Source: an optimization exercise on an open RTL-to-GDS flow (aim: small area, a short achievable clock period and few clock cycles). Production flows keep margins and buffers that such runs may drop. RTL that was checked went through simulation tests only; none was proved equivalent to the original. Not every run is shown, and edits may drop behaviour that the tests do not exercise. For runs 5, 6 and 8 to 10, only the layout was checked, not whether the RTL still works.

==> design/flow/design.v <==
`timescale 1ns / 1ps
module process(
  input clk,  
  input rst,  
  input [23:0] in_pix,  
  output reg [5:0] row, col,  
  output reg out_we,  
  output reg [23:0] out_pix,  
  output reg mirror_done,  
  output reg gray_done,  
  output reg filter_done  
);
reg [5:0] state;
reg [5:0] in_row_mirror;
reg [7:0] gray_value;
reg [23:0] min_val, max_val;
reg [23:0] copy_1, copy_2;
reg [7:0] max_pix, min_pix;
reg freq1, freq2, freq3, freq4, freq5, freq6, freq7, freq8, freq9;
reg[23:0] sum1, sum2, sum_both;
reg[5:0] copy_row, copy_col;
parameter S0 = 0;
parameter S1 = 1;
parameter S2 = 2;
parameter S3 = 3;
parameter S23 = 29;
parameter S4 = 4;
parameter S5 = 5;
parameter S6 = 6;
parameter S7 = 7;
parameter S8 = 8;
parameter S9 = 9;
parameter S10 = 10;
parameter S11 = 11;
parameter S12 = 12;
parameter S13 = 13;
parameter S14 = 14;
parameter S15 = 15;
parameter S_in_between = 28;
parameter Sanother = 27;
parameter Sceva = 26;
parameter Scoord = 25;
always @(posedge clk) begin
	if(rst) begin
		state <= S0;
		row <= 0;
		col <= 0;
		out_we <= 0;
		mirror_done <= 0;
		gray_done <= 0;
		filter_done <= 0;
	end
	else case(state)
		S0: begin
			row <= 0;
			col <= 0;
			mirror_done <= 0;
			gray_done <= 0;
			filter_done <= 0;
			state <= S1;
		end
		S1: begin
			out_we <= 0;
			copy_1 <= in_pix;
			state <= Sanother;
		end
		Sanother: begin
			row <= 63 - row;
			col <= col;
			state <= S2;
		end
		S2: begin
			out_we <= 1;
			copy_2 <= in_pix;
			out_pix <= copy_1;
			state <= S23;
		end
		S23: begin
		   row <= 63 - row;
			col <= col;
			out_pix <= copy_2;
			state <= S3;
		end
		S3: begin
		   out_we <= 0;
			if(row == 31 && col == 63) begin
				mirror_done <= 1;
				state <= S4;
			end
			else if(col == 63) begin
				col <= 0;
				row <= row + 1;
				state <= S1;
			end
			else begin
				col <= col + 1;
				row <= row;
				state <= S1;
			end
		end
		S4: begin
			row <= 0;
			col <= 0;
			state <= S5;
		end
		S5: begin
			max_pix <= (in_pix[23:16] >= in_pix[15:8] ? in_pix[23:16] : in_pix[15:8]) >= (in_pix[23:16] >= in_pix[7:0] ? in_pix[23:16] : in_pix[7:0]) ? (in_pix[23:16] >= in_pix[15:8] ? in_pix[23:16] : in_pix[15:8]) : (in_pix[23:16] >= in_pix[7:0] ? in_pix[23:16] : in_pix[7:0]);
			min_pix <= (in_pix[23:16] <= in_pix[15:8] ? in_pix[23:16] : in_pix[15:8]) <= (in_pix[23:16] <= in_pix[7:0] ? in_pix[23:16] : in_pix[7:0]) ? (in_pix[23:16] <= in_pix[15:8] ? in_pix[23:16] : in_pix[15:8]) : (in_pix[23:16] <= in_pix[7:0] ? in_pix[23:16] : in_pix[7:0]);
			state <= S6;
		end
		S6: begin
			out_we <= 1;
			out_pix[23:16] <= 0;
			out_pix[15:8] <= (max_pix + min_pix)/2;
			out_pix[7:0] <= 0;
			state <= Sceva;
		end
		Sceva: begin
			out_we <= 0;
			if(row == 63 && col == 63) begin
				gray_done <= 1;
				state <= S7;
			end
			else if(col == 63) begin
				col <= 0;
				row <= row + 1;
				state <= S5;
			end
			else begin
				col <= col + 1;
				row <= row;
				state <= S5;
			end
		end
		S7: begin
			row <= 0;
			col <= 0;
			state <= S8;
		end
		S8: begin
			sum1 <= 0;
			sum2 <= 0;
			sum_both <= 0;
			if(row == 0) begin
				freq1 <= 0;
				freq2 <= 0;
				freq3 <= 0;
				if(col == 0) begin
					freq1 <= 0;
					freq4 <= 0;
					freq7 <= 0;
					freq5 <= 1;
					freq6 <= 1;
					freq8 <= 1;
					freq9 <= 1;
					state <= S9;
				end
				else if(col == 63) begin
					freq3 <= 0;
					freq6 <= 0;
					freq9 <= 0;
					freq4 <= 1;
					freq8 <= 1;
					freq5 <= 1;
					freq7 <= 1;
					state <= S9;
				end
				else begin
					freq4 <= 1;
					freq7 <= 1;
					freq5 <= 1;
					freq6 <= 1;
					freq8 <= 1;
					freq9 <= 1;
					state <= S9;
				end
			end
			else if(row == 63) begin
				freq7 <= 0;
				freq8 <= 0;
				freq9 <= 0;
				if(col == 0) begin
					freq1 <= 0;
					freq4 <= 0;
					freq7 <= 0;
					freq2 <= 1;
					freq3 <= 1;
					freq5 <= 1;
					freq6 <= 1;
					state <= S9;
				end
				else if(col == 63) begin
					freq3 <= 0;
					freq6 <= 0;
					freq9 <= 0;
					freq1 <= 1;
					freq2 <= 1;
					freq4 <= 1;
					freq5 <= 1;
					state <= S9;
				end
				else begin
					freq1 <= 1;
					freq2 <= 1;
					freq3 <= 1;
					freq4 <= 1;
					freq5 <= 1;
					freq6 <= 1;
					state <= S9;
				end
			end
			else begin
				if(col == 0) begin
					freq1 <= 0;
					freq2 <= 1;
					freq3 <= 1;
					freq4 <= 0;
					freq5 <= 1;
					freq6 <= 1;
					freq7 <= 0;
					freq8 <= 1;
					freq9 <= 1;
					state <= S9;
				end
				else if(col == 63) begin
					freq1 <= 1;
					freq2 <= 1;
					freq3 <= 0;
					freq4 <= 1;
					freq5 <= 1;
					freq6 <= 0;
					freq7 <= 1;
					freq8 <= 1;
					freq9 <= 0;
					state <= S9;
				end
				else begin
					freq1 <= 1;
					freq2 <= 1;
					freq3 <= 1;
					freq4 <= 1;
					freq5 <= 1;
					freq6 <= 1;
					freq7 <= 1;
					freq8 <= 1;
					freq9 <= 1;
					state <= S9;
				end
			end
		end
		S9: begin
			if(freq1 > 0) begin
				copy_row <= row;
				copy_col <= col;
				row <= row - 1;
				col <= col - 1;
				freq1 <= 0;
				state <= S10;
			end
			else if(freq2 > 0) begin
				copy_row <= row;
				copy_col <= col;
				row <= row - 1;
				col <= col;
				freq2 <= 0;
				state <= S10;
			end
			else if(freq3 > 0) begin
				copy_row <= row;
				copy_col <= col;
				row <= row - 1;
				col <= col + 1;
				freq3 <= 0;
				state <= S10;
			end
			else if(freq4 > 0) begin
				copy_row <= row;
				copy_col <= col;
				row <= row;
				col <= col - 1;
				freq4 <= 0;
				state <= S10;
			end
			else if(freq5 > 0) begin
				sum1 <= 9 * in_pix[15:8];
				freq5 <= 0;
				state <= S9;
			end
			else if(freq6 > 0) begin
				freq6 <= 0;
				copy_row <= row;
				copy_col <= col;
				row <= row;
				col <= col + 1;
				state <= S10;
			end
			else if(freq7 > 0) begin
				freq7 <= 0;
				copy_row <= row;
				copy_col <= col;
				row <= row + 1;
				col <= col - 1;
				state <= S10;
			end
			else if(freq8 > 0) begin
				freq8 <= 0;
				copy_row <= row;
				copy_col <= col;
				row <= row + 1;
				col <= col;
				state <= S10;
			end
			else if(freq9 > 0) begin
				freq9 <= 0;
				copy_row <= row;
				copy_col <= col;
				row <= row + 1;
				col <= col + 1;
				state <= S10;
			end
			else begin
				if(sum1 > sum2) begin
					sum_both <= sum1 - sum2;
				end
				else begin
					sum_both <= 0;
				end
				state <= S_in_between;
			end
		end
		S_in_between: begin
			out_we <= 1;
			out_pix[15:8] <= in_pix[15:8];
			out_pix[7:0] <= in_pix[7:0];
			if(sum_both < 255) begin
				out_pix[23:16] <= sum_both;
			end
			else if(sum_both >= 255) begin
				out_pix[23:16] <= 255;
			end
			state <= S11;
		end
		S10: begin
			sum2 <= sum2 + in_pix[15:8];
			state <= Scoord;
		end
		Scoord: begin
			row <= copy_row;
			col <= copy_col;
			state <= S9;
		end
		S11: begin
			out_we <= 0;
			if(row == 63 && col == 63) begin
				state <= S12;
			end
			else if(col == 63) begin
				col <= 0;
				row <= row + 1;
				state <= S8;
			end
			else begin
				col <= col + 1;
				row <= row;
				state <= S8;
			end
		end
		S12: begin
			row <= 0;
			col <= 0;
			state <= S13;
		end
		S13: begin
			out_pix[15:8] <= in_pix[23:16];
			out_we <= 1;
			state <= S14;
		end
		S14: begin
			out_pix[23:16] <= 0;
			out_pix[7:0] <= 0;
			state <= S15;
		end
		S15: begin
			out_we <= 0;
			if(row == 63 && col == 63) begin
				filter_done <= 1;
			end
			else if(col == 63) begin
				col <= 0;
				row <= row + 1;
				state <= S13;
			end
			else begin
				col <= col + 1;
				row <= row;
				state <= S13;
			end
		end
	endcase
end
endmodule
==> design/flow/run.sh <==
#!/bin/bash
# synth_recipe.tcl (not shown) runs the flow's synth.tcl, then flattens the netlist and writes it again
# the make line also repeats each setting of config.mk as NAME=value (left out here)
make -C /OpenROAD-flow-scripts/flow DESIGN_CONFIG=/design/flow/config.mk WORK_HOME=/design/flow/orfs CLKGATE_MAP_FILE= SYNTH_SCRIPT=/design/flow/synth_recipe.tcl finish
==> design/flow/config.mk <==
export PLATFORM = sky130hd
export DESIGN_NAME = process
export DESIGN_NICKNAME = process
export VERILOG_FILES = /design/flow/design.v
export SDC_FILE = /design/flow/constraint.sdc
export NUM_CORES = 4
export LEC_CHECK = 0
export CAP_MARGIN = 20
export CORE_MARGIN = 2
export CORE_UTILIZATION = 40
export SLEW_MARGIN = 20
==> design/flow/constraint.sdc <==
create_clock -name core_clock -period 8.0 [get_ports {clk}]
set_input_delay 1.6000 -clock core_clock [delete_from_list [all_inputs] [get_ports {clk}]]
set_output_delay 1.6000 -clock core_clock [all_outputs]
set_load 0.01 [all_outputs]
==> run_results.csv, run 1 <==
group,metric,value,unit
status,outcome,"timing/DRC/antenna clean",
clock_tree,cts_tree,"built",
yosys,yosysSeqAreaShare,0.470,
timing,slew_headroom,0.455,
clock_tree,clk_path_buf_depth,2,
critical_path,cp_common_cell,"ha_1",
yosys,synth.area.mux_share,0.00792,
yosys,synth_warnings,1,
floorplan,die_y,175,µm
route,via_per_inst,5.84,
clock_tree,cts_root_buf,"clkbuf_16",
critical_path,crit_arrival,6600,ps
floorplan,fp.dieArea,30600,µm²
floorplan,ioPinCount,66,
layout,diodes,0,
yosys,ys.flop_type,"edfxtp_1",
yosys,synth_edf_count,169,
yosys,synth_seq_cells,190,
critical_path,path_max_fanout,17,
floorplan,start_util,0.406,
hold_path,hp-class,"reg2reg",
critical_path,critPathRequiredTime,8250,ps
layout,mostFrequentLayoutCells,"169 x edfxtp_1, 83 x nor2_1, 77 x o21ai_0, 76 x a21oi_1, 74 x ha_1",
placement,hpwl,21900,µm
timing,period_share,0.793,
layout,layout.cells.most_common,"edfxtp_1",
clock_tree,ctsHoldBuffers,0,
Testbench counts for the RTL of run 1, summed over its fixed seeds: cycles 1,815,744.
run 1: per-stage QoR:
step | utilization | area [µm²] | hold slack, ps | instances
global route | 0.466 | 13400 | 505 | 1594
detailed placement | 0.443 | 12700 | 452 | 1562
global placement | 0.442 | 12700 | 449 | 1562
floorplan | - | 11700 | 475 | 1156
finish | 0.466 | 13400 | 470 | 1594
CTS | 0.466 | 13400 | 471 | 1594
run 1: registers in the layout, summed over array words and instances, names as in the netlist, 5 cells and up:
name	count
copy_row	6
sum1	12
copy_col	6
max_pix	8
out_pix	24
col	6
min_pix	8
sum_both	24
row	6
copy_1	24
state	5
sum2	24
copy_2	24
run 1: critical path, delay by kind of cell:
family / cells / cell delay [ps]
compound gates: 5 / 1530
mux: 1 / 390
simple gates: 6 / 1590
fa+ha+maj: 2 / 630
buf+inv: 1 / 850
run 1: cell type report:
cell class | instances | area, µm²
Multi-Input combinational cell | 835 | 5720
Fill cell | 2687 | 15400
Clock buffer | 24 | 589
Clock inverter | 8 | 78.8
Inverter | 71 | 267
Timing Repair Buffer | 82 | 778
Tap cell | 384 | 480
Sequential cell | 190 | 5500
run 1: cells by family after synthesis:
family,Yosys count
AO/OA/AOI/OAI,320
XOR/XNOR,39
adder cells (fa/ha/maj),78
buffers and inverters,131
flip-flops,190
multiplexers,9
other,1
AND/OR/NAND/NOR,383
run 1: layer usage:
metal / GRT usage / wire, µm / up-vias
met5: 0 / 0 / -
met4: 0.0635 / 615 / 0
met3: 0.0322 / 1720 / 46
met2: 0.315 / 13800 / 329
met1: 0.287 / 14500 / 4456
li1: - / - / 4479
run 1: path summary, 6_finish.rpt:
| check | from | end | slack [ps] | depth (start not counted) |
|---|---|---|---|---|
| max | in_pix[17] | max_pix[2] | 1650 | 15 |
| max reg2reg | state[0] | col[1] | 4970 | 6 |
| min reg2reg | gray_done | gray_done | 470 | 2 |
| min | gray_done | gray_done | 470 | 2 |
run 1: cell usage after synthesis (4+ instances only):
master,count,share of area
a31oi_1,7,0.0037
dfxtp_1,21,0.036
buf_1,4,0.0013
nor3_1,53,0.023
nor2_1,83,0.027
a21o_1,14,0.0090
or3_1,12,0.0064
xnor2_1,22,0.016
and2_1,9,0.0048
a211oi_1,11,0.0071
nand2_1,62,0.020
o21a_1,14,0.0090
and3_1,9,0.0048
o21ai_1,10,0.0043
o211ai_1,4,0.0026
a21oi_1,77,0.033
mux2i_1,7,0.0060
nor4_1,41,0.022
nor2b_1,19,0.010
nand3_1,28,0.012
nand4_1,13,0.0070
a311oi_1,21,0.016
and4_1,4,0.0030
fa_1,4,0.0068
edfxtp_1,169,0.43
buf_2,22,0.0094
clkbuf_1,31,0.0099
nand2b_1,18,0.0096
xor2_1,17,0.013
o21ai_0,77,0.033
ha_1,74,0.079
nor3b_1,6,0.0039
a221oi_1,7,0.0052
inv_1,69,0.022
a222oi_1,13,0.011
a22oi_1,11,0.0071
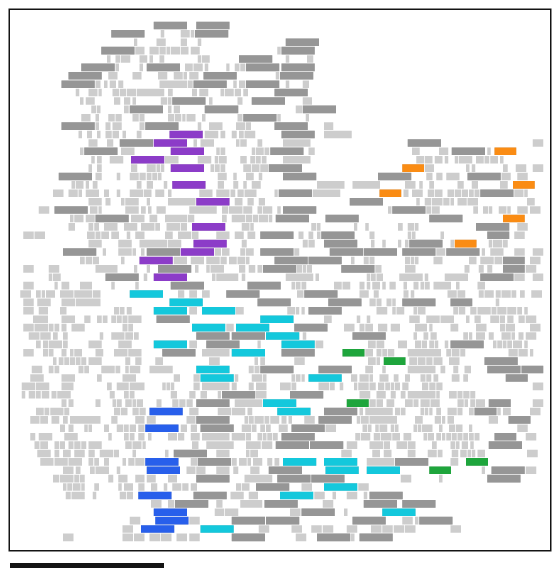
Figure 1: run 1, register map, names as in the netlist.
Scale bar: 50 µm. Other sequential cells in the stronger grey, the rest of the logic in the fainter grey.
colour	name in the netlist	flops
green	state	5
orange	row	6
purple	sum1	12
blue	min_pix	8
cyan	copy_2	24
not coloured	135

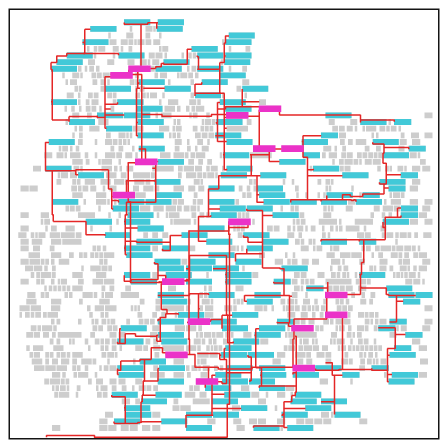
Figure 2: run 1, clock distribution.
[red] clock wires | length: 2520 µm
[magenta] clock-net drivers | count: 17
[cyan] flip-flops | count: 190
flops lie	widely spread
routed clock nets	18

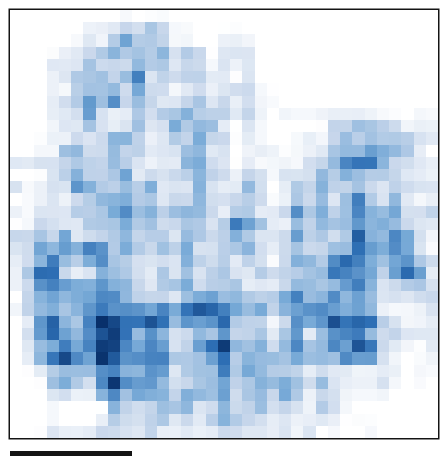
Figure 3: run 1, wiring heat map.
Scale bar: 50 µm. 35 x 35 tiles, from white (low) to dark blue (high), scaled to the fullest tile. Values are wire area over tile area, all layers added.
nearly empty tiles	22%
fullest tile	0.64
tiles over half the peak	13%

Figure 4. Port wiring (run 1).
Scale bar: 50 µm.
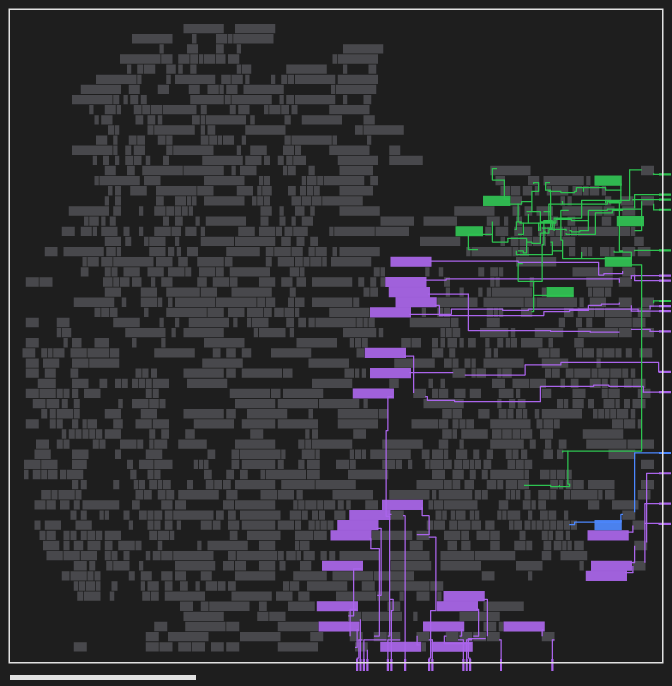

==> run 2: a larger rewrite; changed files in full <==
==> design/flow/design.v <==
`timescale 1ns / 1ps
module process(
  input clk,
  input rst,
  input [23:0] in_pix,
  output reg [5:0] row, col,
  output reg out_we,
  output reg [23:0] out_pix,
  output reg mirror_done,
  output reg gray_done,
  output reg filter_done
);
localparam integer K   = 4;            
localparam integer NS  = 64 / K;       
localparam integer LS  = 2 * K + 2;    
localparam [1:0] ST_MIR = 2'd0, ST_GRAY = 2'd1, ST_SHP = 2'd2, ST_DONE = 2'd3;
reg [1:0]  stage;
reg [10:0] mi;        
reg [1:0]  mph;       
reg [12:0] gi;        
reg        gph;       
reg [6:0]  r0;        
reg [6:0]  sc;        
reg [4:0]  slot;      
reg [5:0] n_row, n_col;
reg       n_we;
reg [2:0] n_wsel;     
reg       n_gr;       
reg       n_sr;       
reg       n_virt;     
reg       n_proc;     
reg       n_jl;       
reg       n_jk;       
reg       n_c0;       
localparam [2:0] WS_PIX = 3'd0, WS_GRAY = 3'd1, WS_TOP = 3'd2, WS_LAST = 3'd3,
                 WS_LASTF = 3'd4, WS_S = 3'd5;
reg [1:0]  x_stage;
reg [10:0] x_mi;
reg [1:0]  x_mph;
reg [12:0] x_gi;
reg        x_gph;
reg [6:0]  x_r0, x_sc;
reg [4:0]  x_slot;
reg [11:0] gp;
reg [6:0]  rr;        
reg [6:0]  cc;
integer j, wi;
always @* begin
  n_row = 0; n_col = 0; n_we = 0; n_wsel = WS_PIX;
  n_gr = 0; n_sr = 0; n_virt = 0; n_proc = 0; n_jl = 0; n_jk = 0; n_c0 = 0;
  x_stage = stage; x_mi = mi; x_mph = mph; x_gi = gi; x_gph = gph;
  x_r0 = r0; x_sc = sc; x_slot = slot;
  gp = 0; rr = 0; cc = 0; j = 0; wi = 0;
  case (stage)
    ST_MIR: begin
      n_row = (mph == 2'd1) ? ~{1'b0, mi[10:6]} : {1'b0, mi[10:6]};
      n_col = mi[5:0];
      n_we  = (mph != 2'd0);
      n_wsel = WS_PIX;
      if (mph == 2'd2) begin
        x_mph = 0;
        x_mi = mi + 1'b1;
        if (mi == 11'h7ff) x_stage = ST_GRAY;
      end else
        x_mph = mph + 1'b1;
    end
    ST_GRAY: begin
      gp = gph ? (gi[11:0] - 1'b1) : gi[11:0];
      n_row = gp[11:6];
      n_col = gp[5:0];
      n_gr = !gph && !gi[12];
      n_we = gph && (gi != 0);
      n_wsel = WS_GRAY;
      if (gph) begin
        x_gi = gi + 1'b1;
        if (gi[12]) x_stage = ST_SHP;
      end
      x_gph = !gph;
    end
    ST_SHP: begin
      n_c0 = (sc == 0);
      cc = sc;
      if (slot == 0) begin
        rr = r0 - 1'b1;
        n_sr = 1;
        n_virt = (r0 == 0) || (sc == 64) || (r0 == 64);
      end else if (slot[0]) begin
        j = (slot + 1) >> 1;
        rr = r0 - 1 + j;
        n_sr = 1;
        n_virt = (sc == 64) || (rr >= 64);
        n_proc = (j >= 2);
        n_jl = (j == K + 1);
        n_jk = (j == K);
      end else if (slot == 2) begin
        rr = r0 - 1'b1;
        n_we = (r0 != 0) && (r0 != 64) && (sc != 64);
        n_wsel = WS_TOP;
      end else if (slot == 4) begin
        n_wsel = WS_LAST;
        if (sc == 0) begin
          rr = r0 - 1'b1;
          cc = 63;
          n_we = (r0 != 0);
          if (r0 == 64) n_wsel = WS_LASTF;
        end else begin
          rr = r0 + K - 1;
          cc = sc - 2;
          n_we = (sc >= 2);
          if (r0 == 64 - K) n_wsel = WS_LASTF;
        end
      end else begin
        wi = (slot - 4) >> 1;
        rr = r0 - 1 + wi;
        cc = sc - 1;
        n_we = (sc != 0);
        n_wsel = WS_S;
      end
      n_row = rr[5:0];
      n_col = cc[5:0];
      if (r0 == 64 && slot == 4) begin
        x_stage = ST_DONE;
      end else if (slot == LS) begin
        x_slot = 0;
        if (sc == 64) begin
          x_sc = 0;
          x_r0 = r0 + K;
        end else
          x_sc = sc + 1'b1;
      end else
        x_slot = slot + 1'b1;
    end
    default: begin
      n_we = 0;
    end
  endcase
end
reg t0_gr, t0_sr, t0_virt, t0_proc, t0_jl, t0_jk, t0_c0;
reg t1_gr, t1_sr, t1_virt, t1_proc, t1_jl, t1_jk, t1_c0;
reg t2_proc, t2_jl;
always @(posedge clk) begin
  if (rst) begin
    stage <= ST_MIR;
    mi <= 0; mph <= 2'd1;            
    gi <= 0; gph <= 0;
    r0 <= 0; sc <= 0; slot <= 0;
    row <= 0; col <= 0; out_we <= 0;
    mirror_done <= 0; gray_done <= 0; filter_done <= 0;
    t0_gr <= 0; t0_sr <= 0; t0_virt <= 0; t0_proc <= 0; t0_jl <= 0; t0_jk <= 0; t0_c0 <= 0;
  end else begin
    stage <= x_stage; mi <= x_mi; mph <= x_mph; gi <= x_gi; gph <= x_gph;
    r0 <= x_r0; sc <= x_sc; slot <= x_slot;
    row <= n_row; col <= n_col; out_we <= n_we;
    mirror_done <= (stage != ST_MIR);
    gray_done <= (stage == ST_SHP) || (stage == ST_DONE);
    filter_done <= (stage == ST_DONE);
    t0_gr <= n_gr; t0_sr <= n_sr; t0_virt <= n_virt; t0_proc <= n_proc;
    t0_jl <= n_jl; t0_jk <= n_jk; t0_c0 <= n_c0;
  end
end
always @(posedge clk) begin
  t1_gr <= t0_gr; t1_sr <= t0_sr; t1_virt <= t0_virt; t1_proc <= t0_proc;
  t1_jl <= t0_jl; t1_jk <= t0_jk; t1_c0 <= t0_c0;
  t2_proc <= t1_proc && t1_sr; t2_jl <= t1_jl;
end
reg [23:0] cap;                   
reg [7:0] mx, mn;
wire [7:0] cr = cap[23:16], cg = cap[15:8], cb = cap[7:0];
wire rg = cr >= cg, rb = cr >= cb, gb = cg >= cb;
wire [7:0] c_mx = (rg && rb) ? cr : (gb ? cg : cb);
wire [7:0] c_mn = (!rg && !rb) ? cr : (!gb ? cg : cb);
wire [8:0] gsum = mx + mn;
wire [7:0] gval = gsum[8:1];
reg  [7:0]  gu, gm;               
reg  [7:0]  gl_cur, gl_prev;      
reg  [7:0]  sl;                   
reg  [9:0]  vr;                   
reg  [12:0] tr;            
reg  [12:0] ra [0:K-1];    
reg  [9:0]  rv [0:K-1];           
wire [7:0]  gnew = t1_virt ? 8'd0 : cap[15:8];
wire [9:0]  vsum = gu + gm + gnew;
wire [9:0]  vold = t1_c0 ? 10'd0 : rv[0];
wire [12:0] ten_gm = {2'b00, gm, 3'b000} + {4'b0000, gm, 1'b0};
wire [12:0] tval = ten_gm - {3'b000, vold};
wire [12:0] sraw = ra[0] - {3'b000, vr};
wire [12:0] anew = tr - {3'b000, vr};
wire [7:0]  sclamp = sraw[12] ? 8'd0 : (|sraw[11:8] ? 8'd255 : sraw[7:0]);
integer e;
always @(posedge clk) begin
  cap <= in_pix;
  mx <= c_mx;
  mn <= c_mn;
  vr <= vsum;
  tr <= tval;
  if (t1_sr) begin
    gu <= gm;
    gm <= gnew;
  end
  if (t1_sr && t1_jk) begin
    gl_prev <= gl_cur;
    gl_cur <= gnew;
  end
  if (t2_proc) begin
    for (e = 0; e < K - 1; e = e + 1) begin
      ra[e] <= ra[e + 1];
      rv[e] <= rv[e + 1];
    end
    ra[K - 1] <= anew;
    rv[K - 1] <= vr;
    if (t2_jl) sl <= sclamp;
  end
  case (n_wsel)
    WS_PIX:   out_pix <= in_pix;
    WS_GRAY:  out_pix <= {8'd0, gval, 8'd0};
    WS_TOP:   out_pix <= {8'd0, cap[23:16], 8'd0};
    WS_LAST:  out_pix <= {sl, gl_prev, 8'd0};
    WS_LASTF: out_pix <= {8'd0, sl, 8'd0};
    default:  out_pix <= {8'd0, sclamp, 8'd0};
  endcase
end
endmodule
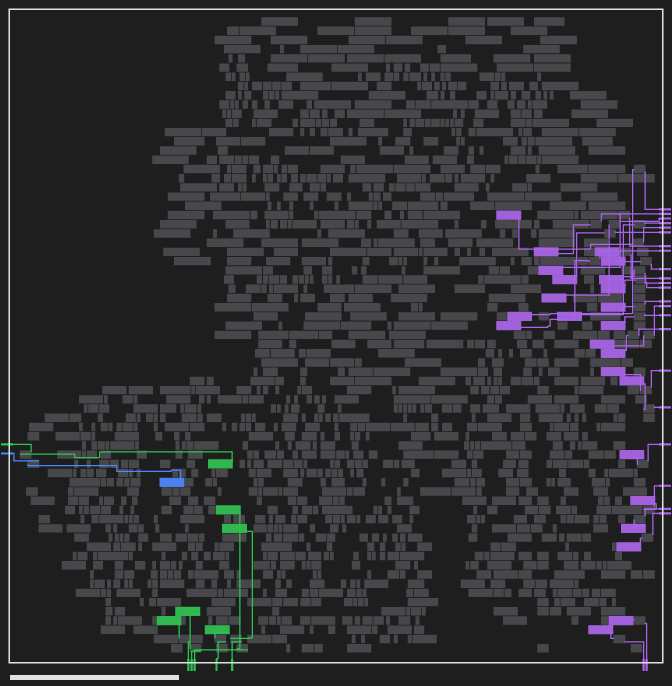
Figure 5: run 2, port wiring.
Scale bar: 50 µm.
colour	port	bits	direction	edge	end cells	buffers	wire
blue	out_we	1	output	left	1	1	61.4 µm
purple	out_pix	24	output	22 right, 2 bottom	24	24	623 µm
green	row	6	output	5 bottom, 1 left	6	6	228 µm

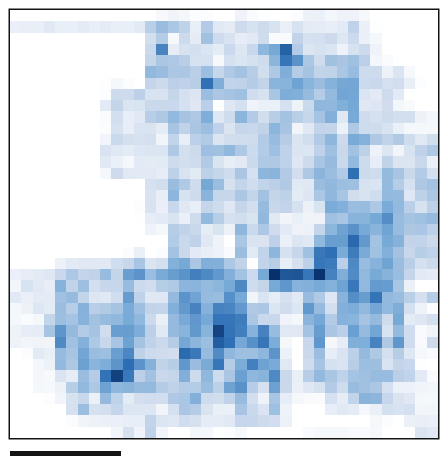
Figure 6: run 2, wiring heat map.
Scale bar: 50 µm. 38 x 38 tiles, from white (low) to dark blue (high), scaled to the fullest tile. Values are wire area over tile area, all layers added.
mean over tiles	0.13
tiles over half the peak	8.5%
nearly empty tiles	23%
fullest tile	0.60
emptiest ninth of the die	upper left

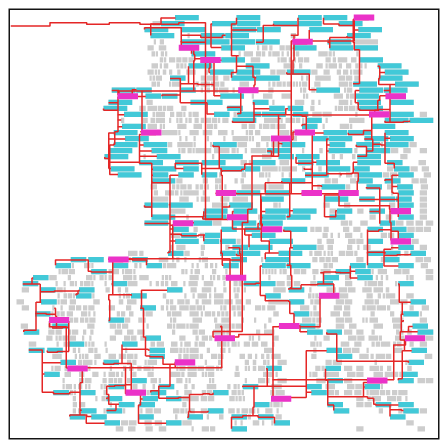
Figure 7: run 2, clock distribution.
[magenta] clock-net drivers | count: 31
[cyan] flip-flops | count: 295
[red] clock wires | length: 3750 µm
routed clock nets	32

==> run 2 against run 1 <==
Effect of this change: hold slack worse by 150 ps; critical endpoint is now out_pix[8]; sequential cell count increased by 105; via count grew 1.8%; clock-buffer cell count rose by 21; cell count grew 15%; synthesized cell count rose by 13%; maximum frequency up 71%; core utilization decreased by 0.48 points.
==> run_results.csv, run 2 <==
group,metric,value,unit
layout,mostFrequentLayoutCells,"162 x dfxtp_1, 132 x edfxtp_1, 112 x nor2_1, 111 x ha_1, 96 x inv_1",
floorplan,die_y,192,µm
floorplan,ioPinCount,66,
layout,layout.cells.most_common,"dfxtp_1",
timing,period_share,0.463,
timing,slew_headroom,0.290,
timing,worst_hold_slack,324,ps
clock_tree,cts_root_buf,"clkbuf_16",
yosys,synth_seq_cells,295,
route,drtIter0Drc,782,
critical_path,path_max_fanout,13,
global_routing,grtUsageMet2,0.279,
status,outcome,"timing/DRC/antenna clean",
yosys,ys.flop_type,"dfxtp_1",
clock_tree,cts_made_buffers,31,
layout,top_regs,"ra: 52 flops, rv: 40 flops",
layout,diodes,0,
layout,largest_reg_flops,52,
clock_tree,clk_pin_slew_worst_paths,60,ps
global_routing,top_usage_layer,"met2",
clock_tree,ctsHoldBuffers,0,
clock_tree,cts.sinks,295,
global_routing,grt_pass1_wl,50000,µm
layout,final_util,0.461,
yosys,yosys-top-cells-area,"edfxtp_1 28%, dfxtp_1 23%, ha_1 9.8%, nor2_1 3.0%, xor2_1 3.0%",
clock_tree,clk_path_buf_depth,3,
yosys,synth_warnings,3,
global_routing,grtUsageTotal,0.171,
yosys,synthDominantCellAreaShare,0.279,
critical_path,critPathRequiredTime,8410,ps
global_routing,use_met1,0.236,
yosys,yosysSeqAreaShare,0.509,
route,via_per_inst,5.15,
floorplan,start_util,0.402,
placement,hpwl,22700,µm
yosys,yosysTopAreaCell,"edfxtp_1",
hold_path,hp-class,"reg2reg",
global_routing,grtUsageMet3,0.0266,
floorplan,fp.dieArea,37000,µm²
layout,final_layout_size_suffix_gt1_frac,0.0623,
yosys,synth_edf_count,132,
Testbench counts for the RTL of run 2, summed over its fixed seeds: cycles 309,396.
[run 2: cell types whose count changed after synthesis, sizes merged, moves of 14 or more]
cell    delta
nor3      -33
ha        +37
o21ai     -37
buf       -20
fa        +15
xnor2     +20
nor4      -38
inv       +26
dfxtp    +142
nor2      +29
mux2i     +22
and2      +14
edfxtp    -37
xor2      +31
[run 2: per-layer routing]
metal  share of wire  up-vias  wire length [µm]
met4           0.019        0               599
li1                -     4709                 -
met2            0.46      200             14200
met1            0.47     4523             14800
met3           0.052       45              1620
met5               0        -                 0
[run 2: path summary, 6_finish.rpt]
path | startpoint | end | slack, ps | cells past startpoint
worst min-delay path | t0_sr | t1_sr | 320 | 0
worst max register to register | sc[1] | out_pix[8] | 4300 | 8
worst min register to register | t0_sr | t1_sr | 320 | 0
worst max-delay path | sc[1] | out_pix[8] | 4300 | 8
[run 2: area by class of cell]
class,count,area (µm²)
timing repair buffer,69,684
tap,461,577
multi-input combinational,862,6430
sequential,295,7230
clock inverter,13,104
clock buffer,45,890
inverter,96,360
fill,3251,19000
[run 2: critical path, stage by stage (launching register included)]
cell and delay (ps):
dfxtp_1 380, inv_1 140, ha_1 280, or4b_4 520, o21ai_0 690, o2111ai_1 260
nor2_1 690, and2_0 460, a311oi_1 110
[run 2: kinds of logic (layout without fill, tap and decap cells)]
| group | after synthesis | after routing | synth area share |
|---|---|---|---|
| flops | 295 | 295 | 0.509 |
| compound gates | 249 | 249 | 0.118 |
| simple gates | 349 | 349 | 0.122 |
| mux | 44 | 44 | 0.0323 |
| buf+inv | 141 | 223 | 0.0388 |
| fa+ha+maj | 130 | 130 | 0.125 |
| xor+xnor | 90 | 90 | 0.0555 |
[run 2: metrics by stage]
stage	cells	setup WS (ps)	cell area [µm²]
finish	1841	4300	16300
global route	1841	3880	16300
CTS	1840	4320	16300
detailed placement	1782	4350	15300
global placement	1782	4490	15300
floorplan	1298	4880	14200
Figure 8. Register map, names as in the netlist (run 2).
Scale bar: 50 µm. Other sequential cells in the stronger grey, the rest of the logic in the fainter grey.
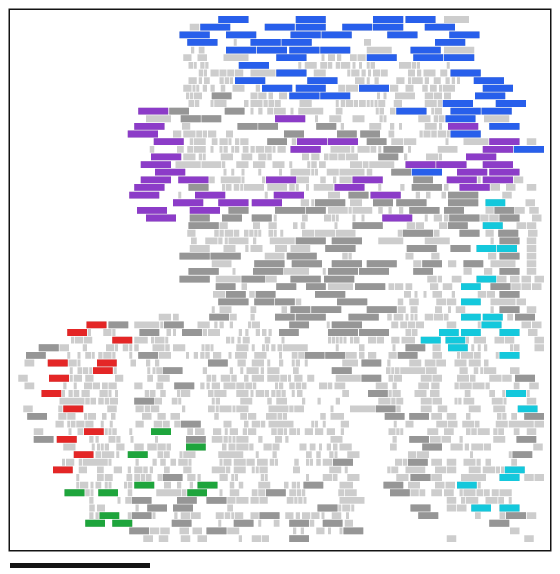

## Run 3: what changed since run 2
--- a/design/flow/config.mk
+++ b/design/flow/config.mk
@@ -5,7 +5,9 @@
 export SDC_FILE = /design/flow/constraint.sdc
 export NUM_CORES = 4
 export LEC_CHECK = 0
+export ABC_CLOCK_PERIOD_IN_PS = 2500
 export CAP_MARGIN = 20
 export CORE_MARGIN = 2
 export CORE_UTILIZATION = 40
+export SETUP_SLACK_MARGIN = 5
 export SLEW_MARGIN = 20
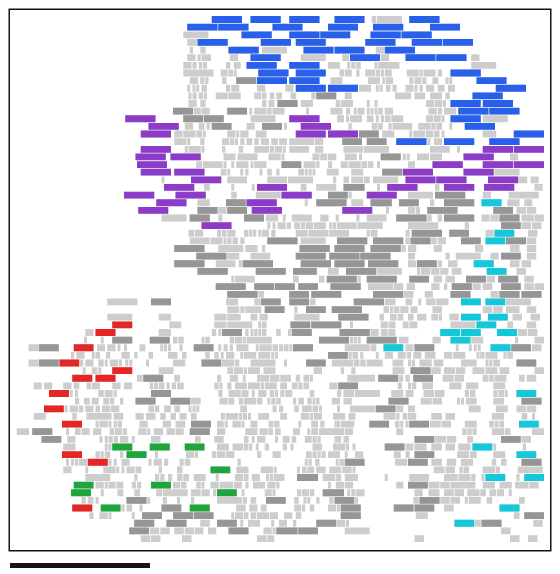
Figure 9: run 3, register map, names as in the netlist.
Scale bar: 50 µm. Other sequential cells in the stronger grey, the rest of the logic in the fainter grey.
FF+latch area: 7240 µm²
Seq area share: 0.433
final core occ: 0.474

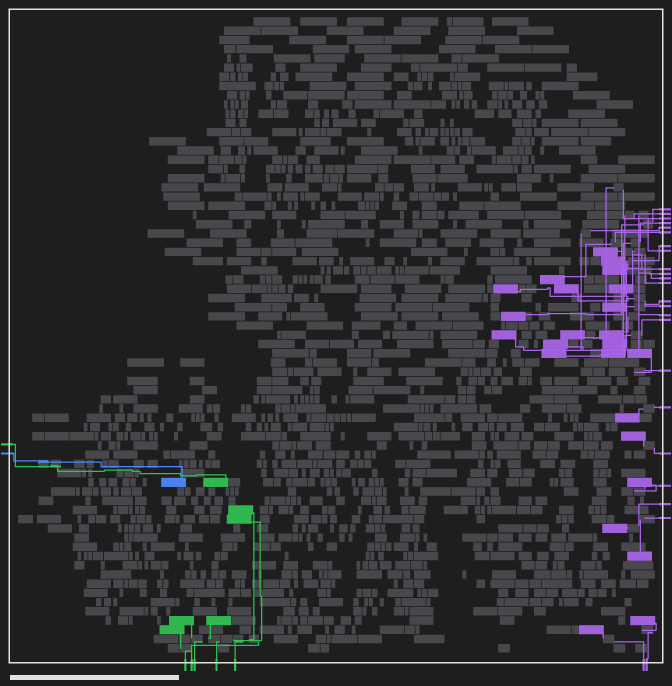
Figure 10: run 3, port wiring.
Scale bar: 50 µm.
io pins: 66
Port Buffers: 65

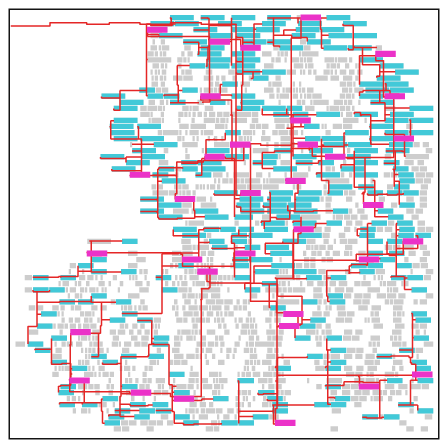
Figure 11: run 3, clock distribution.
[magenta] clock-net drivers | count: 34
[cyan] flip-flops | count: 295
[red] clock wires | length: 3830 µm
flops lie	widely spread

==> run 3 against run 2 <==
Effect of this change: global-route usage fell by 0.12 points; still clean on timing, DRC and antenna; cell count rose by 0.65%; hold slack improved by 1.2 ps; via count rose by 0.66%.
==> run_results.csv, run 3 <==
group,metric,value,unit
yosys,synthTopCellsByCount,"163 x dfxtp_1, 132 x edfxtp_1, 112 x nor2_1, 111 x ha_1, 96 x inv_1",
layout,mostFrequentLayoutCells,"157 x dfxtp_1, 132 x edfxtp_1, 109 x ha_1, 108 x nor2_1, 92 x inv_1",
clock_tree,cts_tree,"built",
placement,hpwl,22600,µm
critical_path,crit_path_end,"out_pix[16]",
global_routing,grt_pass1_wl,49400,µm
layout,layout.cells.most_common,"dfxtp_1",
critical_path,critical_path.top_delay_family,"buffers and inverters",
critical_path,slowest_delay,530,ps
clock_tree,cts_made_buffers,34,
clock_tree,cts.sinks,295,
status,outcome,"timing/DRC/antenna clean",
layout,layout.cells.non_filler,1853,
critical_path,r2r_start,"sc[1]",
critical_path,path_max_fanout,1,
hold_path,hp-class,"reg2reg",
yosys,synth_edf_count,132,
critical_path,r2r_slack,5110,ps
global_routing,grtUsageMet2,0.278,
critical_path,r2r-end,"out_pix[11]",
critical_path,cp-startpoint,"out_pix[16]",
floorplan,die_y,192,µm
clock_tree,cts_root_buf,"clkbuf_16",
floorplan,start_util,0.402,
layout,final_layout_size_suffix_gt1_frac,0.0963,
route,drtIter0Drc,716,
layout,diodes,0,
yosys,synthDominantCellAreaShare,0.279,
timing,layout_setup_ws,5050,ps
layout,fin_area,16700,µm²
-- run 3: metal layers --
layer,share of wire,vias up
met5,0,-
met4,0.022,0
met3,0.053,50
met2,0.46,253
met1,0.47,4507
li1,-,4730
-- run 3: logic make-up after synthesis --
family	Yosys count	share of synthesized area
fa+ha+maj	130	0.125
simple gates	349	0.122
buf+inv	141	0.0388
xor+xnor	90	0.0555
compound gates	249	0.118
mux	44	0.0323
flops	295	0.509
-- run 3: repair_timing --
item	4_1_cts	5_1_grt
hold buffers	0	0
gates cloned	0	0
setup endpoints to repair	37	50
gates resized for setup	26	29
pin swaps	1	8
setup buffers	1	9
-- run 3: area by class of cell --
cell class                      count  area [µm²]
Clock inverter                     13         171
Sequential cell                   295        7240
Tap cell                          461         577
Multi-Input combinational cell    862        6570
Inverter                           96         360
Fill cell                        3192       18600
Clock buffer                       48        1060
Timing Repair Buffer               78         752
-- run 3: how the worst min path moves through the flow --
stage            start       to  cells after the start
2_1_floorplan    t0_c0    t1_c0                      0
3_3_place_gp     t0_sr    t1_sr                      0
3_5_place_dp   t0_proc  t1_proc                      0
4_1_cts        t0_proc  t1_proc                      0
5_1_grt        t0_proc  t1_proc                      0
6_report         t0_sr    t1_sr                      0
Figure 12. Wiring heat map (run 3).
Scale bar: 50 µm. 38 x 38 tiles, from white (low) to dark blue (high), scaled to the fullest tile. Values are wire area over tile area, all layers added.
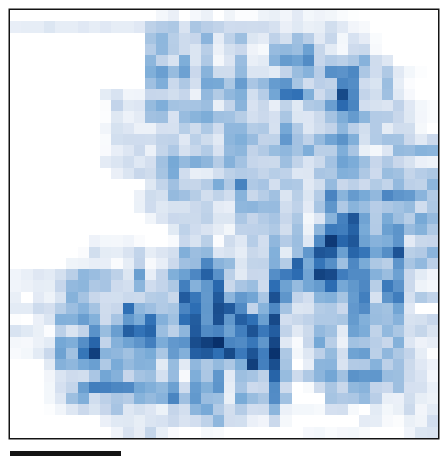

## Run 4: files that changed since run 3, shown whole
==> design/flow/design.v <==
`timescale 1ns / 1ps
module process(
  input clk,
  input rst,
  input [23:0] in_pix,
  output reg [5:0] row, col,
  output reg out_we,
  output reg [23:0] out_pix,
  output reg mirror_done,
  output reg gray_done,
  output reg filter_done
);
localparam integer K  = 4;             
localparam integer KB = 2;              
localparam integer NS = 64 / K;        
localparam integer LS = 2 * K + 2;     
localparam [1:0] ST_MIR = 2'd0, ST_GRAY = 2'd1, ST_SHP = 2'd2, ST_DONE = 2'd3;
localparam [2:0] WS_PIX = 3'd0, WS_GRAY = 3'd1, WS_TOP = 3'd2, WS_LAST = 3'd3,
                 WS_LASTF = 3'd4, WS_S = 3'd5, WS_HOLD = 3'd6;
reg [1:0]  stage;
reg [12:0] cnt;       
reg [4:0]  slot;      
wire [12:0] inc = cnt + ((stage == ST_SHP && cnt[6]) ? 13'd64 : 13'd1);
wire [6:0]  sc = cnt[6:0];
wire [4:0]  strip = cnt[11:7];
wire [5:0]  r0 = strip[5-KB:0] << KB;
wire        c64 = sc[6];
wire        c0 = (sc == 7'd0);
wire        s_first = (strip == 0);
wire        s_last = (strip == NS - 1);
wire        s_virt = (strip == NS);
reg [5:0] n_row, n_col;
reg       n_we;
reg [2:0] n_wsel;
reg       n_gr, n_sr, n_virt, n_proc, n_swap, n_jk;
reg [1:0]  x_stage;
reg [12:0] x_cnt;
reg [4:0]  x_slot;
integer j;
always @* begin
  n_row = 0; n_col = 0; n_we = 0; n_wsel = WS_S;
  n_gr = 0; n_sr = 0; n_virt = 0; n_proc = 0; n_swap = 0; n_jk = 0;
  x_stage = stage; x_cnt = cnt; x_slot = slot;
  j = 0;
  case (stage)
    ST_MIR: begin
      n_row = (slot == 5'd1) ? ~{1'b0, cnt[10:6]} : {1'b0, cnt[10:6]};
      n_col = cnt[5:0];
      n_we  = (slot != 5'd0);
      n_wsel = WS_PIX;
      if (slot == 5'd2) begin
        x_slot = 0;
        x_cnt = inc;
        if (cnt[10:0] == 11'h7ff) begin
          x_stage = ST_GRAY;
          x_cnt = 13'h1fff;
        end
      end else
        x_slot = slot + 1'b1;
    end
    ST_GRAY: begin
      if (!slot[0]) begin
        n_row = inc[11:6];
        n_col = inc[5:0];
        n_gr = 1;
        n_wsel = WS_GRAY;
        x_slot = 1;
      end else begin
        n_row = cnt[11:6];
        n_col = cnt[5:0];
        n_we = !cnt[12];
        n_wsel = WS_HOLD;
        x_slot = 0;
        x_cnt = inc;
        if (cnt == 13'h0fff) begin
          x_stage = ST_SHP;
          x_cnt = 0;
        end
      end
    end
    ST_SHP: begin
      n_col = sc[5:0];
      if (slot == 5'd0) begin
        n_row = r0 + 1'b1;
        n_sr = 1;
        n_virt = c64 || s_virt;
        n_jk = (K == 2);
      end else if (slot == 5'd1) begin
        n_row = r0;
        n_sr = 1;
        n_virt = c64 || s_virt;
        n_wsel = s_virt ? WS_LASTF : (s_last && !c0) ? WS_LASTF : WS_LAST;
      end else if (slot == 5'd2) begin
        n_wsel = WS_HOLD;
        if (c0) begin
          n_row = r0 - 1'b1;
          n_col = 6'd63;
          n_we = !s_first;
        end else begin
          n_row = r0 + (K - 1);
          n_col = sc[5:0] - 2'd2;
          n_we = (sc != 7'd1);
        end
      end else if (slot == 5'd3) begin
        n_row = r0 - 1'b1;
        n_sr = 1;
        n_virt = c64 || s_first;
        n_proc = 1;
        n_swap = 1;
      end else if (slot == 5'd4) begin
        n_row = r0 - 1'b1;
        n_we = !s_first && !c64;
        n_wsel = WS_TOP;
      end else if (slot[0]) begin
        j = (slot + 1) >> 1;
        n_row = r0 + j - 1;
        n_sr = 1;
        n_virt = c64 || (s_last && j == K + 1);
        n_proc = 1;
        n_jk = (j == K);
      end else begin
        j = (slot - 4) >> 1;
        n_row = r0 + j - 1;
        n_col = sc[5:0] - 1'b1;
        n_we = !c0;
      end
      if (s_virt && slot == 5'd2) begin
        x_stage = ST_DONE;
      end else if (slot == LS) begin
        x_slot = 0;
        x_cnt = inc;
      end else
        x_slot = slot + 1'b1;
    end
    default: ;
  endcase
end
reg t0_gr, t0_sr, t0_virt, t0_proc, t0_swap, t0_jk, t0_c0;
reg t1_sr, t1_virt, t1_proc, t1_swap, t1_jk, t1_c0;
reg t2_proc;
always @(posedge clk) begin
  if (rst) begin
    stage <= ST_MIR;
    cnt <= 0;
    slot <= 5'd1;                    
    row <= 0; col <= 0; out_we <= 0;
    mirror_done <= 0; gray_done <= 0; filter_done <= 0;
    t0_gr <= 0; t0_sr <= 0; t0_virt <= 0; t0_proc <= 0; t0_swap <= 0; t0_jk <= 0; t0_c0 <= 0;
  end else begin
    stage <= x_stage; cnt <= x_cnt; slot <= x_slot;
    row <= n_row; col <= n_col; out_we <= n_we;
    mirror_done <= (stage != ST_MIR);
    gray_done <= stage[1];
    filter_done <= (stage == ST_DONE);
    t0_gr <= n_gr; t0_sr <= n_sr; t0_virt <= n_virt; t0_proc <= n_proc;
    t0_swap <= n_swap; t0_jk <= n_jk; t0_c0 <= c0;
  end
end
always @(posedge clk) begin
  t1_sr <= t0_sr; t1_virt <= t0_virt; t1_proc <= t0_proc && t0_sr;
  t1_swap <= t0_swap; t1_jk <= t0_jk; t1_c0 <= t0_c0;
  t2_proc <= t1_proc;
end
wire [7:0] ir = in_pix[23:16], ig = in_pix[15:8], ib = in_pix[7:0];
wire rg = ir >= ig, rb = ir >= ib, gb = ig >= ib;
wire [7:0] i_mx = (rg && rb) ? ir : (gb ? ig : ib);
wire [7:0] i_mn = (!rg && !rb) ? ir : (!gb ? ig : ib);
reg  [7:0] pa, pb;
wire [8:0] gsum = pa + pb;
wire [7:0] gval = gsum[8:1];
reg  [7:0]  gu, gm;               
reg  [7:0]  gl_cur, gl_prev;      
reg  [9:0]  vr;                   
reg  [10:0] tr;                   
reg  [9:0]  ra [0:K-1];           
reg  [9:0]  rv [0:K-1];           
wire [7:0]  gnew = t1_virt ? 8'd0 : pb;
wire [9:0]  vsum = gu + gm + gnew;
wire [9:0]  vold = t1_c0 ? 10'd0 : rv[0];
wire [12:0] tval = {2'b00, gm, 3'b000} + {4'b0000, gm, 1'b0} - {3'b000, vold};
wire [11:0] anew = {1'b0, tr} - {2'b00, vr};
wire [9:0]  asat = anew[11] ? 10'd0 : (anew[10] ? 10'd1023 : anew[9:0]);
wire [10:0] sraw = {1'b0, ra[0]} - {1'b0, vr};
wire [7:0]  sclamp = sraw[10] ? 8'd0 : (|sraw[9:8] ? 8'd255 : sraw[7:0]);
integer e;
always @(posedge clk) begin
  pa <= i_mx;
  pb <= t0_gr ? i_mn : ig;
  vr <= vsum;
  tr <= tval[12] ? 11'd0 : (tval[11] ? 11'd2047 : tval[10:0]);
  if (t1_sr) begin
    gu <= gm;
    gm <= t1_swap ? gu : gnew;
  end
  if (t1_sr && t1_jk) begin
    gl_prev <= gl_cur;
    gl_cur <= gnew;
  end
  if (t2_proc) begin
    for (e = 0; e < K - 1; e = e + 1) begin
      ra[e] <= ra[e + 1];
      rv[e] <= rv[e + 1];
    end
    ra[K - 1] <= asat;
    rv[K - 1] <= vr;
  end
  case (n_wsel)
    WS_PIX:   out_pix <= in_pix;
    WS_GRAY:  out_pix <= {8'd0, gval, 8'd0};
    WS_TOP:   out_pix <= {8'd0, ir, 8'd0};
    WS_LAST:  out_pix <= {sclamp, gl_prev, 8'd0};
    WS_LASTF: out_pix <= {8'd0, sclamp, 8'd0};
    WS_HOLD:  out_pix <= out_pix;
    default:  out_pix <= {8'd0, sclamp, 8'd0};
  endcase
end
endmodule
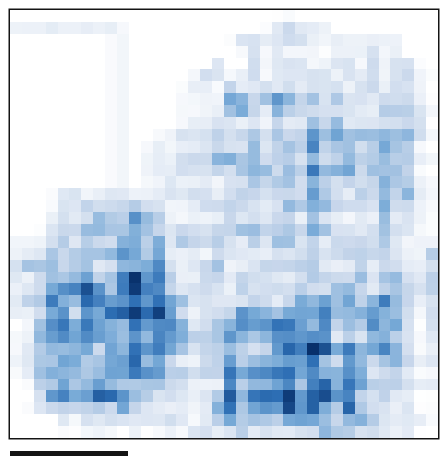
Figure 13: run 4, wiring heat map.
Scale bar: 50 µm. 36 x 36 tiles, from white (low) to dark blue (high), scaled to the fullest tile. Values are wire area over tile area, all layers added.
mean over tiles	0.15
tiles over half the peak	13%
nearly empty tiles	20%
fullest tile	0.68
emptiest ninth of the die	upper left

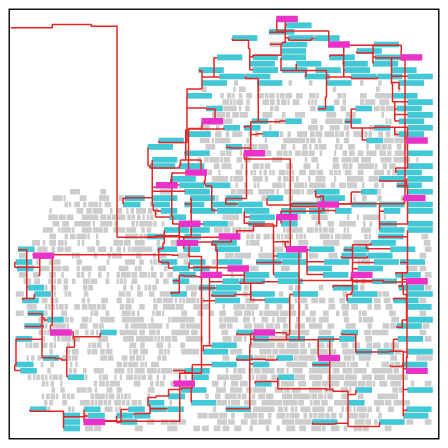
Figure 14: run 4, clock distribution.
[magenta] clock-net drivers | count: 26
[red] clock wires | length: 3030 µm
[cyan] flip-flops | count: 223
flops lie	widely spread

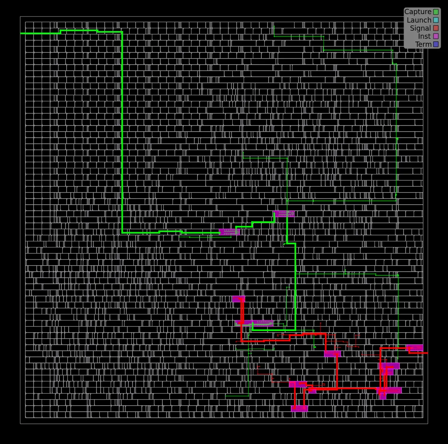
Figure 15: run 4, critical path on the layout.
Tmin final: 3130 ps
final core occ: 0.498
setup ws final: 4870 ps
Non-Filler Instances: 1721
Final TNS setup: 0 ps

==> run 4 against run 3 <==
Effect of this change: clock skew is 14 ps higher; setup slack lost 180 ps; design area shrank 6.5%; critical path type is now in2reg; largest cell class is now multi-input gates.
==> run_results.csv, run 4 <==
group,metric,value,unit
timing,slew_headroom,0.314,
yosys,synth_edf_count,136,
layout,diodes,0,
clock_tree,clk_pin_slew_worst_paths,60,ps
hold_path,whs_path_depth,0,
clock_tree,clk_path_buf_depth,3,
timing,worst_hold_slack,325,ps
placement,io_buffer_count,65,
layout,fin_area,15600,µm²
yosys,synth_seq_cells,223,
floorplan,ioPinCount,66,
critical_path,path_max_fanout,8,
route,via_per_inst,5.62,
clock_tree,cts.sinks,223,
layout,mostFrequentLayoutCells,"136 x edfxtp_1, 98 x ha_1, 82 x inv_1, 79 x dfxtp_1, 78 x a21oi_1",
yosys,yosys-top-cells-area,"edfxtp_1 32%, dfxtp_1 14%, ha_1 11%, a21oi_1 3.4%, fa_1 3.3%",
floorplan,die_y,182,µm
yosys,ys.flop_type,"edfxtp_1",
yosys,synth_warnings,3,
clock_tree,cts_tree,"built",
layout,top_regs,"ra: 40 flops, rv: 40 flops, out_pix: 24 flops",
placement,dpl_cell_area,13800,µm²
floorplan,fp.dieArea,33100,µm²
hold_path,hp-class,"reg2reg",
status,outcome,"timing/DRC/antenna clean",
global_routing,grt_pass1_wl,50300,µm
yosys,yosysSeqAreaShare,0.460,
layout,final_layout_size_suffix_gt1_frac,0.189,
critical_path,critPathRequiredTime,8420,ps
global_routing,grtUsageTotal,0.188,
critical_path,reg2regPathDepth,10,
clock_tree,cts_root_buf,"clkbuf_16",
critical_path,crit_arrival,3550,ps
placement,hpwl,21700,µm
yosys,synthTopCellsByCount,"136 x edfxtp_1, 113 x ha_1, 97 x inv_1, 87 x dfxtp_1, 86 x a21oi_1",
route,drtIter0Drc,740,
yosys,yosysTopAreaCell,"edfxtp_1",
clock_tree,ctsHoldBuffers,0,
Testbench counts for the RTL of run 4, summed over its fixed seeds: cycles 309,372.
==> run 4: changes by cell type after synthesis, sizes merged, moves of 12 or more <==
cell / change
a31oi: +13
a21o: +12
nor2: -48
a21oi: +16
xor2: -31
dfxtp: -76
==> run 4: worst paths after layout <==
| path | slack (ps) | end | from |
|---|---|---|---|
| setup / recovery | 4870 | pa[6] | in_pix[16] |
| hold / removal | 320 | t1_jk | t0_jk |
| setup reg to reg | 5070 | out_pix[9] | cnt[1] |
| hold reg to reg | 320 | t1_jk | t0_jk |
==> run 4: per-stage QoR <==
stage	instances	setup slack (ps)
6_report	1721	4870
3_3_place_gp	1624	3510
2_1_floorplan	1194	4620
5_1_grt	1721	4860
4_1_cts	1694	4980
3_5_place_dp	1624	3400
==> run 4: layer usage <==
metal | routed length, µm | vias up | part of all wire | GRT usage
met5 | 0 | - | 0 | 0
met4 | 975 | 0 | 0.030 | 0.0539
met3 | 1580 | 67 | 0.049 | 0.0231
met2 | 14300 | 278 | 0.45 | 0.299
met1 | 15200 | 4702 | 0.47 | 0.271
li1 | - | 4617 | - | -
==> run 4: cells by family (layout without fill, tap and decap cells) <==
kind of cell	count (synthesis)	count (layout)	synth area share
flops	223	223	0.460
fa+ha+maj	134	134	0.145
buf+inv	140	259	0.0428
simple gates	294	295	0.118
xor+xnor	49	49	0.0339
mux	35	35	0.0291
compound gates	319	324	0.171
==> run 4: area by class of cell <==
cell class / instances / area, µm²
fillers: 2805 / 15800
well taps: 402 / 503
multi-input cells: 837 / 7040
clock inverters: 13 / 105
inverters: 98 / 388
repair buffers: 113 / 1030
flip-flops and latches: 223 / 5850
clock buffers: 35 / 724
==> run 4: worst max-delay path: stages <==
cell      delay, ps
buf_12          120
inv_16           50
ha_4            180
nand2b_4        130
a21o_1          150
a21oi_2         180
o21ai_2          90
o41a_4          480
buf_12          160
nand2_8         100
mux2_4          310
==> run 4: timing repair <==
action / in CTS / in global routing
buffers inserted: 17 / 25
setup endpoints to repair: 134 / 98
pin swaps: 20 / 33
gates resized for setup: 151 / 95
cloned: 5 / 2
Figure 16. Register map, names as in the netlist (run 4).
Scale bar: 50 µm. Other sequential cells in the stronger grey, the rest of the logic in the fainter grey.
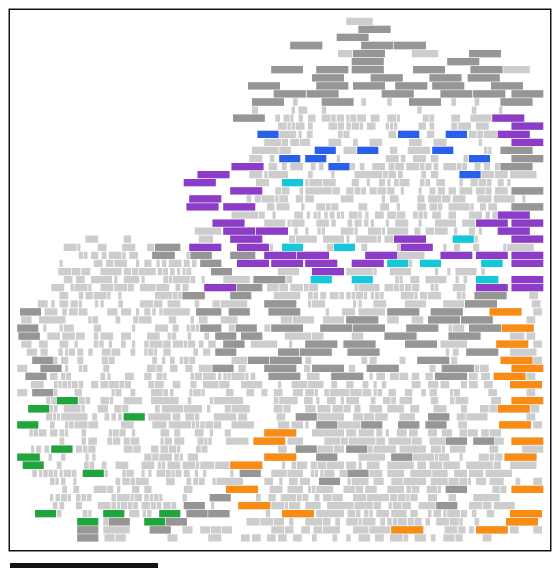

==> run 5: a larger rewrite; changed files in full <==
==> design/flow/design.v <==
`timescale 1ns / 1ps
module process(
  input clk,
  input rst,
  input [23:0] in_pix,
  output reg [5:0] row, col,
  output reg out_we,
  output reg [23:0] out_pix,
  output reg mirror_done,
  output reg gray_done,
  output reg filter_done
);
localparam integer K  = 4;             
localparam integer NS = 64 / K;        
localparam integer LS = 2 * K + 2;     
localparam [1:0] ST_MIR = 2'd0, ST_GRAY = 2'd1, ST_SHP = 2'd2, ST_DONE = 2'd3;
localparam [2:0] WS_PIX = 3'd0, WS_GRAY = 3'd1, WS_TOP = 3'd2, WS_LAST = 3'd3,
                 WS_LASTF = 3'd4, WS_S = 3'd5, WS_HOLD = 3'd6;
reg [1:0]  stage;
reg [12:0] cnt;       
reg [4:0]  slot;      
wire [12:0] inc = cnt + ((stage == ST_SHP && cnt[6]) ? 13'd64 : 13'd1);
wire [6:0]  sc = cnt[6:0];
wire [4:0]  strip = cnt[11:7];
wire        c64 = sc[6];
wire        c0 = (sc == 7'd0);
wire        s_first = (strip == 0);
wire        s_last = (strip == NS - 1);
wire        s_virt = (strip == NS);
reg [5:0] n_row, n_col;
reg       n_we;
reg [2:0] n_wsel;
reg       n_sr, n_virt, n_proc, n_swap, n_jk;
reg [1:0]  x_stage;
reg [12:0] x_cnt;
reg [4:0]  x_slot;
reg [1:0] hs, lo, cs;
wire [3:0] sm1 = strip[3:0] - 1'b1, sp1 = strip[3:0] + 1'b1;
always @* begin
  n_row = 0; n_col = 0; n_we = 0; n_wsel = WS_S;
  n_sr = 0; n_virt = 0; n_proc = 0; n_swap = 0; n_jk = 0;
  x_stage = stage; x_cnt = cnt; x_slot = slot;
  hs = 0; lo = 0; cs = 0;
  case (stage)
    ST_MIR: begin
      n_row = (slot == 5'd1) ? ~{1'b0, cnt[10:6]} : {1'b0, cnt[10:6]};
      n_col = cnt[5:0];
      n_we  = (slot != 5'd0);
      n_wsel = WS_PIX;
      if (slot == 5'd2) begin
        x_slot = 0;
        x_cnt = inc;
        if (cnt[10:0] == 11'h7ff) begin
          x_stage = ST_GRAY;
          x_cnt = 13'h1fff;
        end
      end else
        x_slot = slot + 1'b1;
    end
    ST_GRAY: begin
      if (!slot[0]) begin
        n_row = inc[11:6];
        n_col = inc[5:0];
        n_wsel = WS_GRAY;
        x_slot = 1;
      end else begin
        n_row = cnt[11:6];
        n_col = cnt[5:0];
        n_we = !cnt[12];
        n_wsel = WS_HOLD;
        x_slot = 0;
        x_cnt = inc;
        if (cnt == 13'h0fff) begin
          x_stage = ST_SHP;
          x_cnt = 0;
        end
      end
    end
    ST_SHP: begin
      hs = 2'd0; lo = 2'd0; cs = 2'd0;
      case (slot[3:0])
        4'd0: begin                                    
          lo = 2'd1; n_sr = 1; n_virt = c64 || s_virt;
        end
        4'd1: begin                                    
          n_sr = 1; n_virt = c64 || s_virt;
          n_wsel = (s_virt || (s_last && !c0)) ? WS_LASTF : WS_LAST;
        end
        4'd2: begin                                    
          n_wsel = WS_HOLD; lo = 2'd3;
          if (c0) begin hs = 2'd1; cs = 2'd3; n_we = !s_first; end
          else begin cs = 2'd2; n_we = (sc != 7'd1); end
        end
        4'd3: begin                                    
          hs = 2'd1; lo = 2'd3; n_sr = 1; n_virt = c64 || s_first;
          n_proc = 1; n_swap = 1;
        end
        4'd4: begin                                    
          hs = 2'd1; lo = 2'd3; n_we = !s_first && !c64; n_wsel = WS_TOP;
        end
        4'd5: begin                                    
          lo = 2'd2; n_sr = 1; n_virt = c64; n_proc = 1;
        end
        4'd6: begin                                    
          cs = 2'd1; n_we = !c0;
        end
        4'd7: begin                                    
          lo = 2'd3; n_sr = 1; n_virt = c64; n_proc = 1; n_jk = 1;
        end
        4'd8: begin                                    
          lo = 2'd1; cs = 2'd1; n_we = !c0;
        end
        4'd9: begin                                    
          hs = 2'd2; n_sr = 1; n_virt = c64 || s_last; n_proc = 1;
        end
        default: begin                                 
          lo = 2'd2; cs = 2'd1; n_we = !c0;
        end
      endcase
      n_row = {(hs == 2'd1) ? sm1 : (hs == 2'd2) ? sp1 : strip[3:0], lo};
      n_col = (cs == 2'd0) ? sc[5:0] : (cs == 2'd1) ? sc[5:0] - 1'b1 :
              (cs == 2'd2) ? sc[5:0] - 2'd2 : 6'd63;
      if (s_virt && slot == 5'd2) begin
        x_stage = ST_DONE;
      end else if (slot == LS) begin
        x_slot = 0;
        x_cnt = inc;
      end else
        x_slot = slot + 1'b1;
    end
    default: ;
  endcase
end
reg t0_sr, t0_virt, t0_proc, t0_swap, t0_jk, t0_c0;
reg t1_sr, t1_virt, t1_proc, t1_swap, t1_jk, t1_c0;
reg t2_proc;
always @(posedge clk) begin
  if (rst) begin
    stage <= ST_MIR;
    cnt <= 0;
    slot <= 5'd1;                    
    row <= 0; col <= 0; out_we <= 0;
    mirror_done <= 0; gray_done <= 0; filter_done <= 0;
    t0_sr <= 0; t0_virt <= 0; t0_proc <= 0; t0_swap <= 0; t0_jk <= 0; t0_c0 <= 0;
  end else begin
    stage <= x_stage; cnt <= x_cnt; slot <= x_slot;
    row <= n_row; col <= n_col; out_we <= n_we;
    mirror_done <= (stage != ST_MIR);
    gray_done <= stage[1];
    filter_done <= (stage == ST_DONE);
    t0_sr <= n_sr; t0_virt <= n_virt; t0_proc <= n_proc;
    t0_swap <= n_swap; t0_jk <= n_jk; t0_c0 <= c0;
  end
end
always @(posedge clk) begin
  t1_sr <= t0_sr; t1_virt <= t0_virt; t1_proc <= t0_proc && t0_sr;
  t1_swap <= t0_swap; t1_jk <= t0_jk; t1_c0 <= t0_c0;
  t2_proc <= t1_proc;
end
reg  [23:0] cap;
wire [7:0] ir = in_pix[23:16];
wire [7:0] cr = cap[23:16], cg = cap[15:8], cb = cap[7:0];
wire [7:0] ig = in_pix[15:8], ib = in_pix[7:0];
reg  rg, rb, gb;                  
wire [7:0] c_mx = (rg && rb) ? cr : (gb ? cg : cb);
wire [7:0] c_mn = (!rg && !rb) ? cr : (!gb ? cg : cb);
wire [8:0] gsum = c_mx + c_mn;
wire [7:0] gval = gsum[8:1];
reg  [7:0]  gu, gm;               
reg  [7:0]  gl_cur, gl_prev;      
reg  [9:0]  vr;                   
reg  [10:0] tr;                   
reg  [9:0]  ra [0:K-1];           
reg  [9:0]  rv [0:K-1];           
wire [7:0]  gnew = t1_virt ? 8'd0 : cap[15:8];
wire [9:0]  vsum = gu + gm + gnew;
wire [9:0]  vold = t1_c0 ? 10'd0 : rv[0];
wire [12:0] tval = {2'b00, gm, 3'b000} + {4'b0000, gm, 1'b0} - {3'b000, vold};
wire [11:0] anew = {1'b0, tr} - {2'b00, vr};
wire [9:0]  asat = anew[11] ? 10'd0 : (anew[10] ? 10'd1023 : anew[9:0]);
wire [10:0] sraw = {1'b0, ra[0]} - {1'b0, vr};
wire [7:0]  sclamp = sraw[10] ? 8'd0 : (|sraw[9:8] ? 8'd255 : sraw[7:0]);
integer e;
always @(posedge clk) begin
  cap <= in_pix;
  rg <= ir >= ig;
  rb <= ir >= ib;
  gb <= ig >= ib;
  vr <= vsum;
  tr <= tval[12] ? 11'd0 : (tval[11] ? 11'd2047 : tval[10:0]);
  if (t1_sr) begin
    gu <= gm;
    gm <= t1_swap ? gu : gnew;
  end
  if (t1_sr && t1_jk) begin
    gl_prev <= gl_cur;
    gl_cur <= gnew;
  end
  if (t2_proc) begin
    for (e = 0; e < K - 1; e = e + 1) begin
      ra[e] <= ra[e + 1];
      rv[e] <= rv[e + 1];
    end
    ra[K - 1] <= asat;
    rv[K - 1] <= vr;
  end
  case (n_wsel)
    WS_PIX:   out_pix <= in_pix;
    WS_GRAY:  out_pix <= {8'd0, gval, 8'd0};
    WS_TOP:   out_pix <= {8'd0, ir, 8'd0};
    WS_LAST:  out_pix <= {sclamp, gl_prev, 8'd0};
    WS_LASTF: out_pix <= {8'd0, sclamp, 8'd0};
    WS_HOLD:  out_pix <= out_pix;
    default:  out_pix <= {8'd0, sclamp, 8'd0};
  endcase
end
endmodule
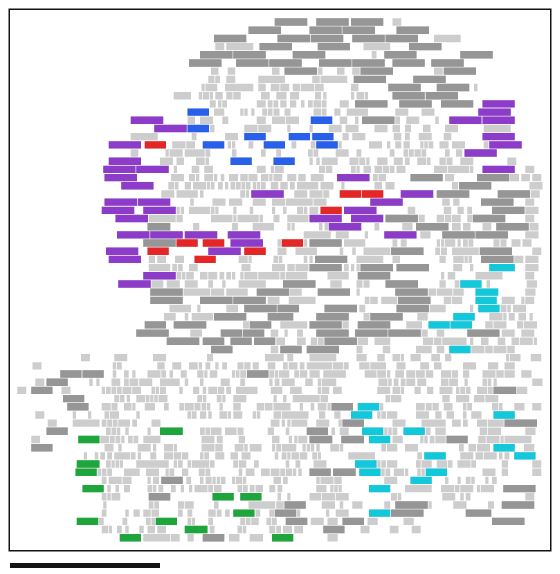
Figure 17: run 5, register map, names as in the netlist.
Scale bar: 50 µm. Other sequential cells in the stronger grey, the rest of the logic in the fainter grey.
colour	name in the netlist	flops
purple	rv	40
green	cnt	13
blue	tr	11
red	vr	10
cyan	cap	24

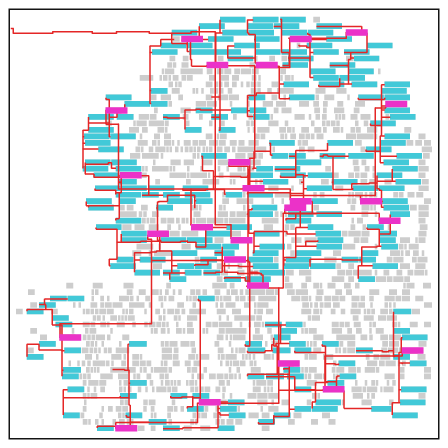
Figure 18: run 5, clock distribution.
[magenta] clock-net drivers | count: 25
[cyan] flip-flops | count: 233
[red] clock wires | length: 3110 µm
flops lie	widely spread

==> run 5 against run 4 <==
Effect of this change: design area decreased by 8.0%; largest cell class is now flip-flops and latches; still clean; critical endpoint is now out_pix[13]; sequential share of layout area increased by 4.7 points; synthesized area decreased by 2.8%; die area decreased by 2.7%; maximum frequency decreased by 0.44%.
==> run_results.csv, run 5 <==
group,metric,value,unit
floorplan,fp.dieArea,32200,µm²
placement,io_buffer_count,65,
critical_path,path_max_fanout,3,
clock_tree,cts_made_buffers,25,
global_routing,grtUsageTotal,0.173,
route,wl_met3,1330,µm
yosys,synth_warnings,3,
clock_tree,cts_root_buf,"clkbuf_16",
yosys,yosysTopAreaCell,"edfxtp_1",
critical_path,crit_arrival,3410,ps
placement,dpl_worst_slack,4240,ps
placement,hpwl,20000,µm
clock_tree,cts_tree,"built",
yosys,yosysSeqAreaShare,0.489,
timing,setup_tns,0,ps
layout,diodes,0,
clock_tree,cts.sinks,233,
placement,dp.cells,1564,
critical_path,critPathRequiredTime,8270,ps
floorplan,ioPinCount,66,
clock_tree,clk_pin_slew_worst_paths,60,ps
floorplan,die_y,179,µm
yosys,yosys-top-cells-area,"edfxtp_1 33%, dfxtp_1 16%, ha_1 9.5%, a21oi_1 3.3%, fa_1 3.1%",
route,via_per_inst,5.36,
timing,slew_headroom,0.314,
layout,top_regs,"ra: 40 flops, rv: 40 flops",
clock_tree,ctsHoldBuffers,0,
status,outcome,"timing/DRC/antenna clean",
route,wl_met2,13000,µm
global_routing,globalRouteOverflowTotal,0,
critical_path,crit_slowest_cell,"mux4_2",
yosys,ys.flop_type,"edfxtp_1",
layout,layout.cells.most_common,"edfxtp_1",
yosys,yosysMostFrequentCell,"edfxtp_1",
timing,period_share,0.393,
route,drtIter0Drc,493,
critical_path,worstPathCellList,"and2_4, mux4_2, a22o_1, fa_2, a211o_1, a31o_2, a21oi_2, xnor2_1, a221o_1, a221oi_2, nor3_2",
yosys,synthTopCellsByCount,"136 x edfxtp_1, 97 x dfxtp_1, 93 x ha_1, 91 x inv_1, 81 x a21oi_1",
yosys,synthDominantCellAreaShare,0.332,
yosys,synth_seq_cells,233,
layout,final_layout_size_suffix_gt1_frac,0.115,
yosys,synth_edf_count,136,
timing,tightest_slew,1030,ps
route,drt-met1-wl,13100,µm
timing,setup_violations,0,
layout,mostFrequentLayoutCells,"136 x edfxtp_1, 89 x inv_1, 87 x ha_1, 85 x dfxtp_1",
hold_path,hp-class,"reg2reg",
route,highest_layer,"met4",
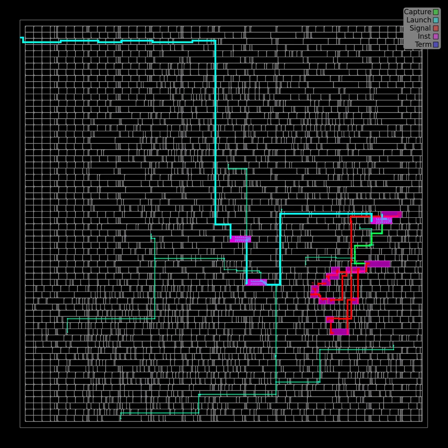
Figure 19: run 5, critical path on the layout.
Non-Filler Instances: 1627
setup ws final: 4860 ps
final core occ: 0.473
Tmin final: 3140 ps

run 5: cell count changes in the layout (fill, tap and decap cells not counted), sizes merged, moves of 11 or more:
cell	delta
buf	-33
a22o	-12
nor2	+16
ha	-20
nand3	-13
clkbuf	-11
run 5: timing repair:
item	in CTS	in global routing
pin swaps	14	15
setup buffers	10	7
resized for setup	70	41
gates cloned	0	0
endpoints found under the setup margin	93	77
run 5: cell families after synthesis:
| logic type | after synthesis | share of synthesized area |
|---|---|---|
| and+or+nand+nor | 304 | 0.128 |
| AOI/OAI and AO/OA | 286 | 0.155 |
| DFF | 233 | 0.489 |
| buffers and inverters | 141 | 0.0459 |
| adders and majority gates | 112 | 0.125 |
| xor gates and xnor gates | 46 | 0.0327 |
| muxes | 27 | 0.0239 |
run 5: path summary, 6_finish.rpt:
path	slack, ps	start	depth (start not counted)	end
setup reg to reg	4860	cap[8]	11	out_pix[13]
hold / removal	320	t1_proc	0	t2_proc
hold reg to reg	320	t1_proc	0	t2_proc
setup / recovery	4860	cap[8]	11	out_pix[13]
run 5: layout make-up:
cell class	instances	area [µm²]
sequential	233	6050
fill	2851	16000
tap	396	495
inverter	91	342
multi-input combinational	775	5920
clock inverter	15	128
clock buffer	31	648
timing repair buffer	86	803
run 5: metrics by stage:
step / instance area (µm²) / hold slack (ps)
2_1_floorplan: 12300 / 310
3_3_place_gp: 13300 / 312
3_5_place_dp: 13300 / 314
4_1_cts: 14200 / 326
5_1_grt: 14400 / 335
6_report: 14400 / 324
run 5: critical path, delay by kind of cell (launching register included):
family,cells,cell delay (ps)
AOI/OAI and AO/OA,6,1400
muxes,1,470
DFF,1,360
adders and majority gates,1,350
and+or+nand+nor,2,210
xor gates and xnor gates,1,80
run 5: routing by layer:
layer | vias to the layer above | global-route usage
li1 | 4269 | -
met1 | 4196 | 0.235
met2 | 200 | 0.284
met3 | 49 | 0.0288
met4 | 0 | 0.0485
met5 | - | 0
Figure 20. Port wiring (run 5).
Scale bar: 50 µm.
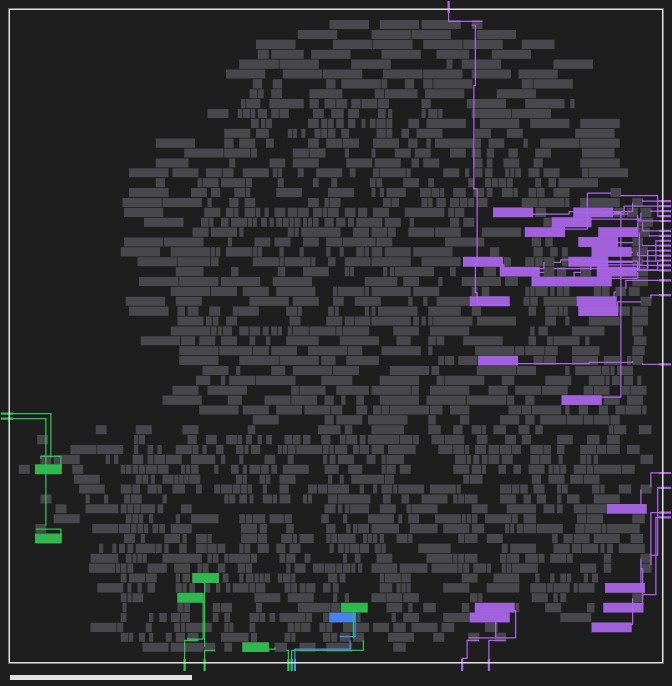

## Run 6: what changed since run 5
==> design/flow/flow/run.sh (new file) <==
#!/bin/bash
set -euo pipefail
bash standard.sh SETUP_SLACK_MARGIN=5.6 finish > standard_flow.log 2>&1
==> design/flow/standard.sh (new file) <==
#!/bin/bash
# synth_recipe.tcl (not shown) runs the flow's synth.tcl, then flattens the netlist and writes it again
# the make line also repeats each setting of config.mk as NAME=value (left out here)
make -C /OpenROAD-flow-scripts/flow DESIGN_CONFIG=/design/flow/config.mk WORK_HOME=/design/flow/orfs CLKGATE_MAP_FILE= SYNTH_SCRIPT=/design/flow/synth_recipe.tcl "${@:-finish}"
removed: design/flow/run.sh
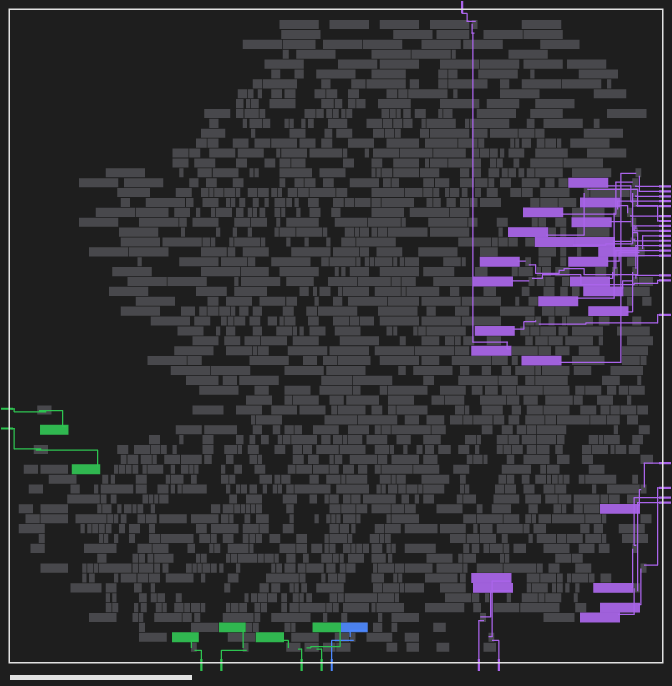
Figure 21: run 6, port wiring.
Scale bar: 50 µm.
colour	port	bits	direction	edge	end cells	buffers	wire
green	row	6	output	4 bottom, 2 left	6	6	108 µm
blue	out_we	1	output	bottom	1	1	17.9 µm
purple	out_pix	24	output	21 right, 2 bottom, 1 top	24	24	830 µm

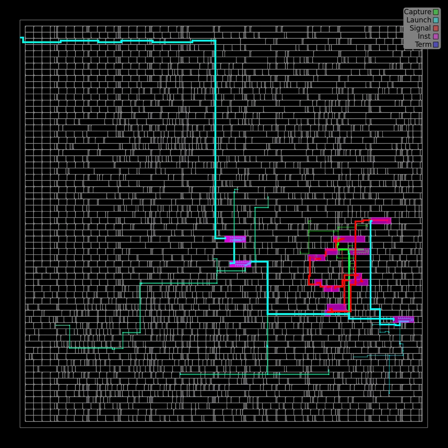
Figure 22: run 6, critical path on the layout.
Non-Filler Instances: 1700
Tmin final: 3130 ps
final core occ: 0.526
setup ws final: 4870 ps

==> run 6 against run 5 <==
Effect of this change: wire length grew 10%; design area increased by 11%; synthesized area did not move; critical path type unchanged; clock skew grew 4.9 ps.
==> run_results.csv, run 6 <==
group,metric,value,unit
status,outcome,"timing/DRC/antenna clean",
layout,top_regs,"ra: 40 flops, rv: 40 flops",
yosys,synthTopCellsByCount,"136 x edfxtp_1, 97 x dfxtp_1, 93 x ha_1, 91 x inv_1, 81 x a21oi_1",
timing,setup_tns,0,ps
yosys,synth_warnings,3,
timing,setup_violations,0,
route,drtIter0Drc,581,
yosys,yosys-top-cells-area,"edfxtp_1 33%, dfxtp_1 16%, ha_1 9.5%, a21oi_1 3.3%, fa_1 3.1%",
critical_path,critPathRequiredTime,8270,ps
layout,final_layout_size_suffix_gt1_frac,0.328,
global_routing,grtUsageMet2,0.306,
clock_tree,clk_path_buf_depth,3,
layout,multi_input_comb_area,6820,µm²
placement,dpl_worst_slack,4280,ps
floorplan,fp.dieArea,32200,µm²
clock_tree,clk_pin_slew_worst_paths,70,ps
yosys,yosysTopAreaCell,"edfxtp_1",
layout,mostFrequentLayoutCells,"136 x edfxtp_1, 73 x nor2_1, 70 x inv_1, 66 x buf_4, 61 x ha_1",
layout,layout.cells.most_common,"edfxtp_1",
layout,fillCellCount,2648,
global_routing,grtUsageTotal,0.188,
timing,fin_worst_skew,14.1,ps
hold_path,hp-class,"reg2reg",
yosys,yosysMostFrequentCell,"edfxtp_1",
layout,diodes,0,
critical_path,path_max_fanout,3,
clock_tree,cts_root_buf,"clkbuf_16",
global_routing,grt_pass1_wl,49200,µm
yosys,synth_seq_cells,233,
clock_tree,ctsHoldBuffers,0,
floorplan,die_y,179,µm
placement,hpwl,20200,µm
global_routing,top_usage_layer,"met2",
timing,worst_hold_slack,324,ps
global_routing,globalRouteOverflowTotal,0,
yosys,yosysSeqAreaShare,0.489,
critical_path,r2r_slack,4870,ps
route,via_per_inst,5.39,
timing,tightest_slew,1040,ps
clock_tree,cts_made_buffers,26,
layout,seqCellArea,6110,µm²
layout,fin_area,16000,µm²
global_routing,grtUsageMet3,0.0267,
floorplan,ioPinCount,66,
clock_tree,cts.sinks,233,
timing,slew_headroom,0.305,
yosys,synthDominantCellAreaShare,0.332,
yosys,ys.flop_type,"edfxtp_1",
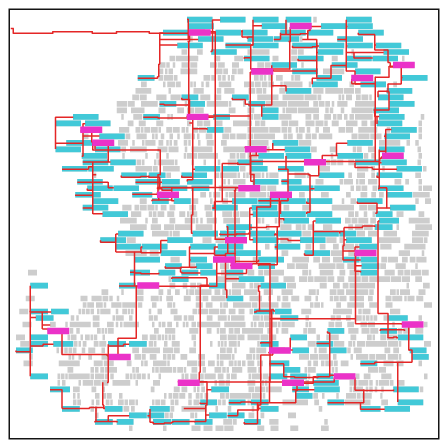
Figure 23: run 6, clock distribution.
[cyan] flip-flops | count: 233
[red] clock wires | length: 3200 µm
[magenta] clock-net drivers | count: 26
routed clock nets	27

==> run 6: cell counts after synthesis <==
Identical to the previous run, type by type.
==> run 6: routing by layer <==
layer | wire, µm | vias up | part of all wire
li1 | - | 4417 | -
met1 | 14500 | 4478 | 0.46
met2 | 14400 | 220 | 0.46
met3 | 1340 | 56 | 0.043
met4 | 852 | 0 | 0.027
met5 | 0 | - | 0
==> run 6: critical path, cell delays in order, from the launching register on <==
cell and delay, ps:
dfxtp_4 360, and2_1 150, mux4_2 480, a22o_1 240, fa_2 350, a211o_1 260, a31o_2 230, a21oi_2 160
xnor2_1 80, a221o_1 300, a221oi_2 180, nor3_1 80
==> run 6: cell families after synthesis <==
| logic type | count (synthesis) | synth area share |
|---|---|---|
| adder cells (fa/ha/maj) | 112 | 0.125 |
| flip-flops | 233 | 0.489 |
| XOR/XNOR | 46 | 0.0327 |
| buffers and inverters | 141 | 0.0459 |
| AO/OA/AOI/OAI | 286 | 0.155 |
| multiplexers | 27 | 0.0239 |
| AND/OR/NAND/NOR | 304 | 0.128 |
==> run 6: repair_timing <==
| action | CTS | global route |
|---|---|---|
| pin swaps | 60 | 51 |
| gates cloned | 5 | 2 |
| buffers inserted | 65 | 16 |
| resized for setup | 377 | 91 |
| endpoints found under the setup margin | 149 | 142 |
==> run 6: stage by stage <==
step,utilization,instances
final,0.526,1700
after global routing,0.526,1700
after CTS,0.510,1682
after detailed placement,0.449,1564
after global placement,0.449,1564
after floorplan,-,1149
==> run 6: final timing paths <==
kind,from,cells past startpoint,endpoint
worst max-delay path,cap[8],11,out_pix[13]
worst min-delay path,t0_swap,0,t1_swap
worst max register to register,cap[8],11,out_pix[13]
worst min register to register,t0_swap,0,t1_swap
==> run 6: area by class of cell <==
type / instances / area share
Clock buffer: 33 / 0.0450
Clock inverter: 15 / 0.0103
Inverter: 91 / 0.0238
Multi-Input combinational cell: 779 / 0.426
Sequential cell: 233 / 0.382
Tap cell: 396 / 0.0310
Timing Repair Buffer: 153 / 0.0816
Figure 24. Wiring heat map (run 6).
Scale bar: 50 µm. 36 x 36 tiles, from white (low) to dark blue (high), scaled to the fullest tile. Values are wire area over tile area, all layers added.
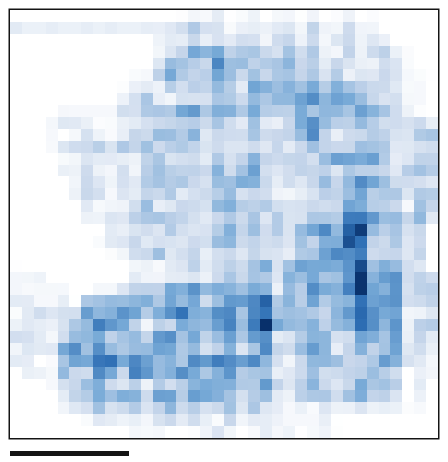

## Run 7: what changed since run 6
--- a/design/flow/design.v
+++ b/design/flow/design.v
@@ -160,8 +160,7 @@
 reg  [23:0] cap;
 wire [7:0] ir = in_pix[23:16];
 wire [7:0] cr = cap[23:16], cg = cap[15:8], cb = cap[7:0];
-wire [7:0] ig = in_pix[15:8], ib = in_pix[7:0];
-reg  rg, rb, gb;                  
+wire rg = cr >= cg, rb = cr >= cb, gb = cg >= cb;
 wire [7:0] c_mx = (rg && rb) ? cr : (gb ? cg : cb);
 wire [7:0] c_mn = (!rg && !rb) ? cr : (!gb ? cg : cb);
 wire [8:0] gsum = c_mx + c_mn;
@@ -183,9 +182,6 @@
 integer e;
 always @(posedge clk) begin
   cap <= in_pix;
-  rg <= ir >= ig;
-  rb <= ir >= ib;
-  gb <= ig >= ib;
   vr <= vsum;
   tr <= tval[12] ? 11'd0 : (tval[11] ? 11'd2047 : tval[10:0]);
   if (t1_sr) begin
==> design/flow/run.sh (new file) <==
#!/bin/bash
# synth_recipe.tcl (not shown) runs the flow's synth.tcl, then flattens the netlist and writes it again
# the make line also repeats each setting of config.mk as NAME=value (left out here)
make -C /OpenROAD-flow-scripts/flow DESIGN_CONFIG=/design/flow/config.mk WORK_HOME=/design/flow/orfs CLKGATE_MAP_FILE= SYNTH_SCRIPT=/design/flow/synth_recipe.tcl finish
removed: design/flow/flow/run.sh
removed: design/flow/standard.sh
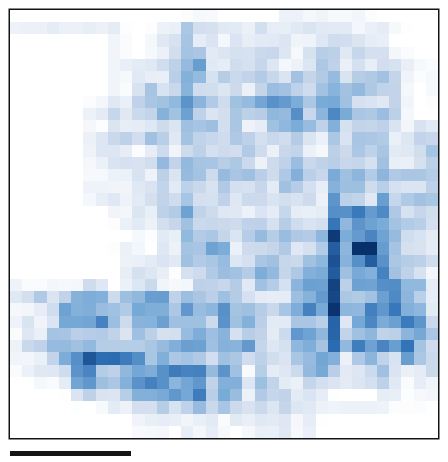
Figure 25: run 7, wiring heat map.
Scale bar: 50 µm. 35 x 35 tiles, from white (low) to dark blue (high), scaled to the fullest tile. Values are wire area over tile area, all layers added.
tiles over half the peak	9.0%
nearly empty tiles	22%
densest ninth of the die	middle right

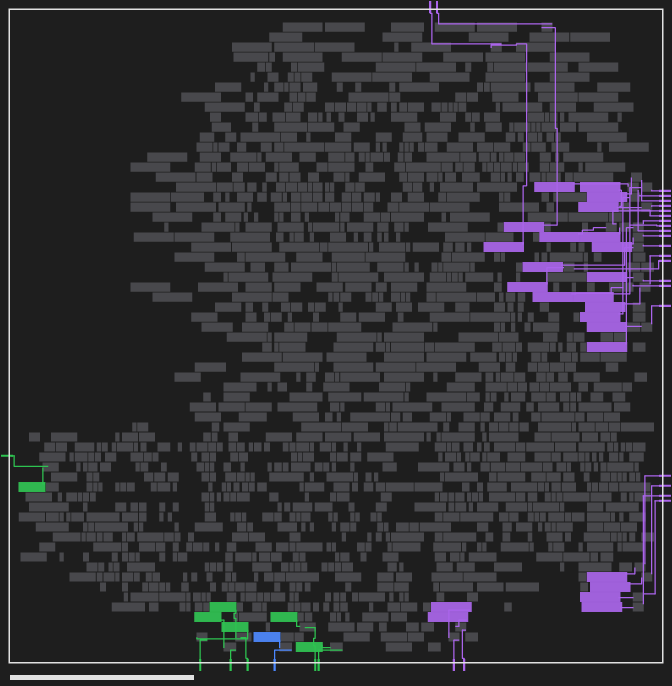
Figure 26: run 7, port wiring.
Scale bar: 50 µm.
colour	port	bits	direction	edge	end cells	buffers	wire
purple	out_pix	24	output	20 right, 2 bottom, 2 top	24	24	727 µm
blue	out_we	1	output	bottom	1	1	9.50 µm
green	row	6	output	5 bottom, 1 left	6	6	98.5 µm

==> run 7 against run 6 <==
Effect of this change: still clean on timing, DRC and antenna; clock skew is 4.0 ps lower; setup slack worse by 570 ps; critical path depth is 10 higher; clock-buffer cell count is 1 higher; die area is 2.3% lower.
==> run_results.csv, run 7 <==
group,metric,value,unit
status,outcome,"timing/DRC/antenna clean",
critical_path,crit_arrival,3980,ps
yosys,yosys-top-cells-area,"edfxtp_1 34%, dfxtp_1 16%, ha_1 9.7%, a21oi_1 4.5%, o21ai_0 3.5%",
clock_tree,clk_path_buf_depth,3,
floorplan,die_y,177,µm
global_routing,grtUsageTotal,0.183,
yosys,synthTopCellsByCount,"136 x edfxtp_1, 108 x a21oi_1, 100 x nor2_1, 95 x inv_1, 94 x dfxtp_1",
layout,layout.cells.non_filler,1709,
route,via_per_inst,5.32,
yosys,syn_area_per_cell,10.2,µm²
critical_path,critPathRequiredTime,8280,ps
critical_path,r2r_start,"cap[14]",
critical_path,r2r_slack,4300,ps
clock_tree,cts_tree,"built",
timing,worst_hold_slack,322,ps
clock_tree,cts_root_buf,"clkbuf_16",
floorplan,fp.dieArea,31500,µm²
placement,hpwl,20000,µm
floorplan,start_util,0.406,
timing,tightest_slew,1050,ps
layout,final_layout_size_suffix_gt1_frac,0.221,
layout,diodes,0,
yosys,yosysSeqAreaShare,0.496,
layout,top_regs,"ra: 40 flops, rv: 40 flops",
placement,dp.cells,1581,
timing,setup_tns,0,ps
timing,fin_worst_skew,10.1,ps
clock_tree,cts_made_buffers,27,
critical_path,path_max_fanout,5,
layout,layout.cells.most_common,"edfxtp_1",
clock_tree,cts.sinks,230,
layout,final_util,0.517,
layout,mostFrequentLayoutCells,"136 x edfxtp_1, 91 x nor2_1, 85 x nand2_1, 79 x a21oi_1, 78 x inv_1",
layout,fillCellCount,2624,
yosys,yosysMostFrequentCell,"edfxtp_1",
route,drtIter0Drc,658,
yosys,synth_warnings,3,
hold_path,hp-class,"reg2reg",
timing,setup_violations,0,
clock_tree,clk_pin_slew_worst_paths,60,ps
yosys,synth_seq_cells,230,
Testbench counts for the RTL of run 7, summed over its fixed seeds: cycles 309,372.
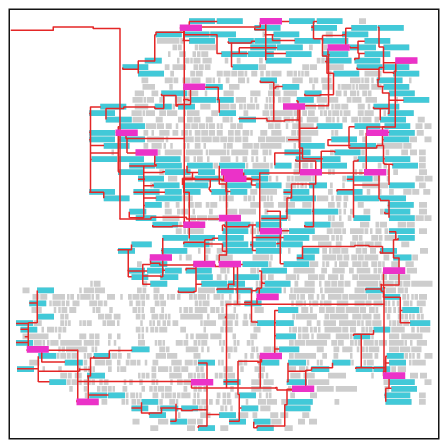
Figure 27: run 7, clock distribution.
[cyan] flip-flops | count: 230
[magenta] clock-net drivers | count: 27
[red] clock wires | length: 2970 µm
flops lie	widely spread
routed clock nets	28

[run 7: changes by cell type after synthesis, moves of 12 or more]
cell and delta:
a21oi_1 +27, nor2_1 +20, o21a_1 -14, nand2_1 +23, xor2_1 -12, o21ai_0 +26
[run 7: final cells by class]
type / count / area, µm² / share of cell area
Inverter: 95 / 362 / 0.0236
Timing Repair Buffer: 143 / 1300 / 0.0846
Sequential cell: 230 / 6010 / 0.392
Multi-Input combinational cell: 801 / 6270 / 0.409
Clock buffer: 34 / 702 / 0.0458
Clock inverter: 16 / 200 / 0.0131
Tap cell: 390 / 488 / 0.0318
[run 7: cells by family after synthesis]
group           count (synthesis)  share of synthesized area
simple gates                  327                      0.134
compound gates                312                      0.160
flops                         230                      0.496
buf+inv                       145                     0.0465
fa+ha+maj                     112                      0.128
xor+xnor                       40                     0.0291
mux                             7                    0.00583
[run 7: final timing paths]
check	end	cells past startpoint
worst max-delay path	out_pix[15]	21
worst min-delay path	t1_c0	0
worst max register to register	out_pix[15]	21
worst min register to register	t1_c0	0
[run 7: routing by layer]
| layer | wire length (µm) | up-vias | GRT usage | part of all wire |
|---|---|---|---|---|
| met5 | 0 | - | 0 | 0 |
| met4 | 967 | 0 | 0.0622 | 0.033 |
| met3 | 1730 | 77 | 0.0249 | 0.059 |
| met2 | 13500 | 281 | 0.295 | 0.46 |
| met1 | 13200 | 4311 | 0.252 | 0.45 |
| li1 | - | 4430 | - | - |
[run 7: stage by stage]
step / setup WS [ps] / instance area [µm²]
final: 4300 / 15300
after global routing: 4090 / 15300
after CTS: 4340 / 14800
after detailed placement: 3760 / 13100
after global placement: 3800 / 13100
after floorplan: 4520 / 12100
[run 7: critical path, stage by stage (launching register included)]
cell and delay, ps:
dfxtp_4 360, inv_2 160, ha_4 230, a21o_1 180, a21oi_2 180, o21ai_4 120
buf_4 150, buf_4 130, nand4_1 140, nand4_4 140, nor2_4 110, fa_2 210
nor2b_1 50, o21ai_1 130, nand2b_1 90, a21o_1 170, a21o_1 180, a21o_1 190
a21oi_2 130, o21ai_1 60, a221oi_1 210, o21ai_1 100
[run 7: repair_timing]
item                                    in CTS  in global routing
buffers inserted                            54                 20
endpoints found under the setup margin      91                 75
hold buffers                                 0                  0
pin swaps                                   55                 54
resized for setup                          136                 94
gates cloned                                 4                  0
Figure 28. Register map, names as in the netlist (run 7).
Scale bar: 50 µm. Other sequential cells in the stronger grey, the rest of the logic in the fainter grey.
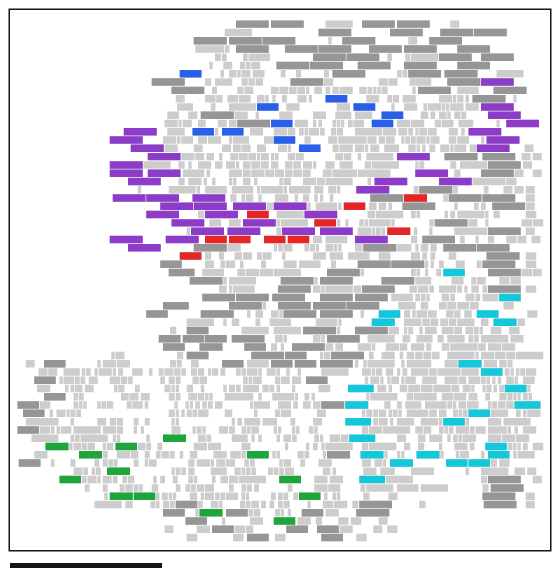

## Run 8: what changed since run 7
--- a/design/flow/design.v
+++ b/design/flow/design.v
@@ -160,30 +160,33 @@
 reg  [23:0] cap;
 wire [7:0] ir = in_pix[23:16];
 wire [7:0] cr = cap[23:16], cg = cap[15:8], cb = cap[7:0];
-wire rg = cr >= cg, rb = cr >= cb, gb = cg >= cb;
-wire [7:0] c_mx = (rg && rb) ? cr : (gb ? cg : cb);
-wire [7:0] c_mn = (!rg && !rb) ? cr : (!gb ? cg : cb);
-wire [8:0] gsum = c_mx + c_mn;
+wire [7:0] ig = in_pix[15:8], ib = in_pix[7:0];
+reg  rg, rb, gb;                  
+wire [8:0] s_rg = cr + cg, s_rb = cr + cb, s_gb = cg + cb;
+wire [8:0] gsum = (rg != rb) ? s_gb : (rg == gb) ? s_rb : s_rg;
 wire [7:0] gval = gsum[8:1];
 reg  [7:0]  gu, gm;               
 reg  [7:0]  gl_cur, gl_prev;      
 reg  [9:0]  vr;                   
-reg  [10:0] tr;                   
+reg  [12:0] tr;                   
 reg  [9:0]  ra [0:K-1];           
 reg  [9:0]  rv [0:K-1];           
 wire [7:0]  gnew = t1_virt ? 8'd0 : cap[15:8];
 wire [9:0]  vsum = gu + gm + gnew;
 wire [9:0]  vold = t1_c0 ? 10'd0 : rv[0];
 wire [12:0] tval = {2'b00, gm, 3'b000} + {4'b0000, gm, 1'b0} - {3'b000, vold};
-wire [11:0] anew = {1'b0, tr} - {2'b00, vr};
-wire [9:0]  asat = anew[11] ? 10'd0 : (anew[10] ? 10'd1023 : anew[9:0]);
+wire [12:0] anew = tr - {3'b000, vr};
+wire [9:0]  asat = anew[12] ? 10'd0 : (|anew[11:10] ? 10'd1023 : anew[9:0]);
 wire [10:0] sraw = {1'b0, ra[0]} - {1'b0, vr};
 wire [7:0]  sclamp = sraw[10] ? 8'd0 : (|sraw[9:8] ? 8'd255 : sraw[7:0]);
 integer e;
 always @(posedge clk) begin
   cap <= in_pix;
+  rg <= ir >= ig;
+  rb <= ir >= ib;
+  gb <= ig >= ib;
   vr <= vsum;
-  tr <= tval[12] ? 11'd0 : (tval[11] ? 11'd2047 : tval[10:0]);
+  tr <= tval;
   if (t1_sr) begin
     gu <= gm;
     gm <= t1_swap ? gu : gnew;
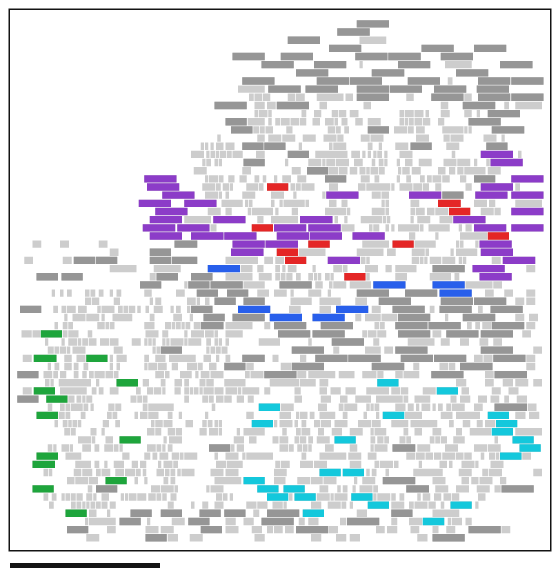
Figure 29: run 8, register map, names as in the netlist.
Scale bar: 50 µm. Other sequential cells in the stronger grey, the rest of the logic in the fainter grey.
colour	name in the netlist	flops
purple	rv	40
red	vr	10
green	cnt	13
blue	gm	8
cyan	cap	24
not coloured	140

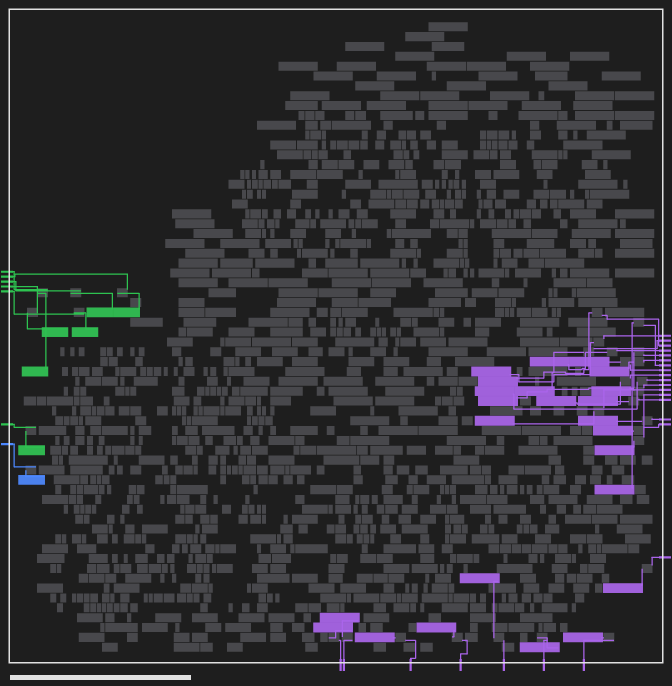
Figure 30: run 8, port wiring.
Scale bar: 50 µm.

==> run 8 against run 7 <==
Effect of this change: synthesized area increased by 3.2%; synthesized cell count decreased by 3.2%; critical endpoint is now out_pix[14].
==> run_results.csv, run 8 <==
group,metric,value,unit
timing,period_share,0.372,
yosys,synth.area.mux_share,0.0217,
route,via_per_inst,5.43,
global_routing,grtUsageTotal,0.173,
layout,layout.cells.most_common,"edfxtp_1",
critical_path,worstPathCellList,"xnor2_4, mux2_2, ha_1, nand3_1, mux2_2, a211oi_2, a2111oi_2, xor2_1, o311a_1, a311oi_2",
yosys,synthDominantCellAreaShare,0.329,
timing,setup_tns,0,ps
layout,fillCellCount,2837,
layout,final_layout_size_suffix_gt1_frac,0.116,
timing,tightest_slew,1030,ps
yosys,synth_top_family_by_area,"compound AO/OA/AOI/OAI gates",
layout,layout.cells.non_filler,1615,
yosys,synthXorXnorAreaFrac,0.0312,
critical_path,cp_common_cell,"mux2_2",
yosys,synthAdderAreaFrac,0.133,
yosys,yosys-top-cells-area,"edfxtp_1 33%, dfxtp_1 16%, ha_1 10%, fa_1 3.2%, a21oi_1 2.8%",
global_routing,globalRouteOverflowTotal,0,
floorplan,die_y,180,µm
clock_tree,clk_pin_slew_worst_paths,70,ps
yosys,synth_warnings,3,
floorplan,start_util,0.405,
layout,top_regs,"ra: 40 flops, rv: 40 flops",
critical_path,worst-path-buf-inv,0,
clock_tree,cts_root_buf,"clkbuf_16",
placement,dpl_worst_slack,4290,ps
timing,fin_worst_skew,40.6,ps
status,outcome,"timing/DRC/antenna clean",
yosys,yosysTopAreaCell,"edfxtp_1",
critical_path,path_max_fanout,4,
layout,mostFrequentLayoutCells,"136 x edfxtp_1, 94 x ha_1, 90 x dfxtp_1, 84 x inv_1, 71 x nor2_1",
yosys,yosysSeqAreaShare,0.489,
placement,hpwl,19900,µm
clock_tree,ctsHoldBuffers,0,
hold_path,whs_path_depth,0,
global_routing,grt_pass1_wl,45800,µm
critical_path,critical_path.top_delay_family,"compound AO/OA/AOI/OAI gates",
yosys,yosysMostFrequentCell,"edfxtp_1",
floorplan,ioPinCount,66,
yosys,synthTopCellsByCount,"136 x edfxtp_1, 100 x ha_1, 99 x dfxtp_1, 84 x inv_1, 72 x nor2_1",
timing,worst_hold_slack,319,ps
floorplan,fp.dieArea,32400,µm²
timing,fin_crit,2970,ps
critical_path,critPathRequiredTime,8380,ps
yosys,synth-compound-area-share,0.163,
yosys,yosys.area_share.simple,0.123,
critical_path,crit_slowest_cell,"o311a_1",
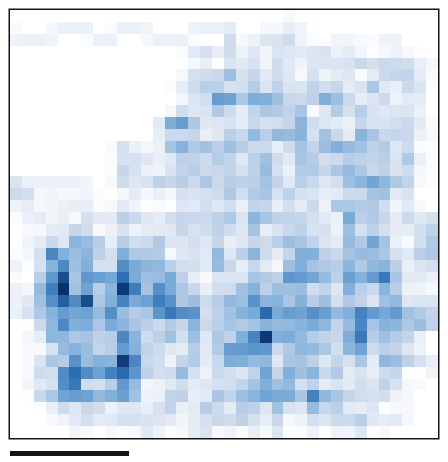
Figure 31: run 8, wiring heat map.
Scale bar: 50 µm. 36 x 36 tiles, from white (low) to dark blue (high), scaled to the fullest tile. Values are wire area over tile area, all layers added.
emptiest ninth of the die	upper left
fullest tile	0.68
mean over tiles	0.14

## run 8: cell types whose count changed in the layout (fill, tap and decap cells not counted), moves of 11 or more
cell and delta:
buf_4 -56, nand2_1 -29, o21ai_1 -25, a21oi_2 -24, dfxtp_1 +21, ha_1 +21
nor2_1 -20, o21a_1 +19, inv_2 -15, a21oi_1 -14, mux2_2 +14, ha_4 -13
nor2b_1 +12, buf_6 -11
## run 8: final timing paths
check        startpoint           to
max                  gb  out_pix[14]
min reg2reg     t1_proc      t2_proc
min             t1_proc      t2_proc
max reg2reg          gb  out_pix[14]
## run 8: per-stage QoR
step | cell area (µm²)
after floorplan | 12400
after global placement | 13400
after global routing | 14600
after detailed placement | 13500
final | 14600
after CTS | 14400
## run 8: timing repair
action | CTS | global route
endpoints found under the setup margin | 78 | 58
buffers inserted | 2 | 0
gates resized for setup | 53 | 52
pin swaps | 5 | 9
## run 8: area by class of cell
class | count | area (µm²) | area share
Timing Repair Buffer | 74 | 712 | 0.0488
Tap cell | 396 | 495 | 0.0340
Clock inverter | 18 | 194 | 0.0133
Inverter | 84 | 315 | 0.0216
Sequential cell | 235 | 6080 | 0.417
Multi-Input combinational cell | 778 | 6120 | 0.420
Clock buffer | 30 | 666 | 0.0456
## run 8: cell families (layout without fill, tap and decap cells)
group           count (synthesis)  after routing
flops                         235            235
fa+ha+maj                     120            120
xor+xnor                       42             42
buf+inv                       123            206
compound gates                295            295
mux                            25             25
simple gates                  296            296
## run 8: routing by layer
layer / vias to the layer above / wire length [µm] / GRT usage
li1: 4273 / - / -
met1: 4201 / 13600 / 0.251
met2: 233 / 12700 / 0.268
met3: 61 / 1380 / 0.0273
met4: 0 / 817 / 0.0506
met5: - / 0 / 0
Figure 32. Clock distribution (run 8).
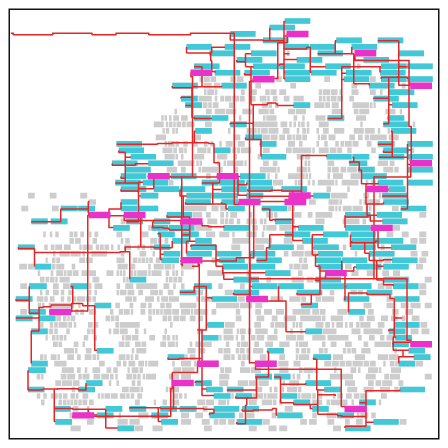

## Run 9: what changed since run 8
--- a/design/flow/config.mk
+++ b/design/flow/config.mk
@@ -9,5 +9,7 @@
 export CAP_MARGIN = 20
 export CORE_MARGIN = 2
 export CORE_UTILIZATION = 40
+export CTS_CLUSTER_DIAMETER = 120
+export CTS_CLUSTER_SIZE = 30
 export SETUP_SLACK_MARGIN = 5
 export SLEW_MARGIN = 20
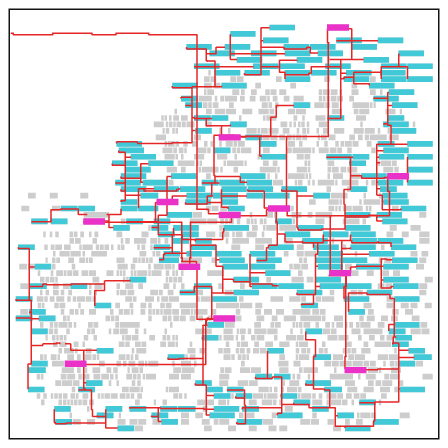
Figure 33: run 9, clock distribution.
worst clock skew: 32.7 ps

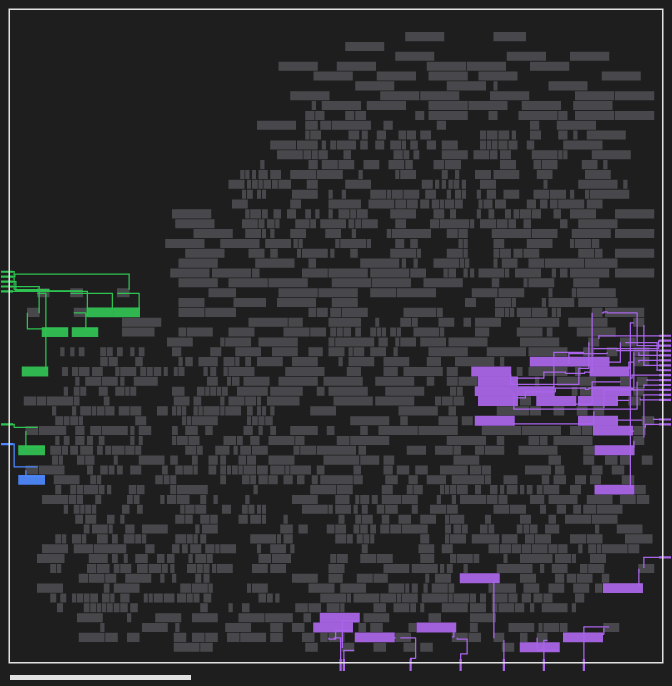
Figure 34: run 9, port wiring.
Scale bar: 50 µm.
colour	port	bits	direction	edge	end cells	buffers	wire
blue	out_we	1	output	left	1	1	20.2 µm
purple	out_pix	24	output	17 right, 7 bottom	24	24	643 µm
green	row	6	output	left	6	6	211 µm

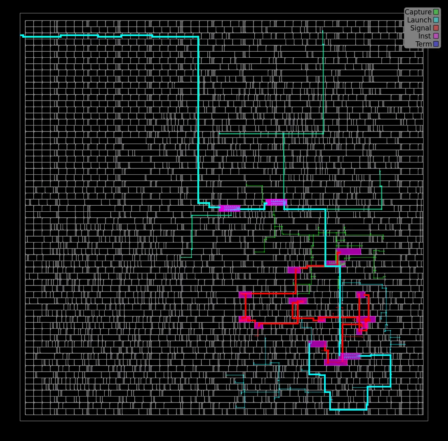
Figure 35: run 9, critical path on the layout.
final core occ: 0.460
Tmin final: 2990 ps
setup ws final: 5010 ps
Non-Filler Instances: 1588

==> run 9 against run 8 <==
Effect of this change: maximum frequency down 0.74%; largest cell class is now flip-flops and latches; sequential share of layout area rose by 1.5 points; synthesized area unchanged.
==> run_results.csv, run 9 <==
group,metric,value,unit
critical_path,cp-startpoint,"rg",
global_routing,grtUsageTotal,0.169,
yosys,ys.flop_type,"edfxtp_1",
placement,hpwl,19900,µm
clock_tree,ctsHoldBuffers,0,
critical_path,cp.depth,12,
hold_path,whs_path_depth,0,
floorplan,die_y,180,µm
critical_path,worstPathCellList,"xnor2_4, buf_4, mux2i_1, nor2b_1, fa_2, a21oi_2, o31ai_4, o311a_1, o21ai_0, a22oi_1, a221oi_2, a311oi_2",
route,drtIter0Drc,740,
timing,tightest_slew,1040,ps
layout,top_regs,"ra: 40 flops, rv: 40 flops",
yosys,syn_area_per_cell,10.9,µm²
critical_path,crit_arrival,3230,ps
layout,final_layout_size_suffix_gt1_frac,0.0923,
yosys,synth_edf_count,136,
clock_tree,cts_made_buffers,12,
status,outcome,"timing/DRC/antenna clean",
floorplan,start_util,0.405,
critical_path,path_max_fanout,4,
layout,layout.cells.most_common,"edfxtp_1",
layout,mostFrequentLayoutCells,"136 x edfxtp_1, 95 x ha_1, 89 x dfxtp_1, 84 x inv_1, 71 x nor2_1",
critical_path,critPathRequiredTime,8230,ps
floorplan,ioPinCount,66,
yosys,synth_seq_cells,235,
critical_path,worst-path-buf-inv,1,
critical_path,critical_path.top_delay_family,"compound AO/OA/AOI/OAI gates",
critical_path,slowest_delay,380,ps
hold_path,hp-start,"t1_proc",
floorplan,fp.dieArea,32400,µm²
yosys,synth_warnings,3,
yosys,yosys-top-cells-area,"edfxtp_1 33%, dfxtp_1 16%, ha_1 10%, fa_1 3.2%, a21oi_1 2.8%",
placement,io_buffer_count,65,
global_routing,globalRouteOverflowTotal,0,
timing,setup_violations,0,
clock_tree,cts_root_buf,"clkbuf_16",
yosys,yosysTopAreaCell,"edfxtp_1",
-- run 9: changes by cell type in the layout (fill, tap and decap cells not counted), sizes merged --
| cell | delta |
|---|---|
| buf | +1 |
| clkbuf | -13 |
| bufinv | -3 |
| inv | -1 |
| clkdlybuf4s50 | +16 |
| clkinvlp | -2 |
| clkinv | -9 |
| dlymetal6s2s | +3 |
| dlygate4sd2 | -19 |
-- run 9: layer usage --
metal  part of all wire  global-route usage  vias up
li1                   -                   -     4223
met1               0.49               0.250     4169
met2               0.45               0.263      178
met3              0.043              0.0243       47
met4              0.021              0.0406        0
met5                  0                   0        -
-- run 9: cells by family (layout without fill, tap and decap cells) --
logic type,Yosys count,count (layout),share of synthesized area
compound gates,295,295,0.163
xor+xnor,42,42,0.0312
fa+ha+maj,120,120,0.133
buf+inv,123,179,0.0386
flops,235,235,0.489
mux,25,25,0.0217
simple gates,296,296,0.123
-- run 9: worst paths after layout --
kind	to	slack [ps]
worst max register to register	out_pix[15]	5010
worst min register to register	t2_proc	300
worst max-delay path	out_pix[15]	5010
worst min-delay path	t2_proc	300
-- run 9: final cells by class --
cell class                 instances  area, µm²  area share
clock buffer                      17        340      0.0242
clock inverter                     3       43.8     0.00311
inverter                          84        315      0.0224
multi-input combinational        778       6060       0.430
sequential                       235       6080       0.432
tap                              396        495      0.0352
timing repair buffer              75        751      0.0533
-- run 9: what timing repair did --
item / CTS / global route
gates resized for setup: 37 / 41
setup buffers: 2 / 1
pin swaps: 4 / 6
setup endpoints to repair: 58 / 58
-- run 9: worst register-to-register path, cell delays in order (launching register included) --
cell,delay [ps]
dfxtp_2,380
xnor2_4,200
buf_4,160
mux2i_1,200
nor2b_1,80
fa_2,370
a21oi_2,240
o31ai_4,100
o311a_1,290
o21ai_0,150
a22oi_1,120
a221oi_2,330
a311oi_2,90
-- run 9: through the flow --
stage / util / instances / setup WS, ps
floorplan: - / 1136 / 5010
global placement: 0.439 / 1564 / 4350
detailed placement: 0.440 / 1565 / 4290
CTS: 0.455 / 1587 / 4860
global route: 0.460 / 1588 / 4900
finish: 0.460 / 1588 / 5010
Figure 36. Register map, names as in the netlist (run 9).
Scale bar: 50 µm. Other sequential cells in the stronger grey, the rest of the logic in the fainter grey.
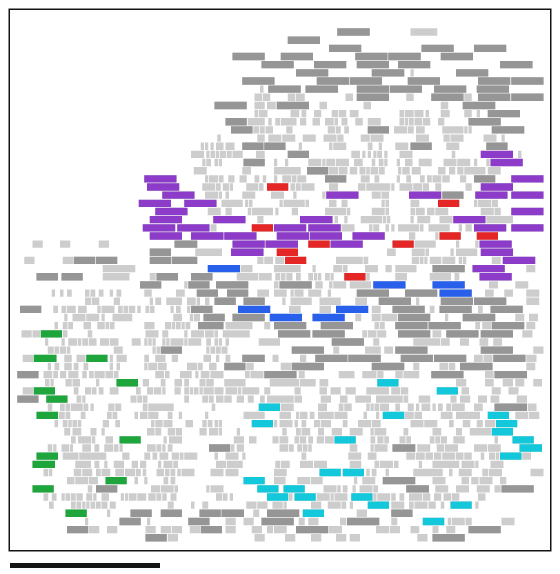

## Run 10: what changed since run 9
==> design/flow/flow/run.sh (new file) <==
#!/bin/bash
set -euo pipefail
bash standard.sh SETUP_SLACK_MARGIN=5.4 finish > standard_flow.log 2>&1
==> design/flow/standard.sh (new file) <==
#!/bin/bash
# synth_recipe.tcl (not shown) runs the flow's synth.tcl, then flattens the netlist and writes it again
# the make line also repeats each setting of config.mk as NAME=value (left out here)
make -C /OpenROAD-flow-scripts/flow DESIGN_CONFIG=/design/flow/config.mk WORK_HOME=/design/flow/orfs CLKGATE_MAP_FILE= SYNTH_SCRIPT=/design/flow/synth_recipe.tcl "${@:-finish}"
--- a/design/flow/config.mk
+++ b/design/flow/config.mk
@@ -10,6 +10,5 @@
 export CORE_MARGIN = 2
 export CORE_UTILIZATION = 40
 export CTS_CLUSTER_DIAMETER = 120
-export CTS_CLUSTER_SIZE = 30
-export SETUP_SLACK_MARGIN = 5
+export CTS_CLUSTER_SIZE = 25
 export SLEW_MARGIN = 20
removed: design/flow/run.sh
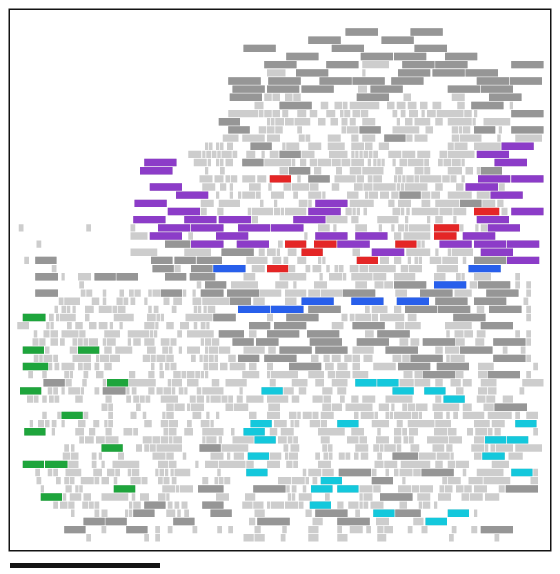
Figure 37: run 10, register map, names as in the netlist.
Scale bar: 50 µm. Other sequential cells in the stronger grey, the rest of the logic in the fainter grey.
colour	name in the netlist	flops
blue	gm	8
red	vr	10
cyan	cap	24
purple	rv	40
green	cnt	13
not coloured	140

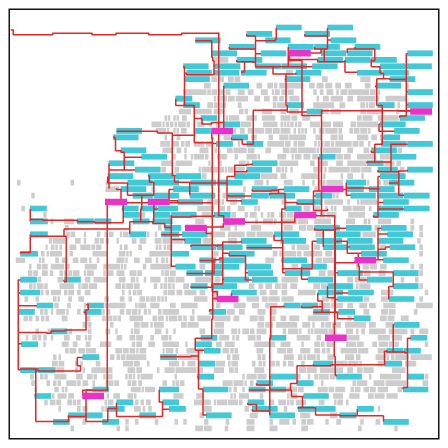
Figure 38: run 10, clock distribution.
[cyan] flip-flops | count: 235
[magenta] clock-net drivers | count: 13
[red] clock wires | length: 2850 µm
flops lie	widely spread

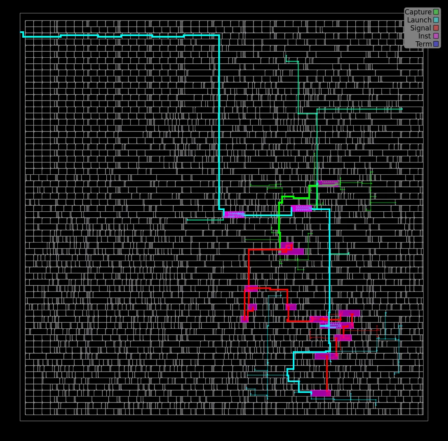
Figure 39: run 10, critical path on the layout.
Non-Filler Instances: 1654
final core occ: 0.498

==> run 10 against run 9 <==
Effect of this change: still clean; die area is the same; design area increased by 8.2%; maximum frequency decreased by 0.66%; wire length grew 6.7%; critical path depth fell by 1; hold slack better by 6.8 ps.
==> run_results.csv, run 10 <==
group,metric,value,unit
yosys,syn_area_per_cell,10.9,µm²
critical_path,cp-startpoint,"gb",
floorplan,fp.dieArea,32400,µm²
yosys,synth_edf_count,136,
placement,dpl_worst_slack,4300,ps
layout,layout.cells.most_common,"edfxtp_1",
yosys,yosysMostFrequentCell,"edfxtp_1",
timing,fin_crit,3010,ps
clock_tree,cts_made_buffers,13,
critical_path,path_max_fanout,4,
timing,period_share,0.377,
clock_tree,clk_path_buf_depth,3,
clock_tree,clk_pin_slew_worst_paths,110,ps
global_routing,grtUsageMet2,0.289,
clock_tree,cts_tree,"built",
critical_path,crit_slowest_cell,"dfxtp_4",
status,outcome,"timing/DRC/antenna clean",
critical_path,slowest_delay,380,ps
critical_path,r2r-end,"out_pix[14]",
global_routing,globalRouteOverflowTotal,0,
timing,fin_worst_skew,22.8,ps
critical_path,crit_arrival,3330,ps
global_routing,use_met1,0.255,
critical_path,critical_path.top_delay_family,"compound AO/OA/AOI/OAI gates",
timing,tightest_slew,1030,ps
floorplan,start_util,0.405,
layout,mostFrequentLayoutCells,"136 x edfxtp_1, 78 x dfxtp_1, 77 x ha_1, 74 x inv_1, 70 x nor2_1",
layout,top_regs,"ra: 40 flops, rv: 40 flops",
layout,fillCellCount,2774,
route,via_per_inst,5.40,
yosys,synth_warnings,3,
timing,setup_violations,0,
yosys,yosysSeqAreaShare,0.489,
critical_path,worstPathCellList,"xnor2_4, buf_12, mux2_4, ha_4, or2_2, a21oi_4, a211oi_2, a2111oi_2, xor2_1, o311a_1, a311oi_2",
hold_path,hp-start,"t0_c0",
yosys,synthDominantCellAreaShare,0.329,
clock_tree,cts.sinks,235,
timing,slew_headroom,0.314,
run 10: logic make-up after synthesis:
| family | Yosys count | synth area share |
|---|---|---|
| buf+inv | 123 | 0.0386 |
| fa+ha+maj | 120 | 0.133 |
| compound gates | 295 | 0.163 |
| mux | 25 | 0.0217 |
| simple gates | 296 | 0.123 |
| xor+xnor | 42 | 0.0312 |
| flops | 235 | 0.489 |
run 10: routing by layer:
| layer | part of all wire | up-vias |
|---|---|---|
| met2 | 0.47 | 174 |
| met4 | 0.015 | 0 |
| met5 | 0 | - |
| met3 | 0.039 | 27 |
| li1 | - | 4375 |
| met1 | 0.47 | 4358 |
run 10: worst max path at each step:
| stage | endpoint | slack (ps) | depth (start not counted) |
|---|---|---|---|
| 2_1_floorplan | rg | 5200 | 9 |
| 3_3_place_gp | rg | 4330 | 9 |
| 3_5_place_dp | rg | 4300 | 9 |
| 4_1_cts | out_pix[15] | 5060 | 11 |
| 5_1_grt | out_pix[14] | 4890 | 10 |
| 6_report | out_pix[14] | 4990 | 11 |
run 10: repair_timing:
action                                  CTS  global route
setup buffers                            30            40
endpoints found under the setup margin  138           100
gates cloned                              1             2
pin swaps                                27            61
resized for setup                       293           119
run 10: final cells by class:
class                   count  area [µm²]  share of cell area
flip-flops and latches    235        6120               0.402
clock inverters             2        20.0             0.00131
repair buffers            138        1070              0.0705
inverters                  84         344              0.0226
well taps                 396         495              0.0325
multi-input cells         780        6840               0.449
clock buffers              19         348              0.0228
run 10: stage by stage:
step,hold slack [ps],utilization,cells,cell area [µm²]
floorplan,310,-,1136,12600
global placement,310,0.443,1560,13600
detailed placement,312,0.444,1560,13600
CTS,312,0.471,1612,14400
global route,316,0.498,1654,15200
finish,306,0.498,1654,15200

==> screenshots <==
Critical path on the layout.
image #1
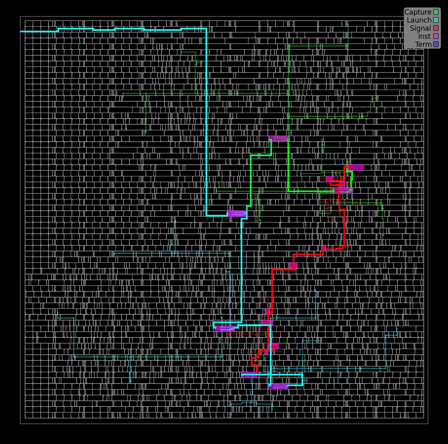
image #2
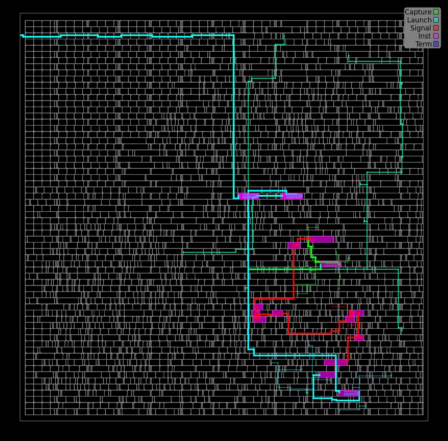
image #3
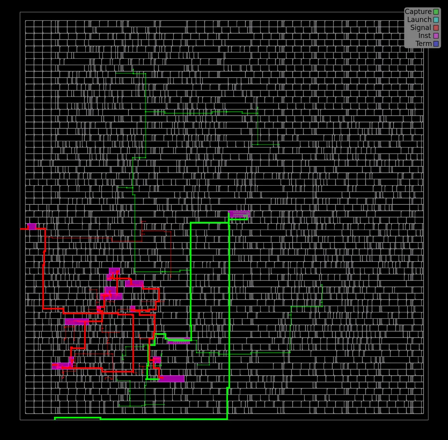
- run 2 = image #1
- run 1 = image #3
- run 8 = image #2

==> static timing again, ports no longer ideal <==
The results above use ideal ports. As a check the final layouts listed here were re-extracted and re-timed, cells and wires unchanged.
Step 1, drivers: a clkbuf_16 drives clk and a buf_2 each remaining input, both assumed.
Step 2 also shifts input and output timing later by t, the mid clock arrival at the registers, as if the neighbouring blocks saw the same clock.
Slacks: ideal / step 1 / step 2; pairs: ideal / step 1.
| run | t, ns | setup WS [ns] | hold slack, ns | pins driven straight from the clock port |
|---|---|---|---|---|
| run 1 | 0.483 | 1.654 / 1.679 / 1.195 | 0.470 / 0.470 / 0.470 | 1 |
| run 2 | 0.625 | 4.298 / 4.298 / 4.298 | 0.324 / 0.324 / 0.324 | 1 |
| run 3 | 0.553 | 5.052 / 5.000 / 4.719 | 0.325 / 0.325 / 0.325 | 1 |
| run 4 | 0.574 | 4.873 / 4.874 / 4.300 | 0.325 / 0.325 / 0.325 | 1 |
| run 5 | 0.577 | 4.859 / 4.859 / 4.546 | 0.324 / 0.324 / 0.324 | 1 |
| run 6 | 0.572 | 4.866 / 4.866 / 4.856 | 0.324 / 0.324 / 0.324 | 1 |
| run 7 | 0.587 | 4.300 / 4.300 / 4.300 | 0.322 / 0.322 / 0.322 | 1 |
| run 8 | 0.584 | 5.027 / 5.009 / 4.508 | 0.319 / 0.319 / 0.319 | 1 |
| run 9 | 0.524 | 5.005 / 4.993 / 4.598 | 0.300 / 0.300 / 0.300 | 1 |
| run 10 | 0.518 | 4.985 / 4.985 / 4.735 | 0.306 / 0.306 / 0.306 | 1 |
After both steps every run listed still meets setup and hold. The setup slack of run 4, which loses most, moves by +0.001 ns with the drivers and by -0.573 ns with both steps.
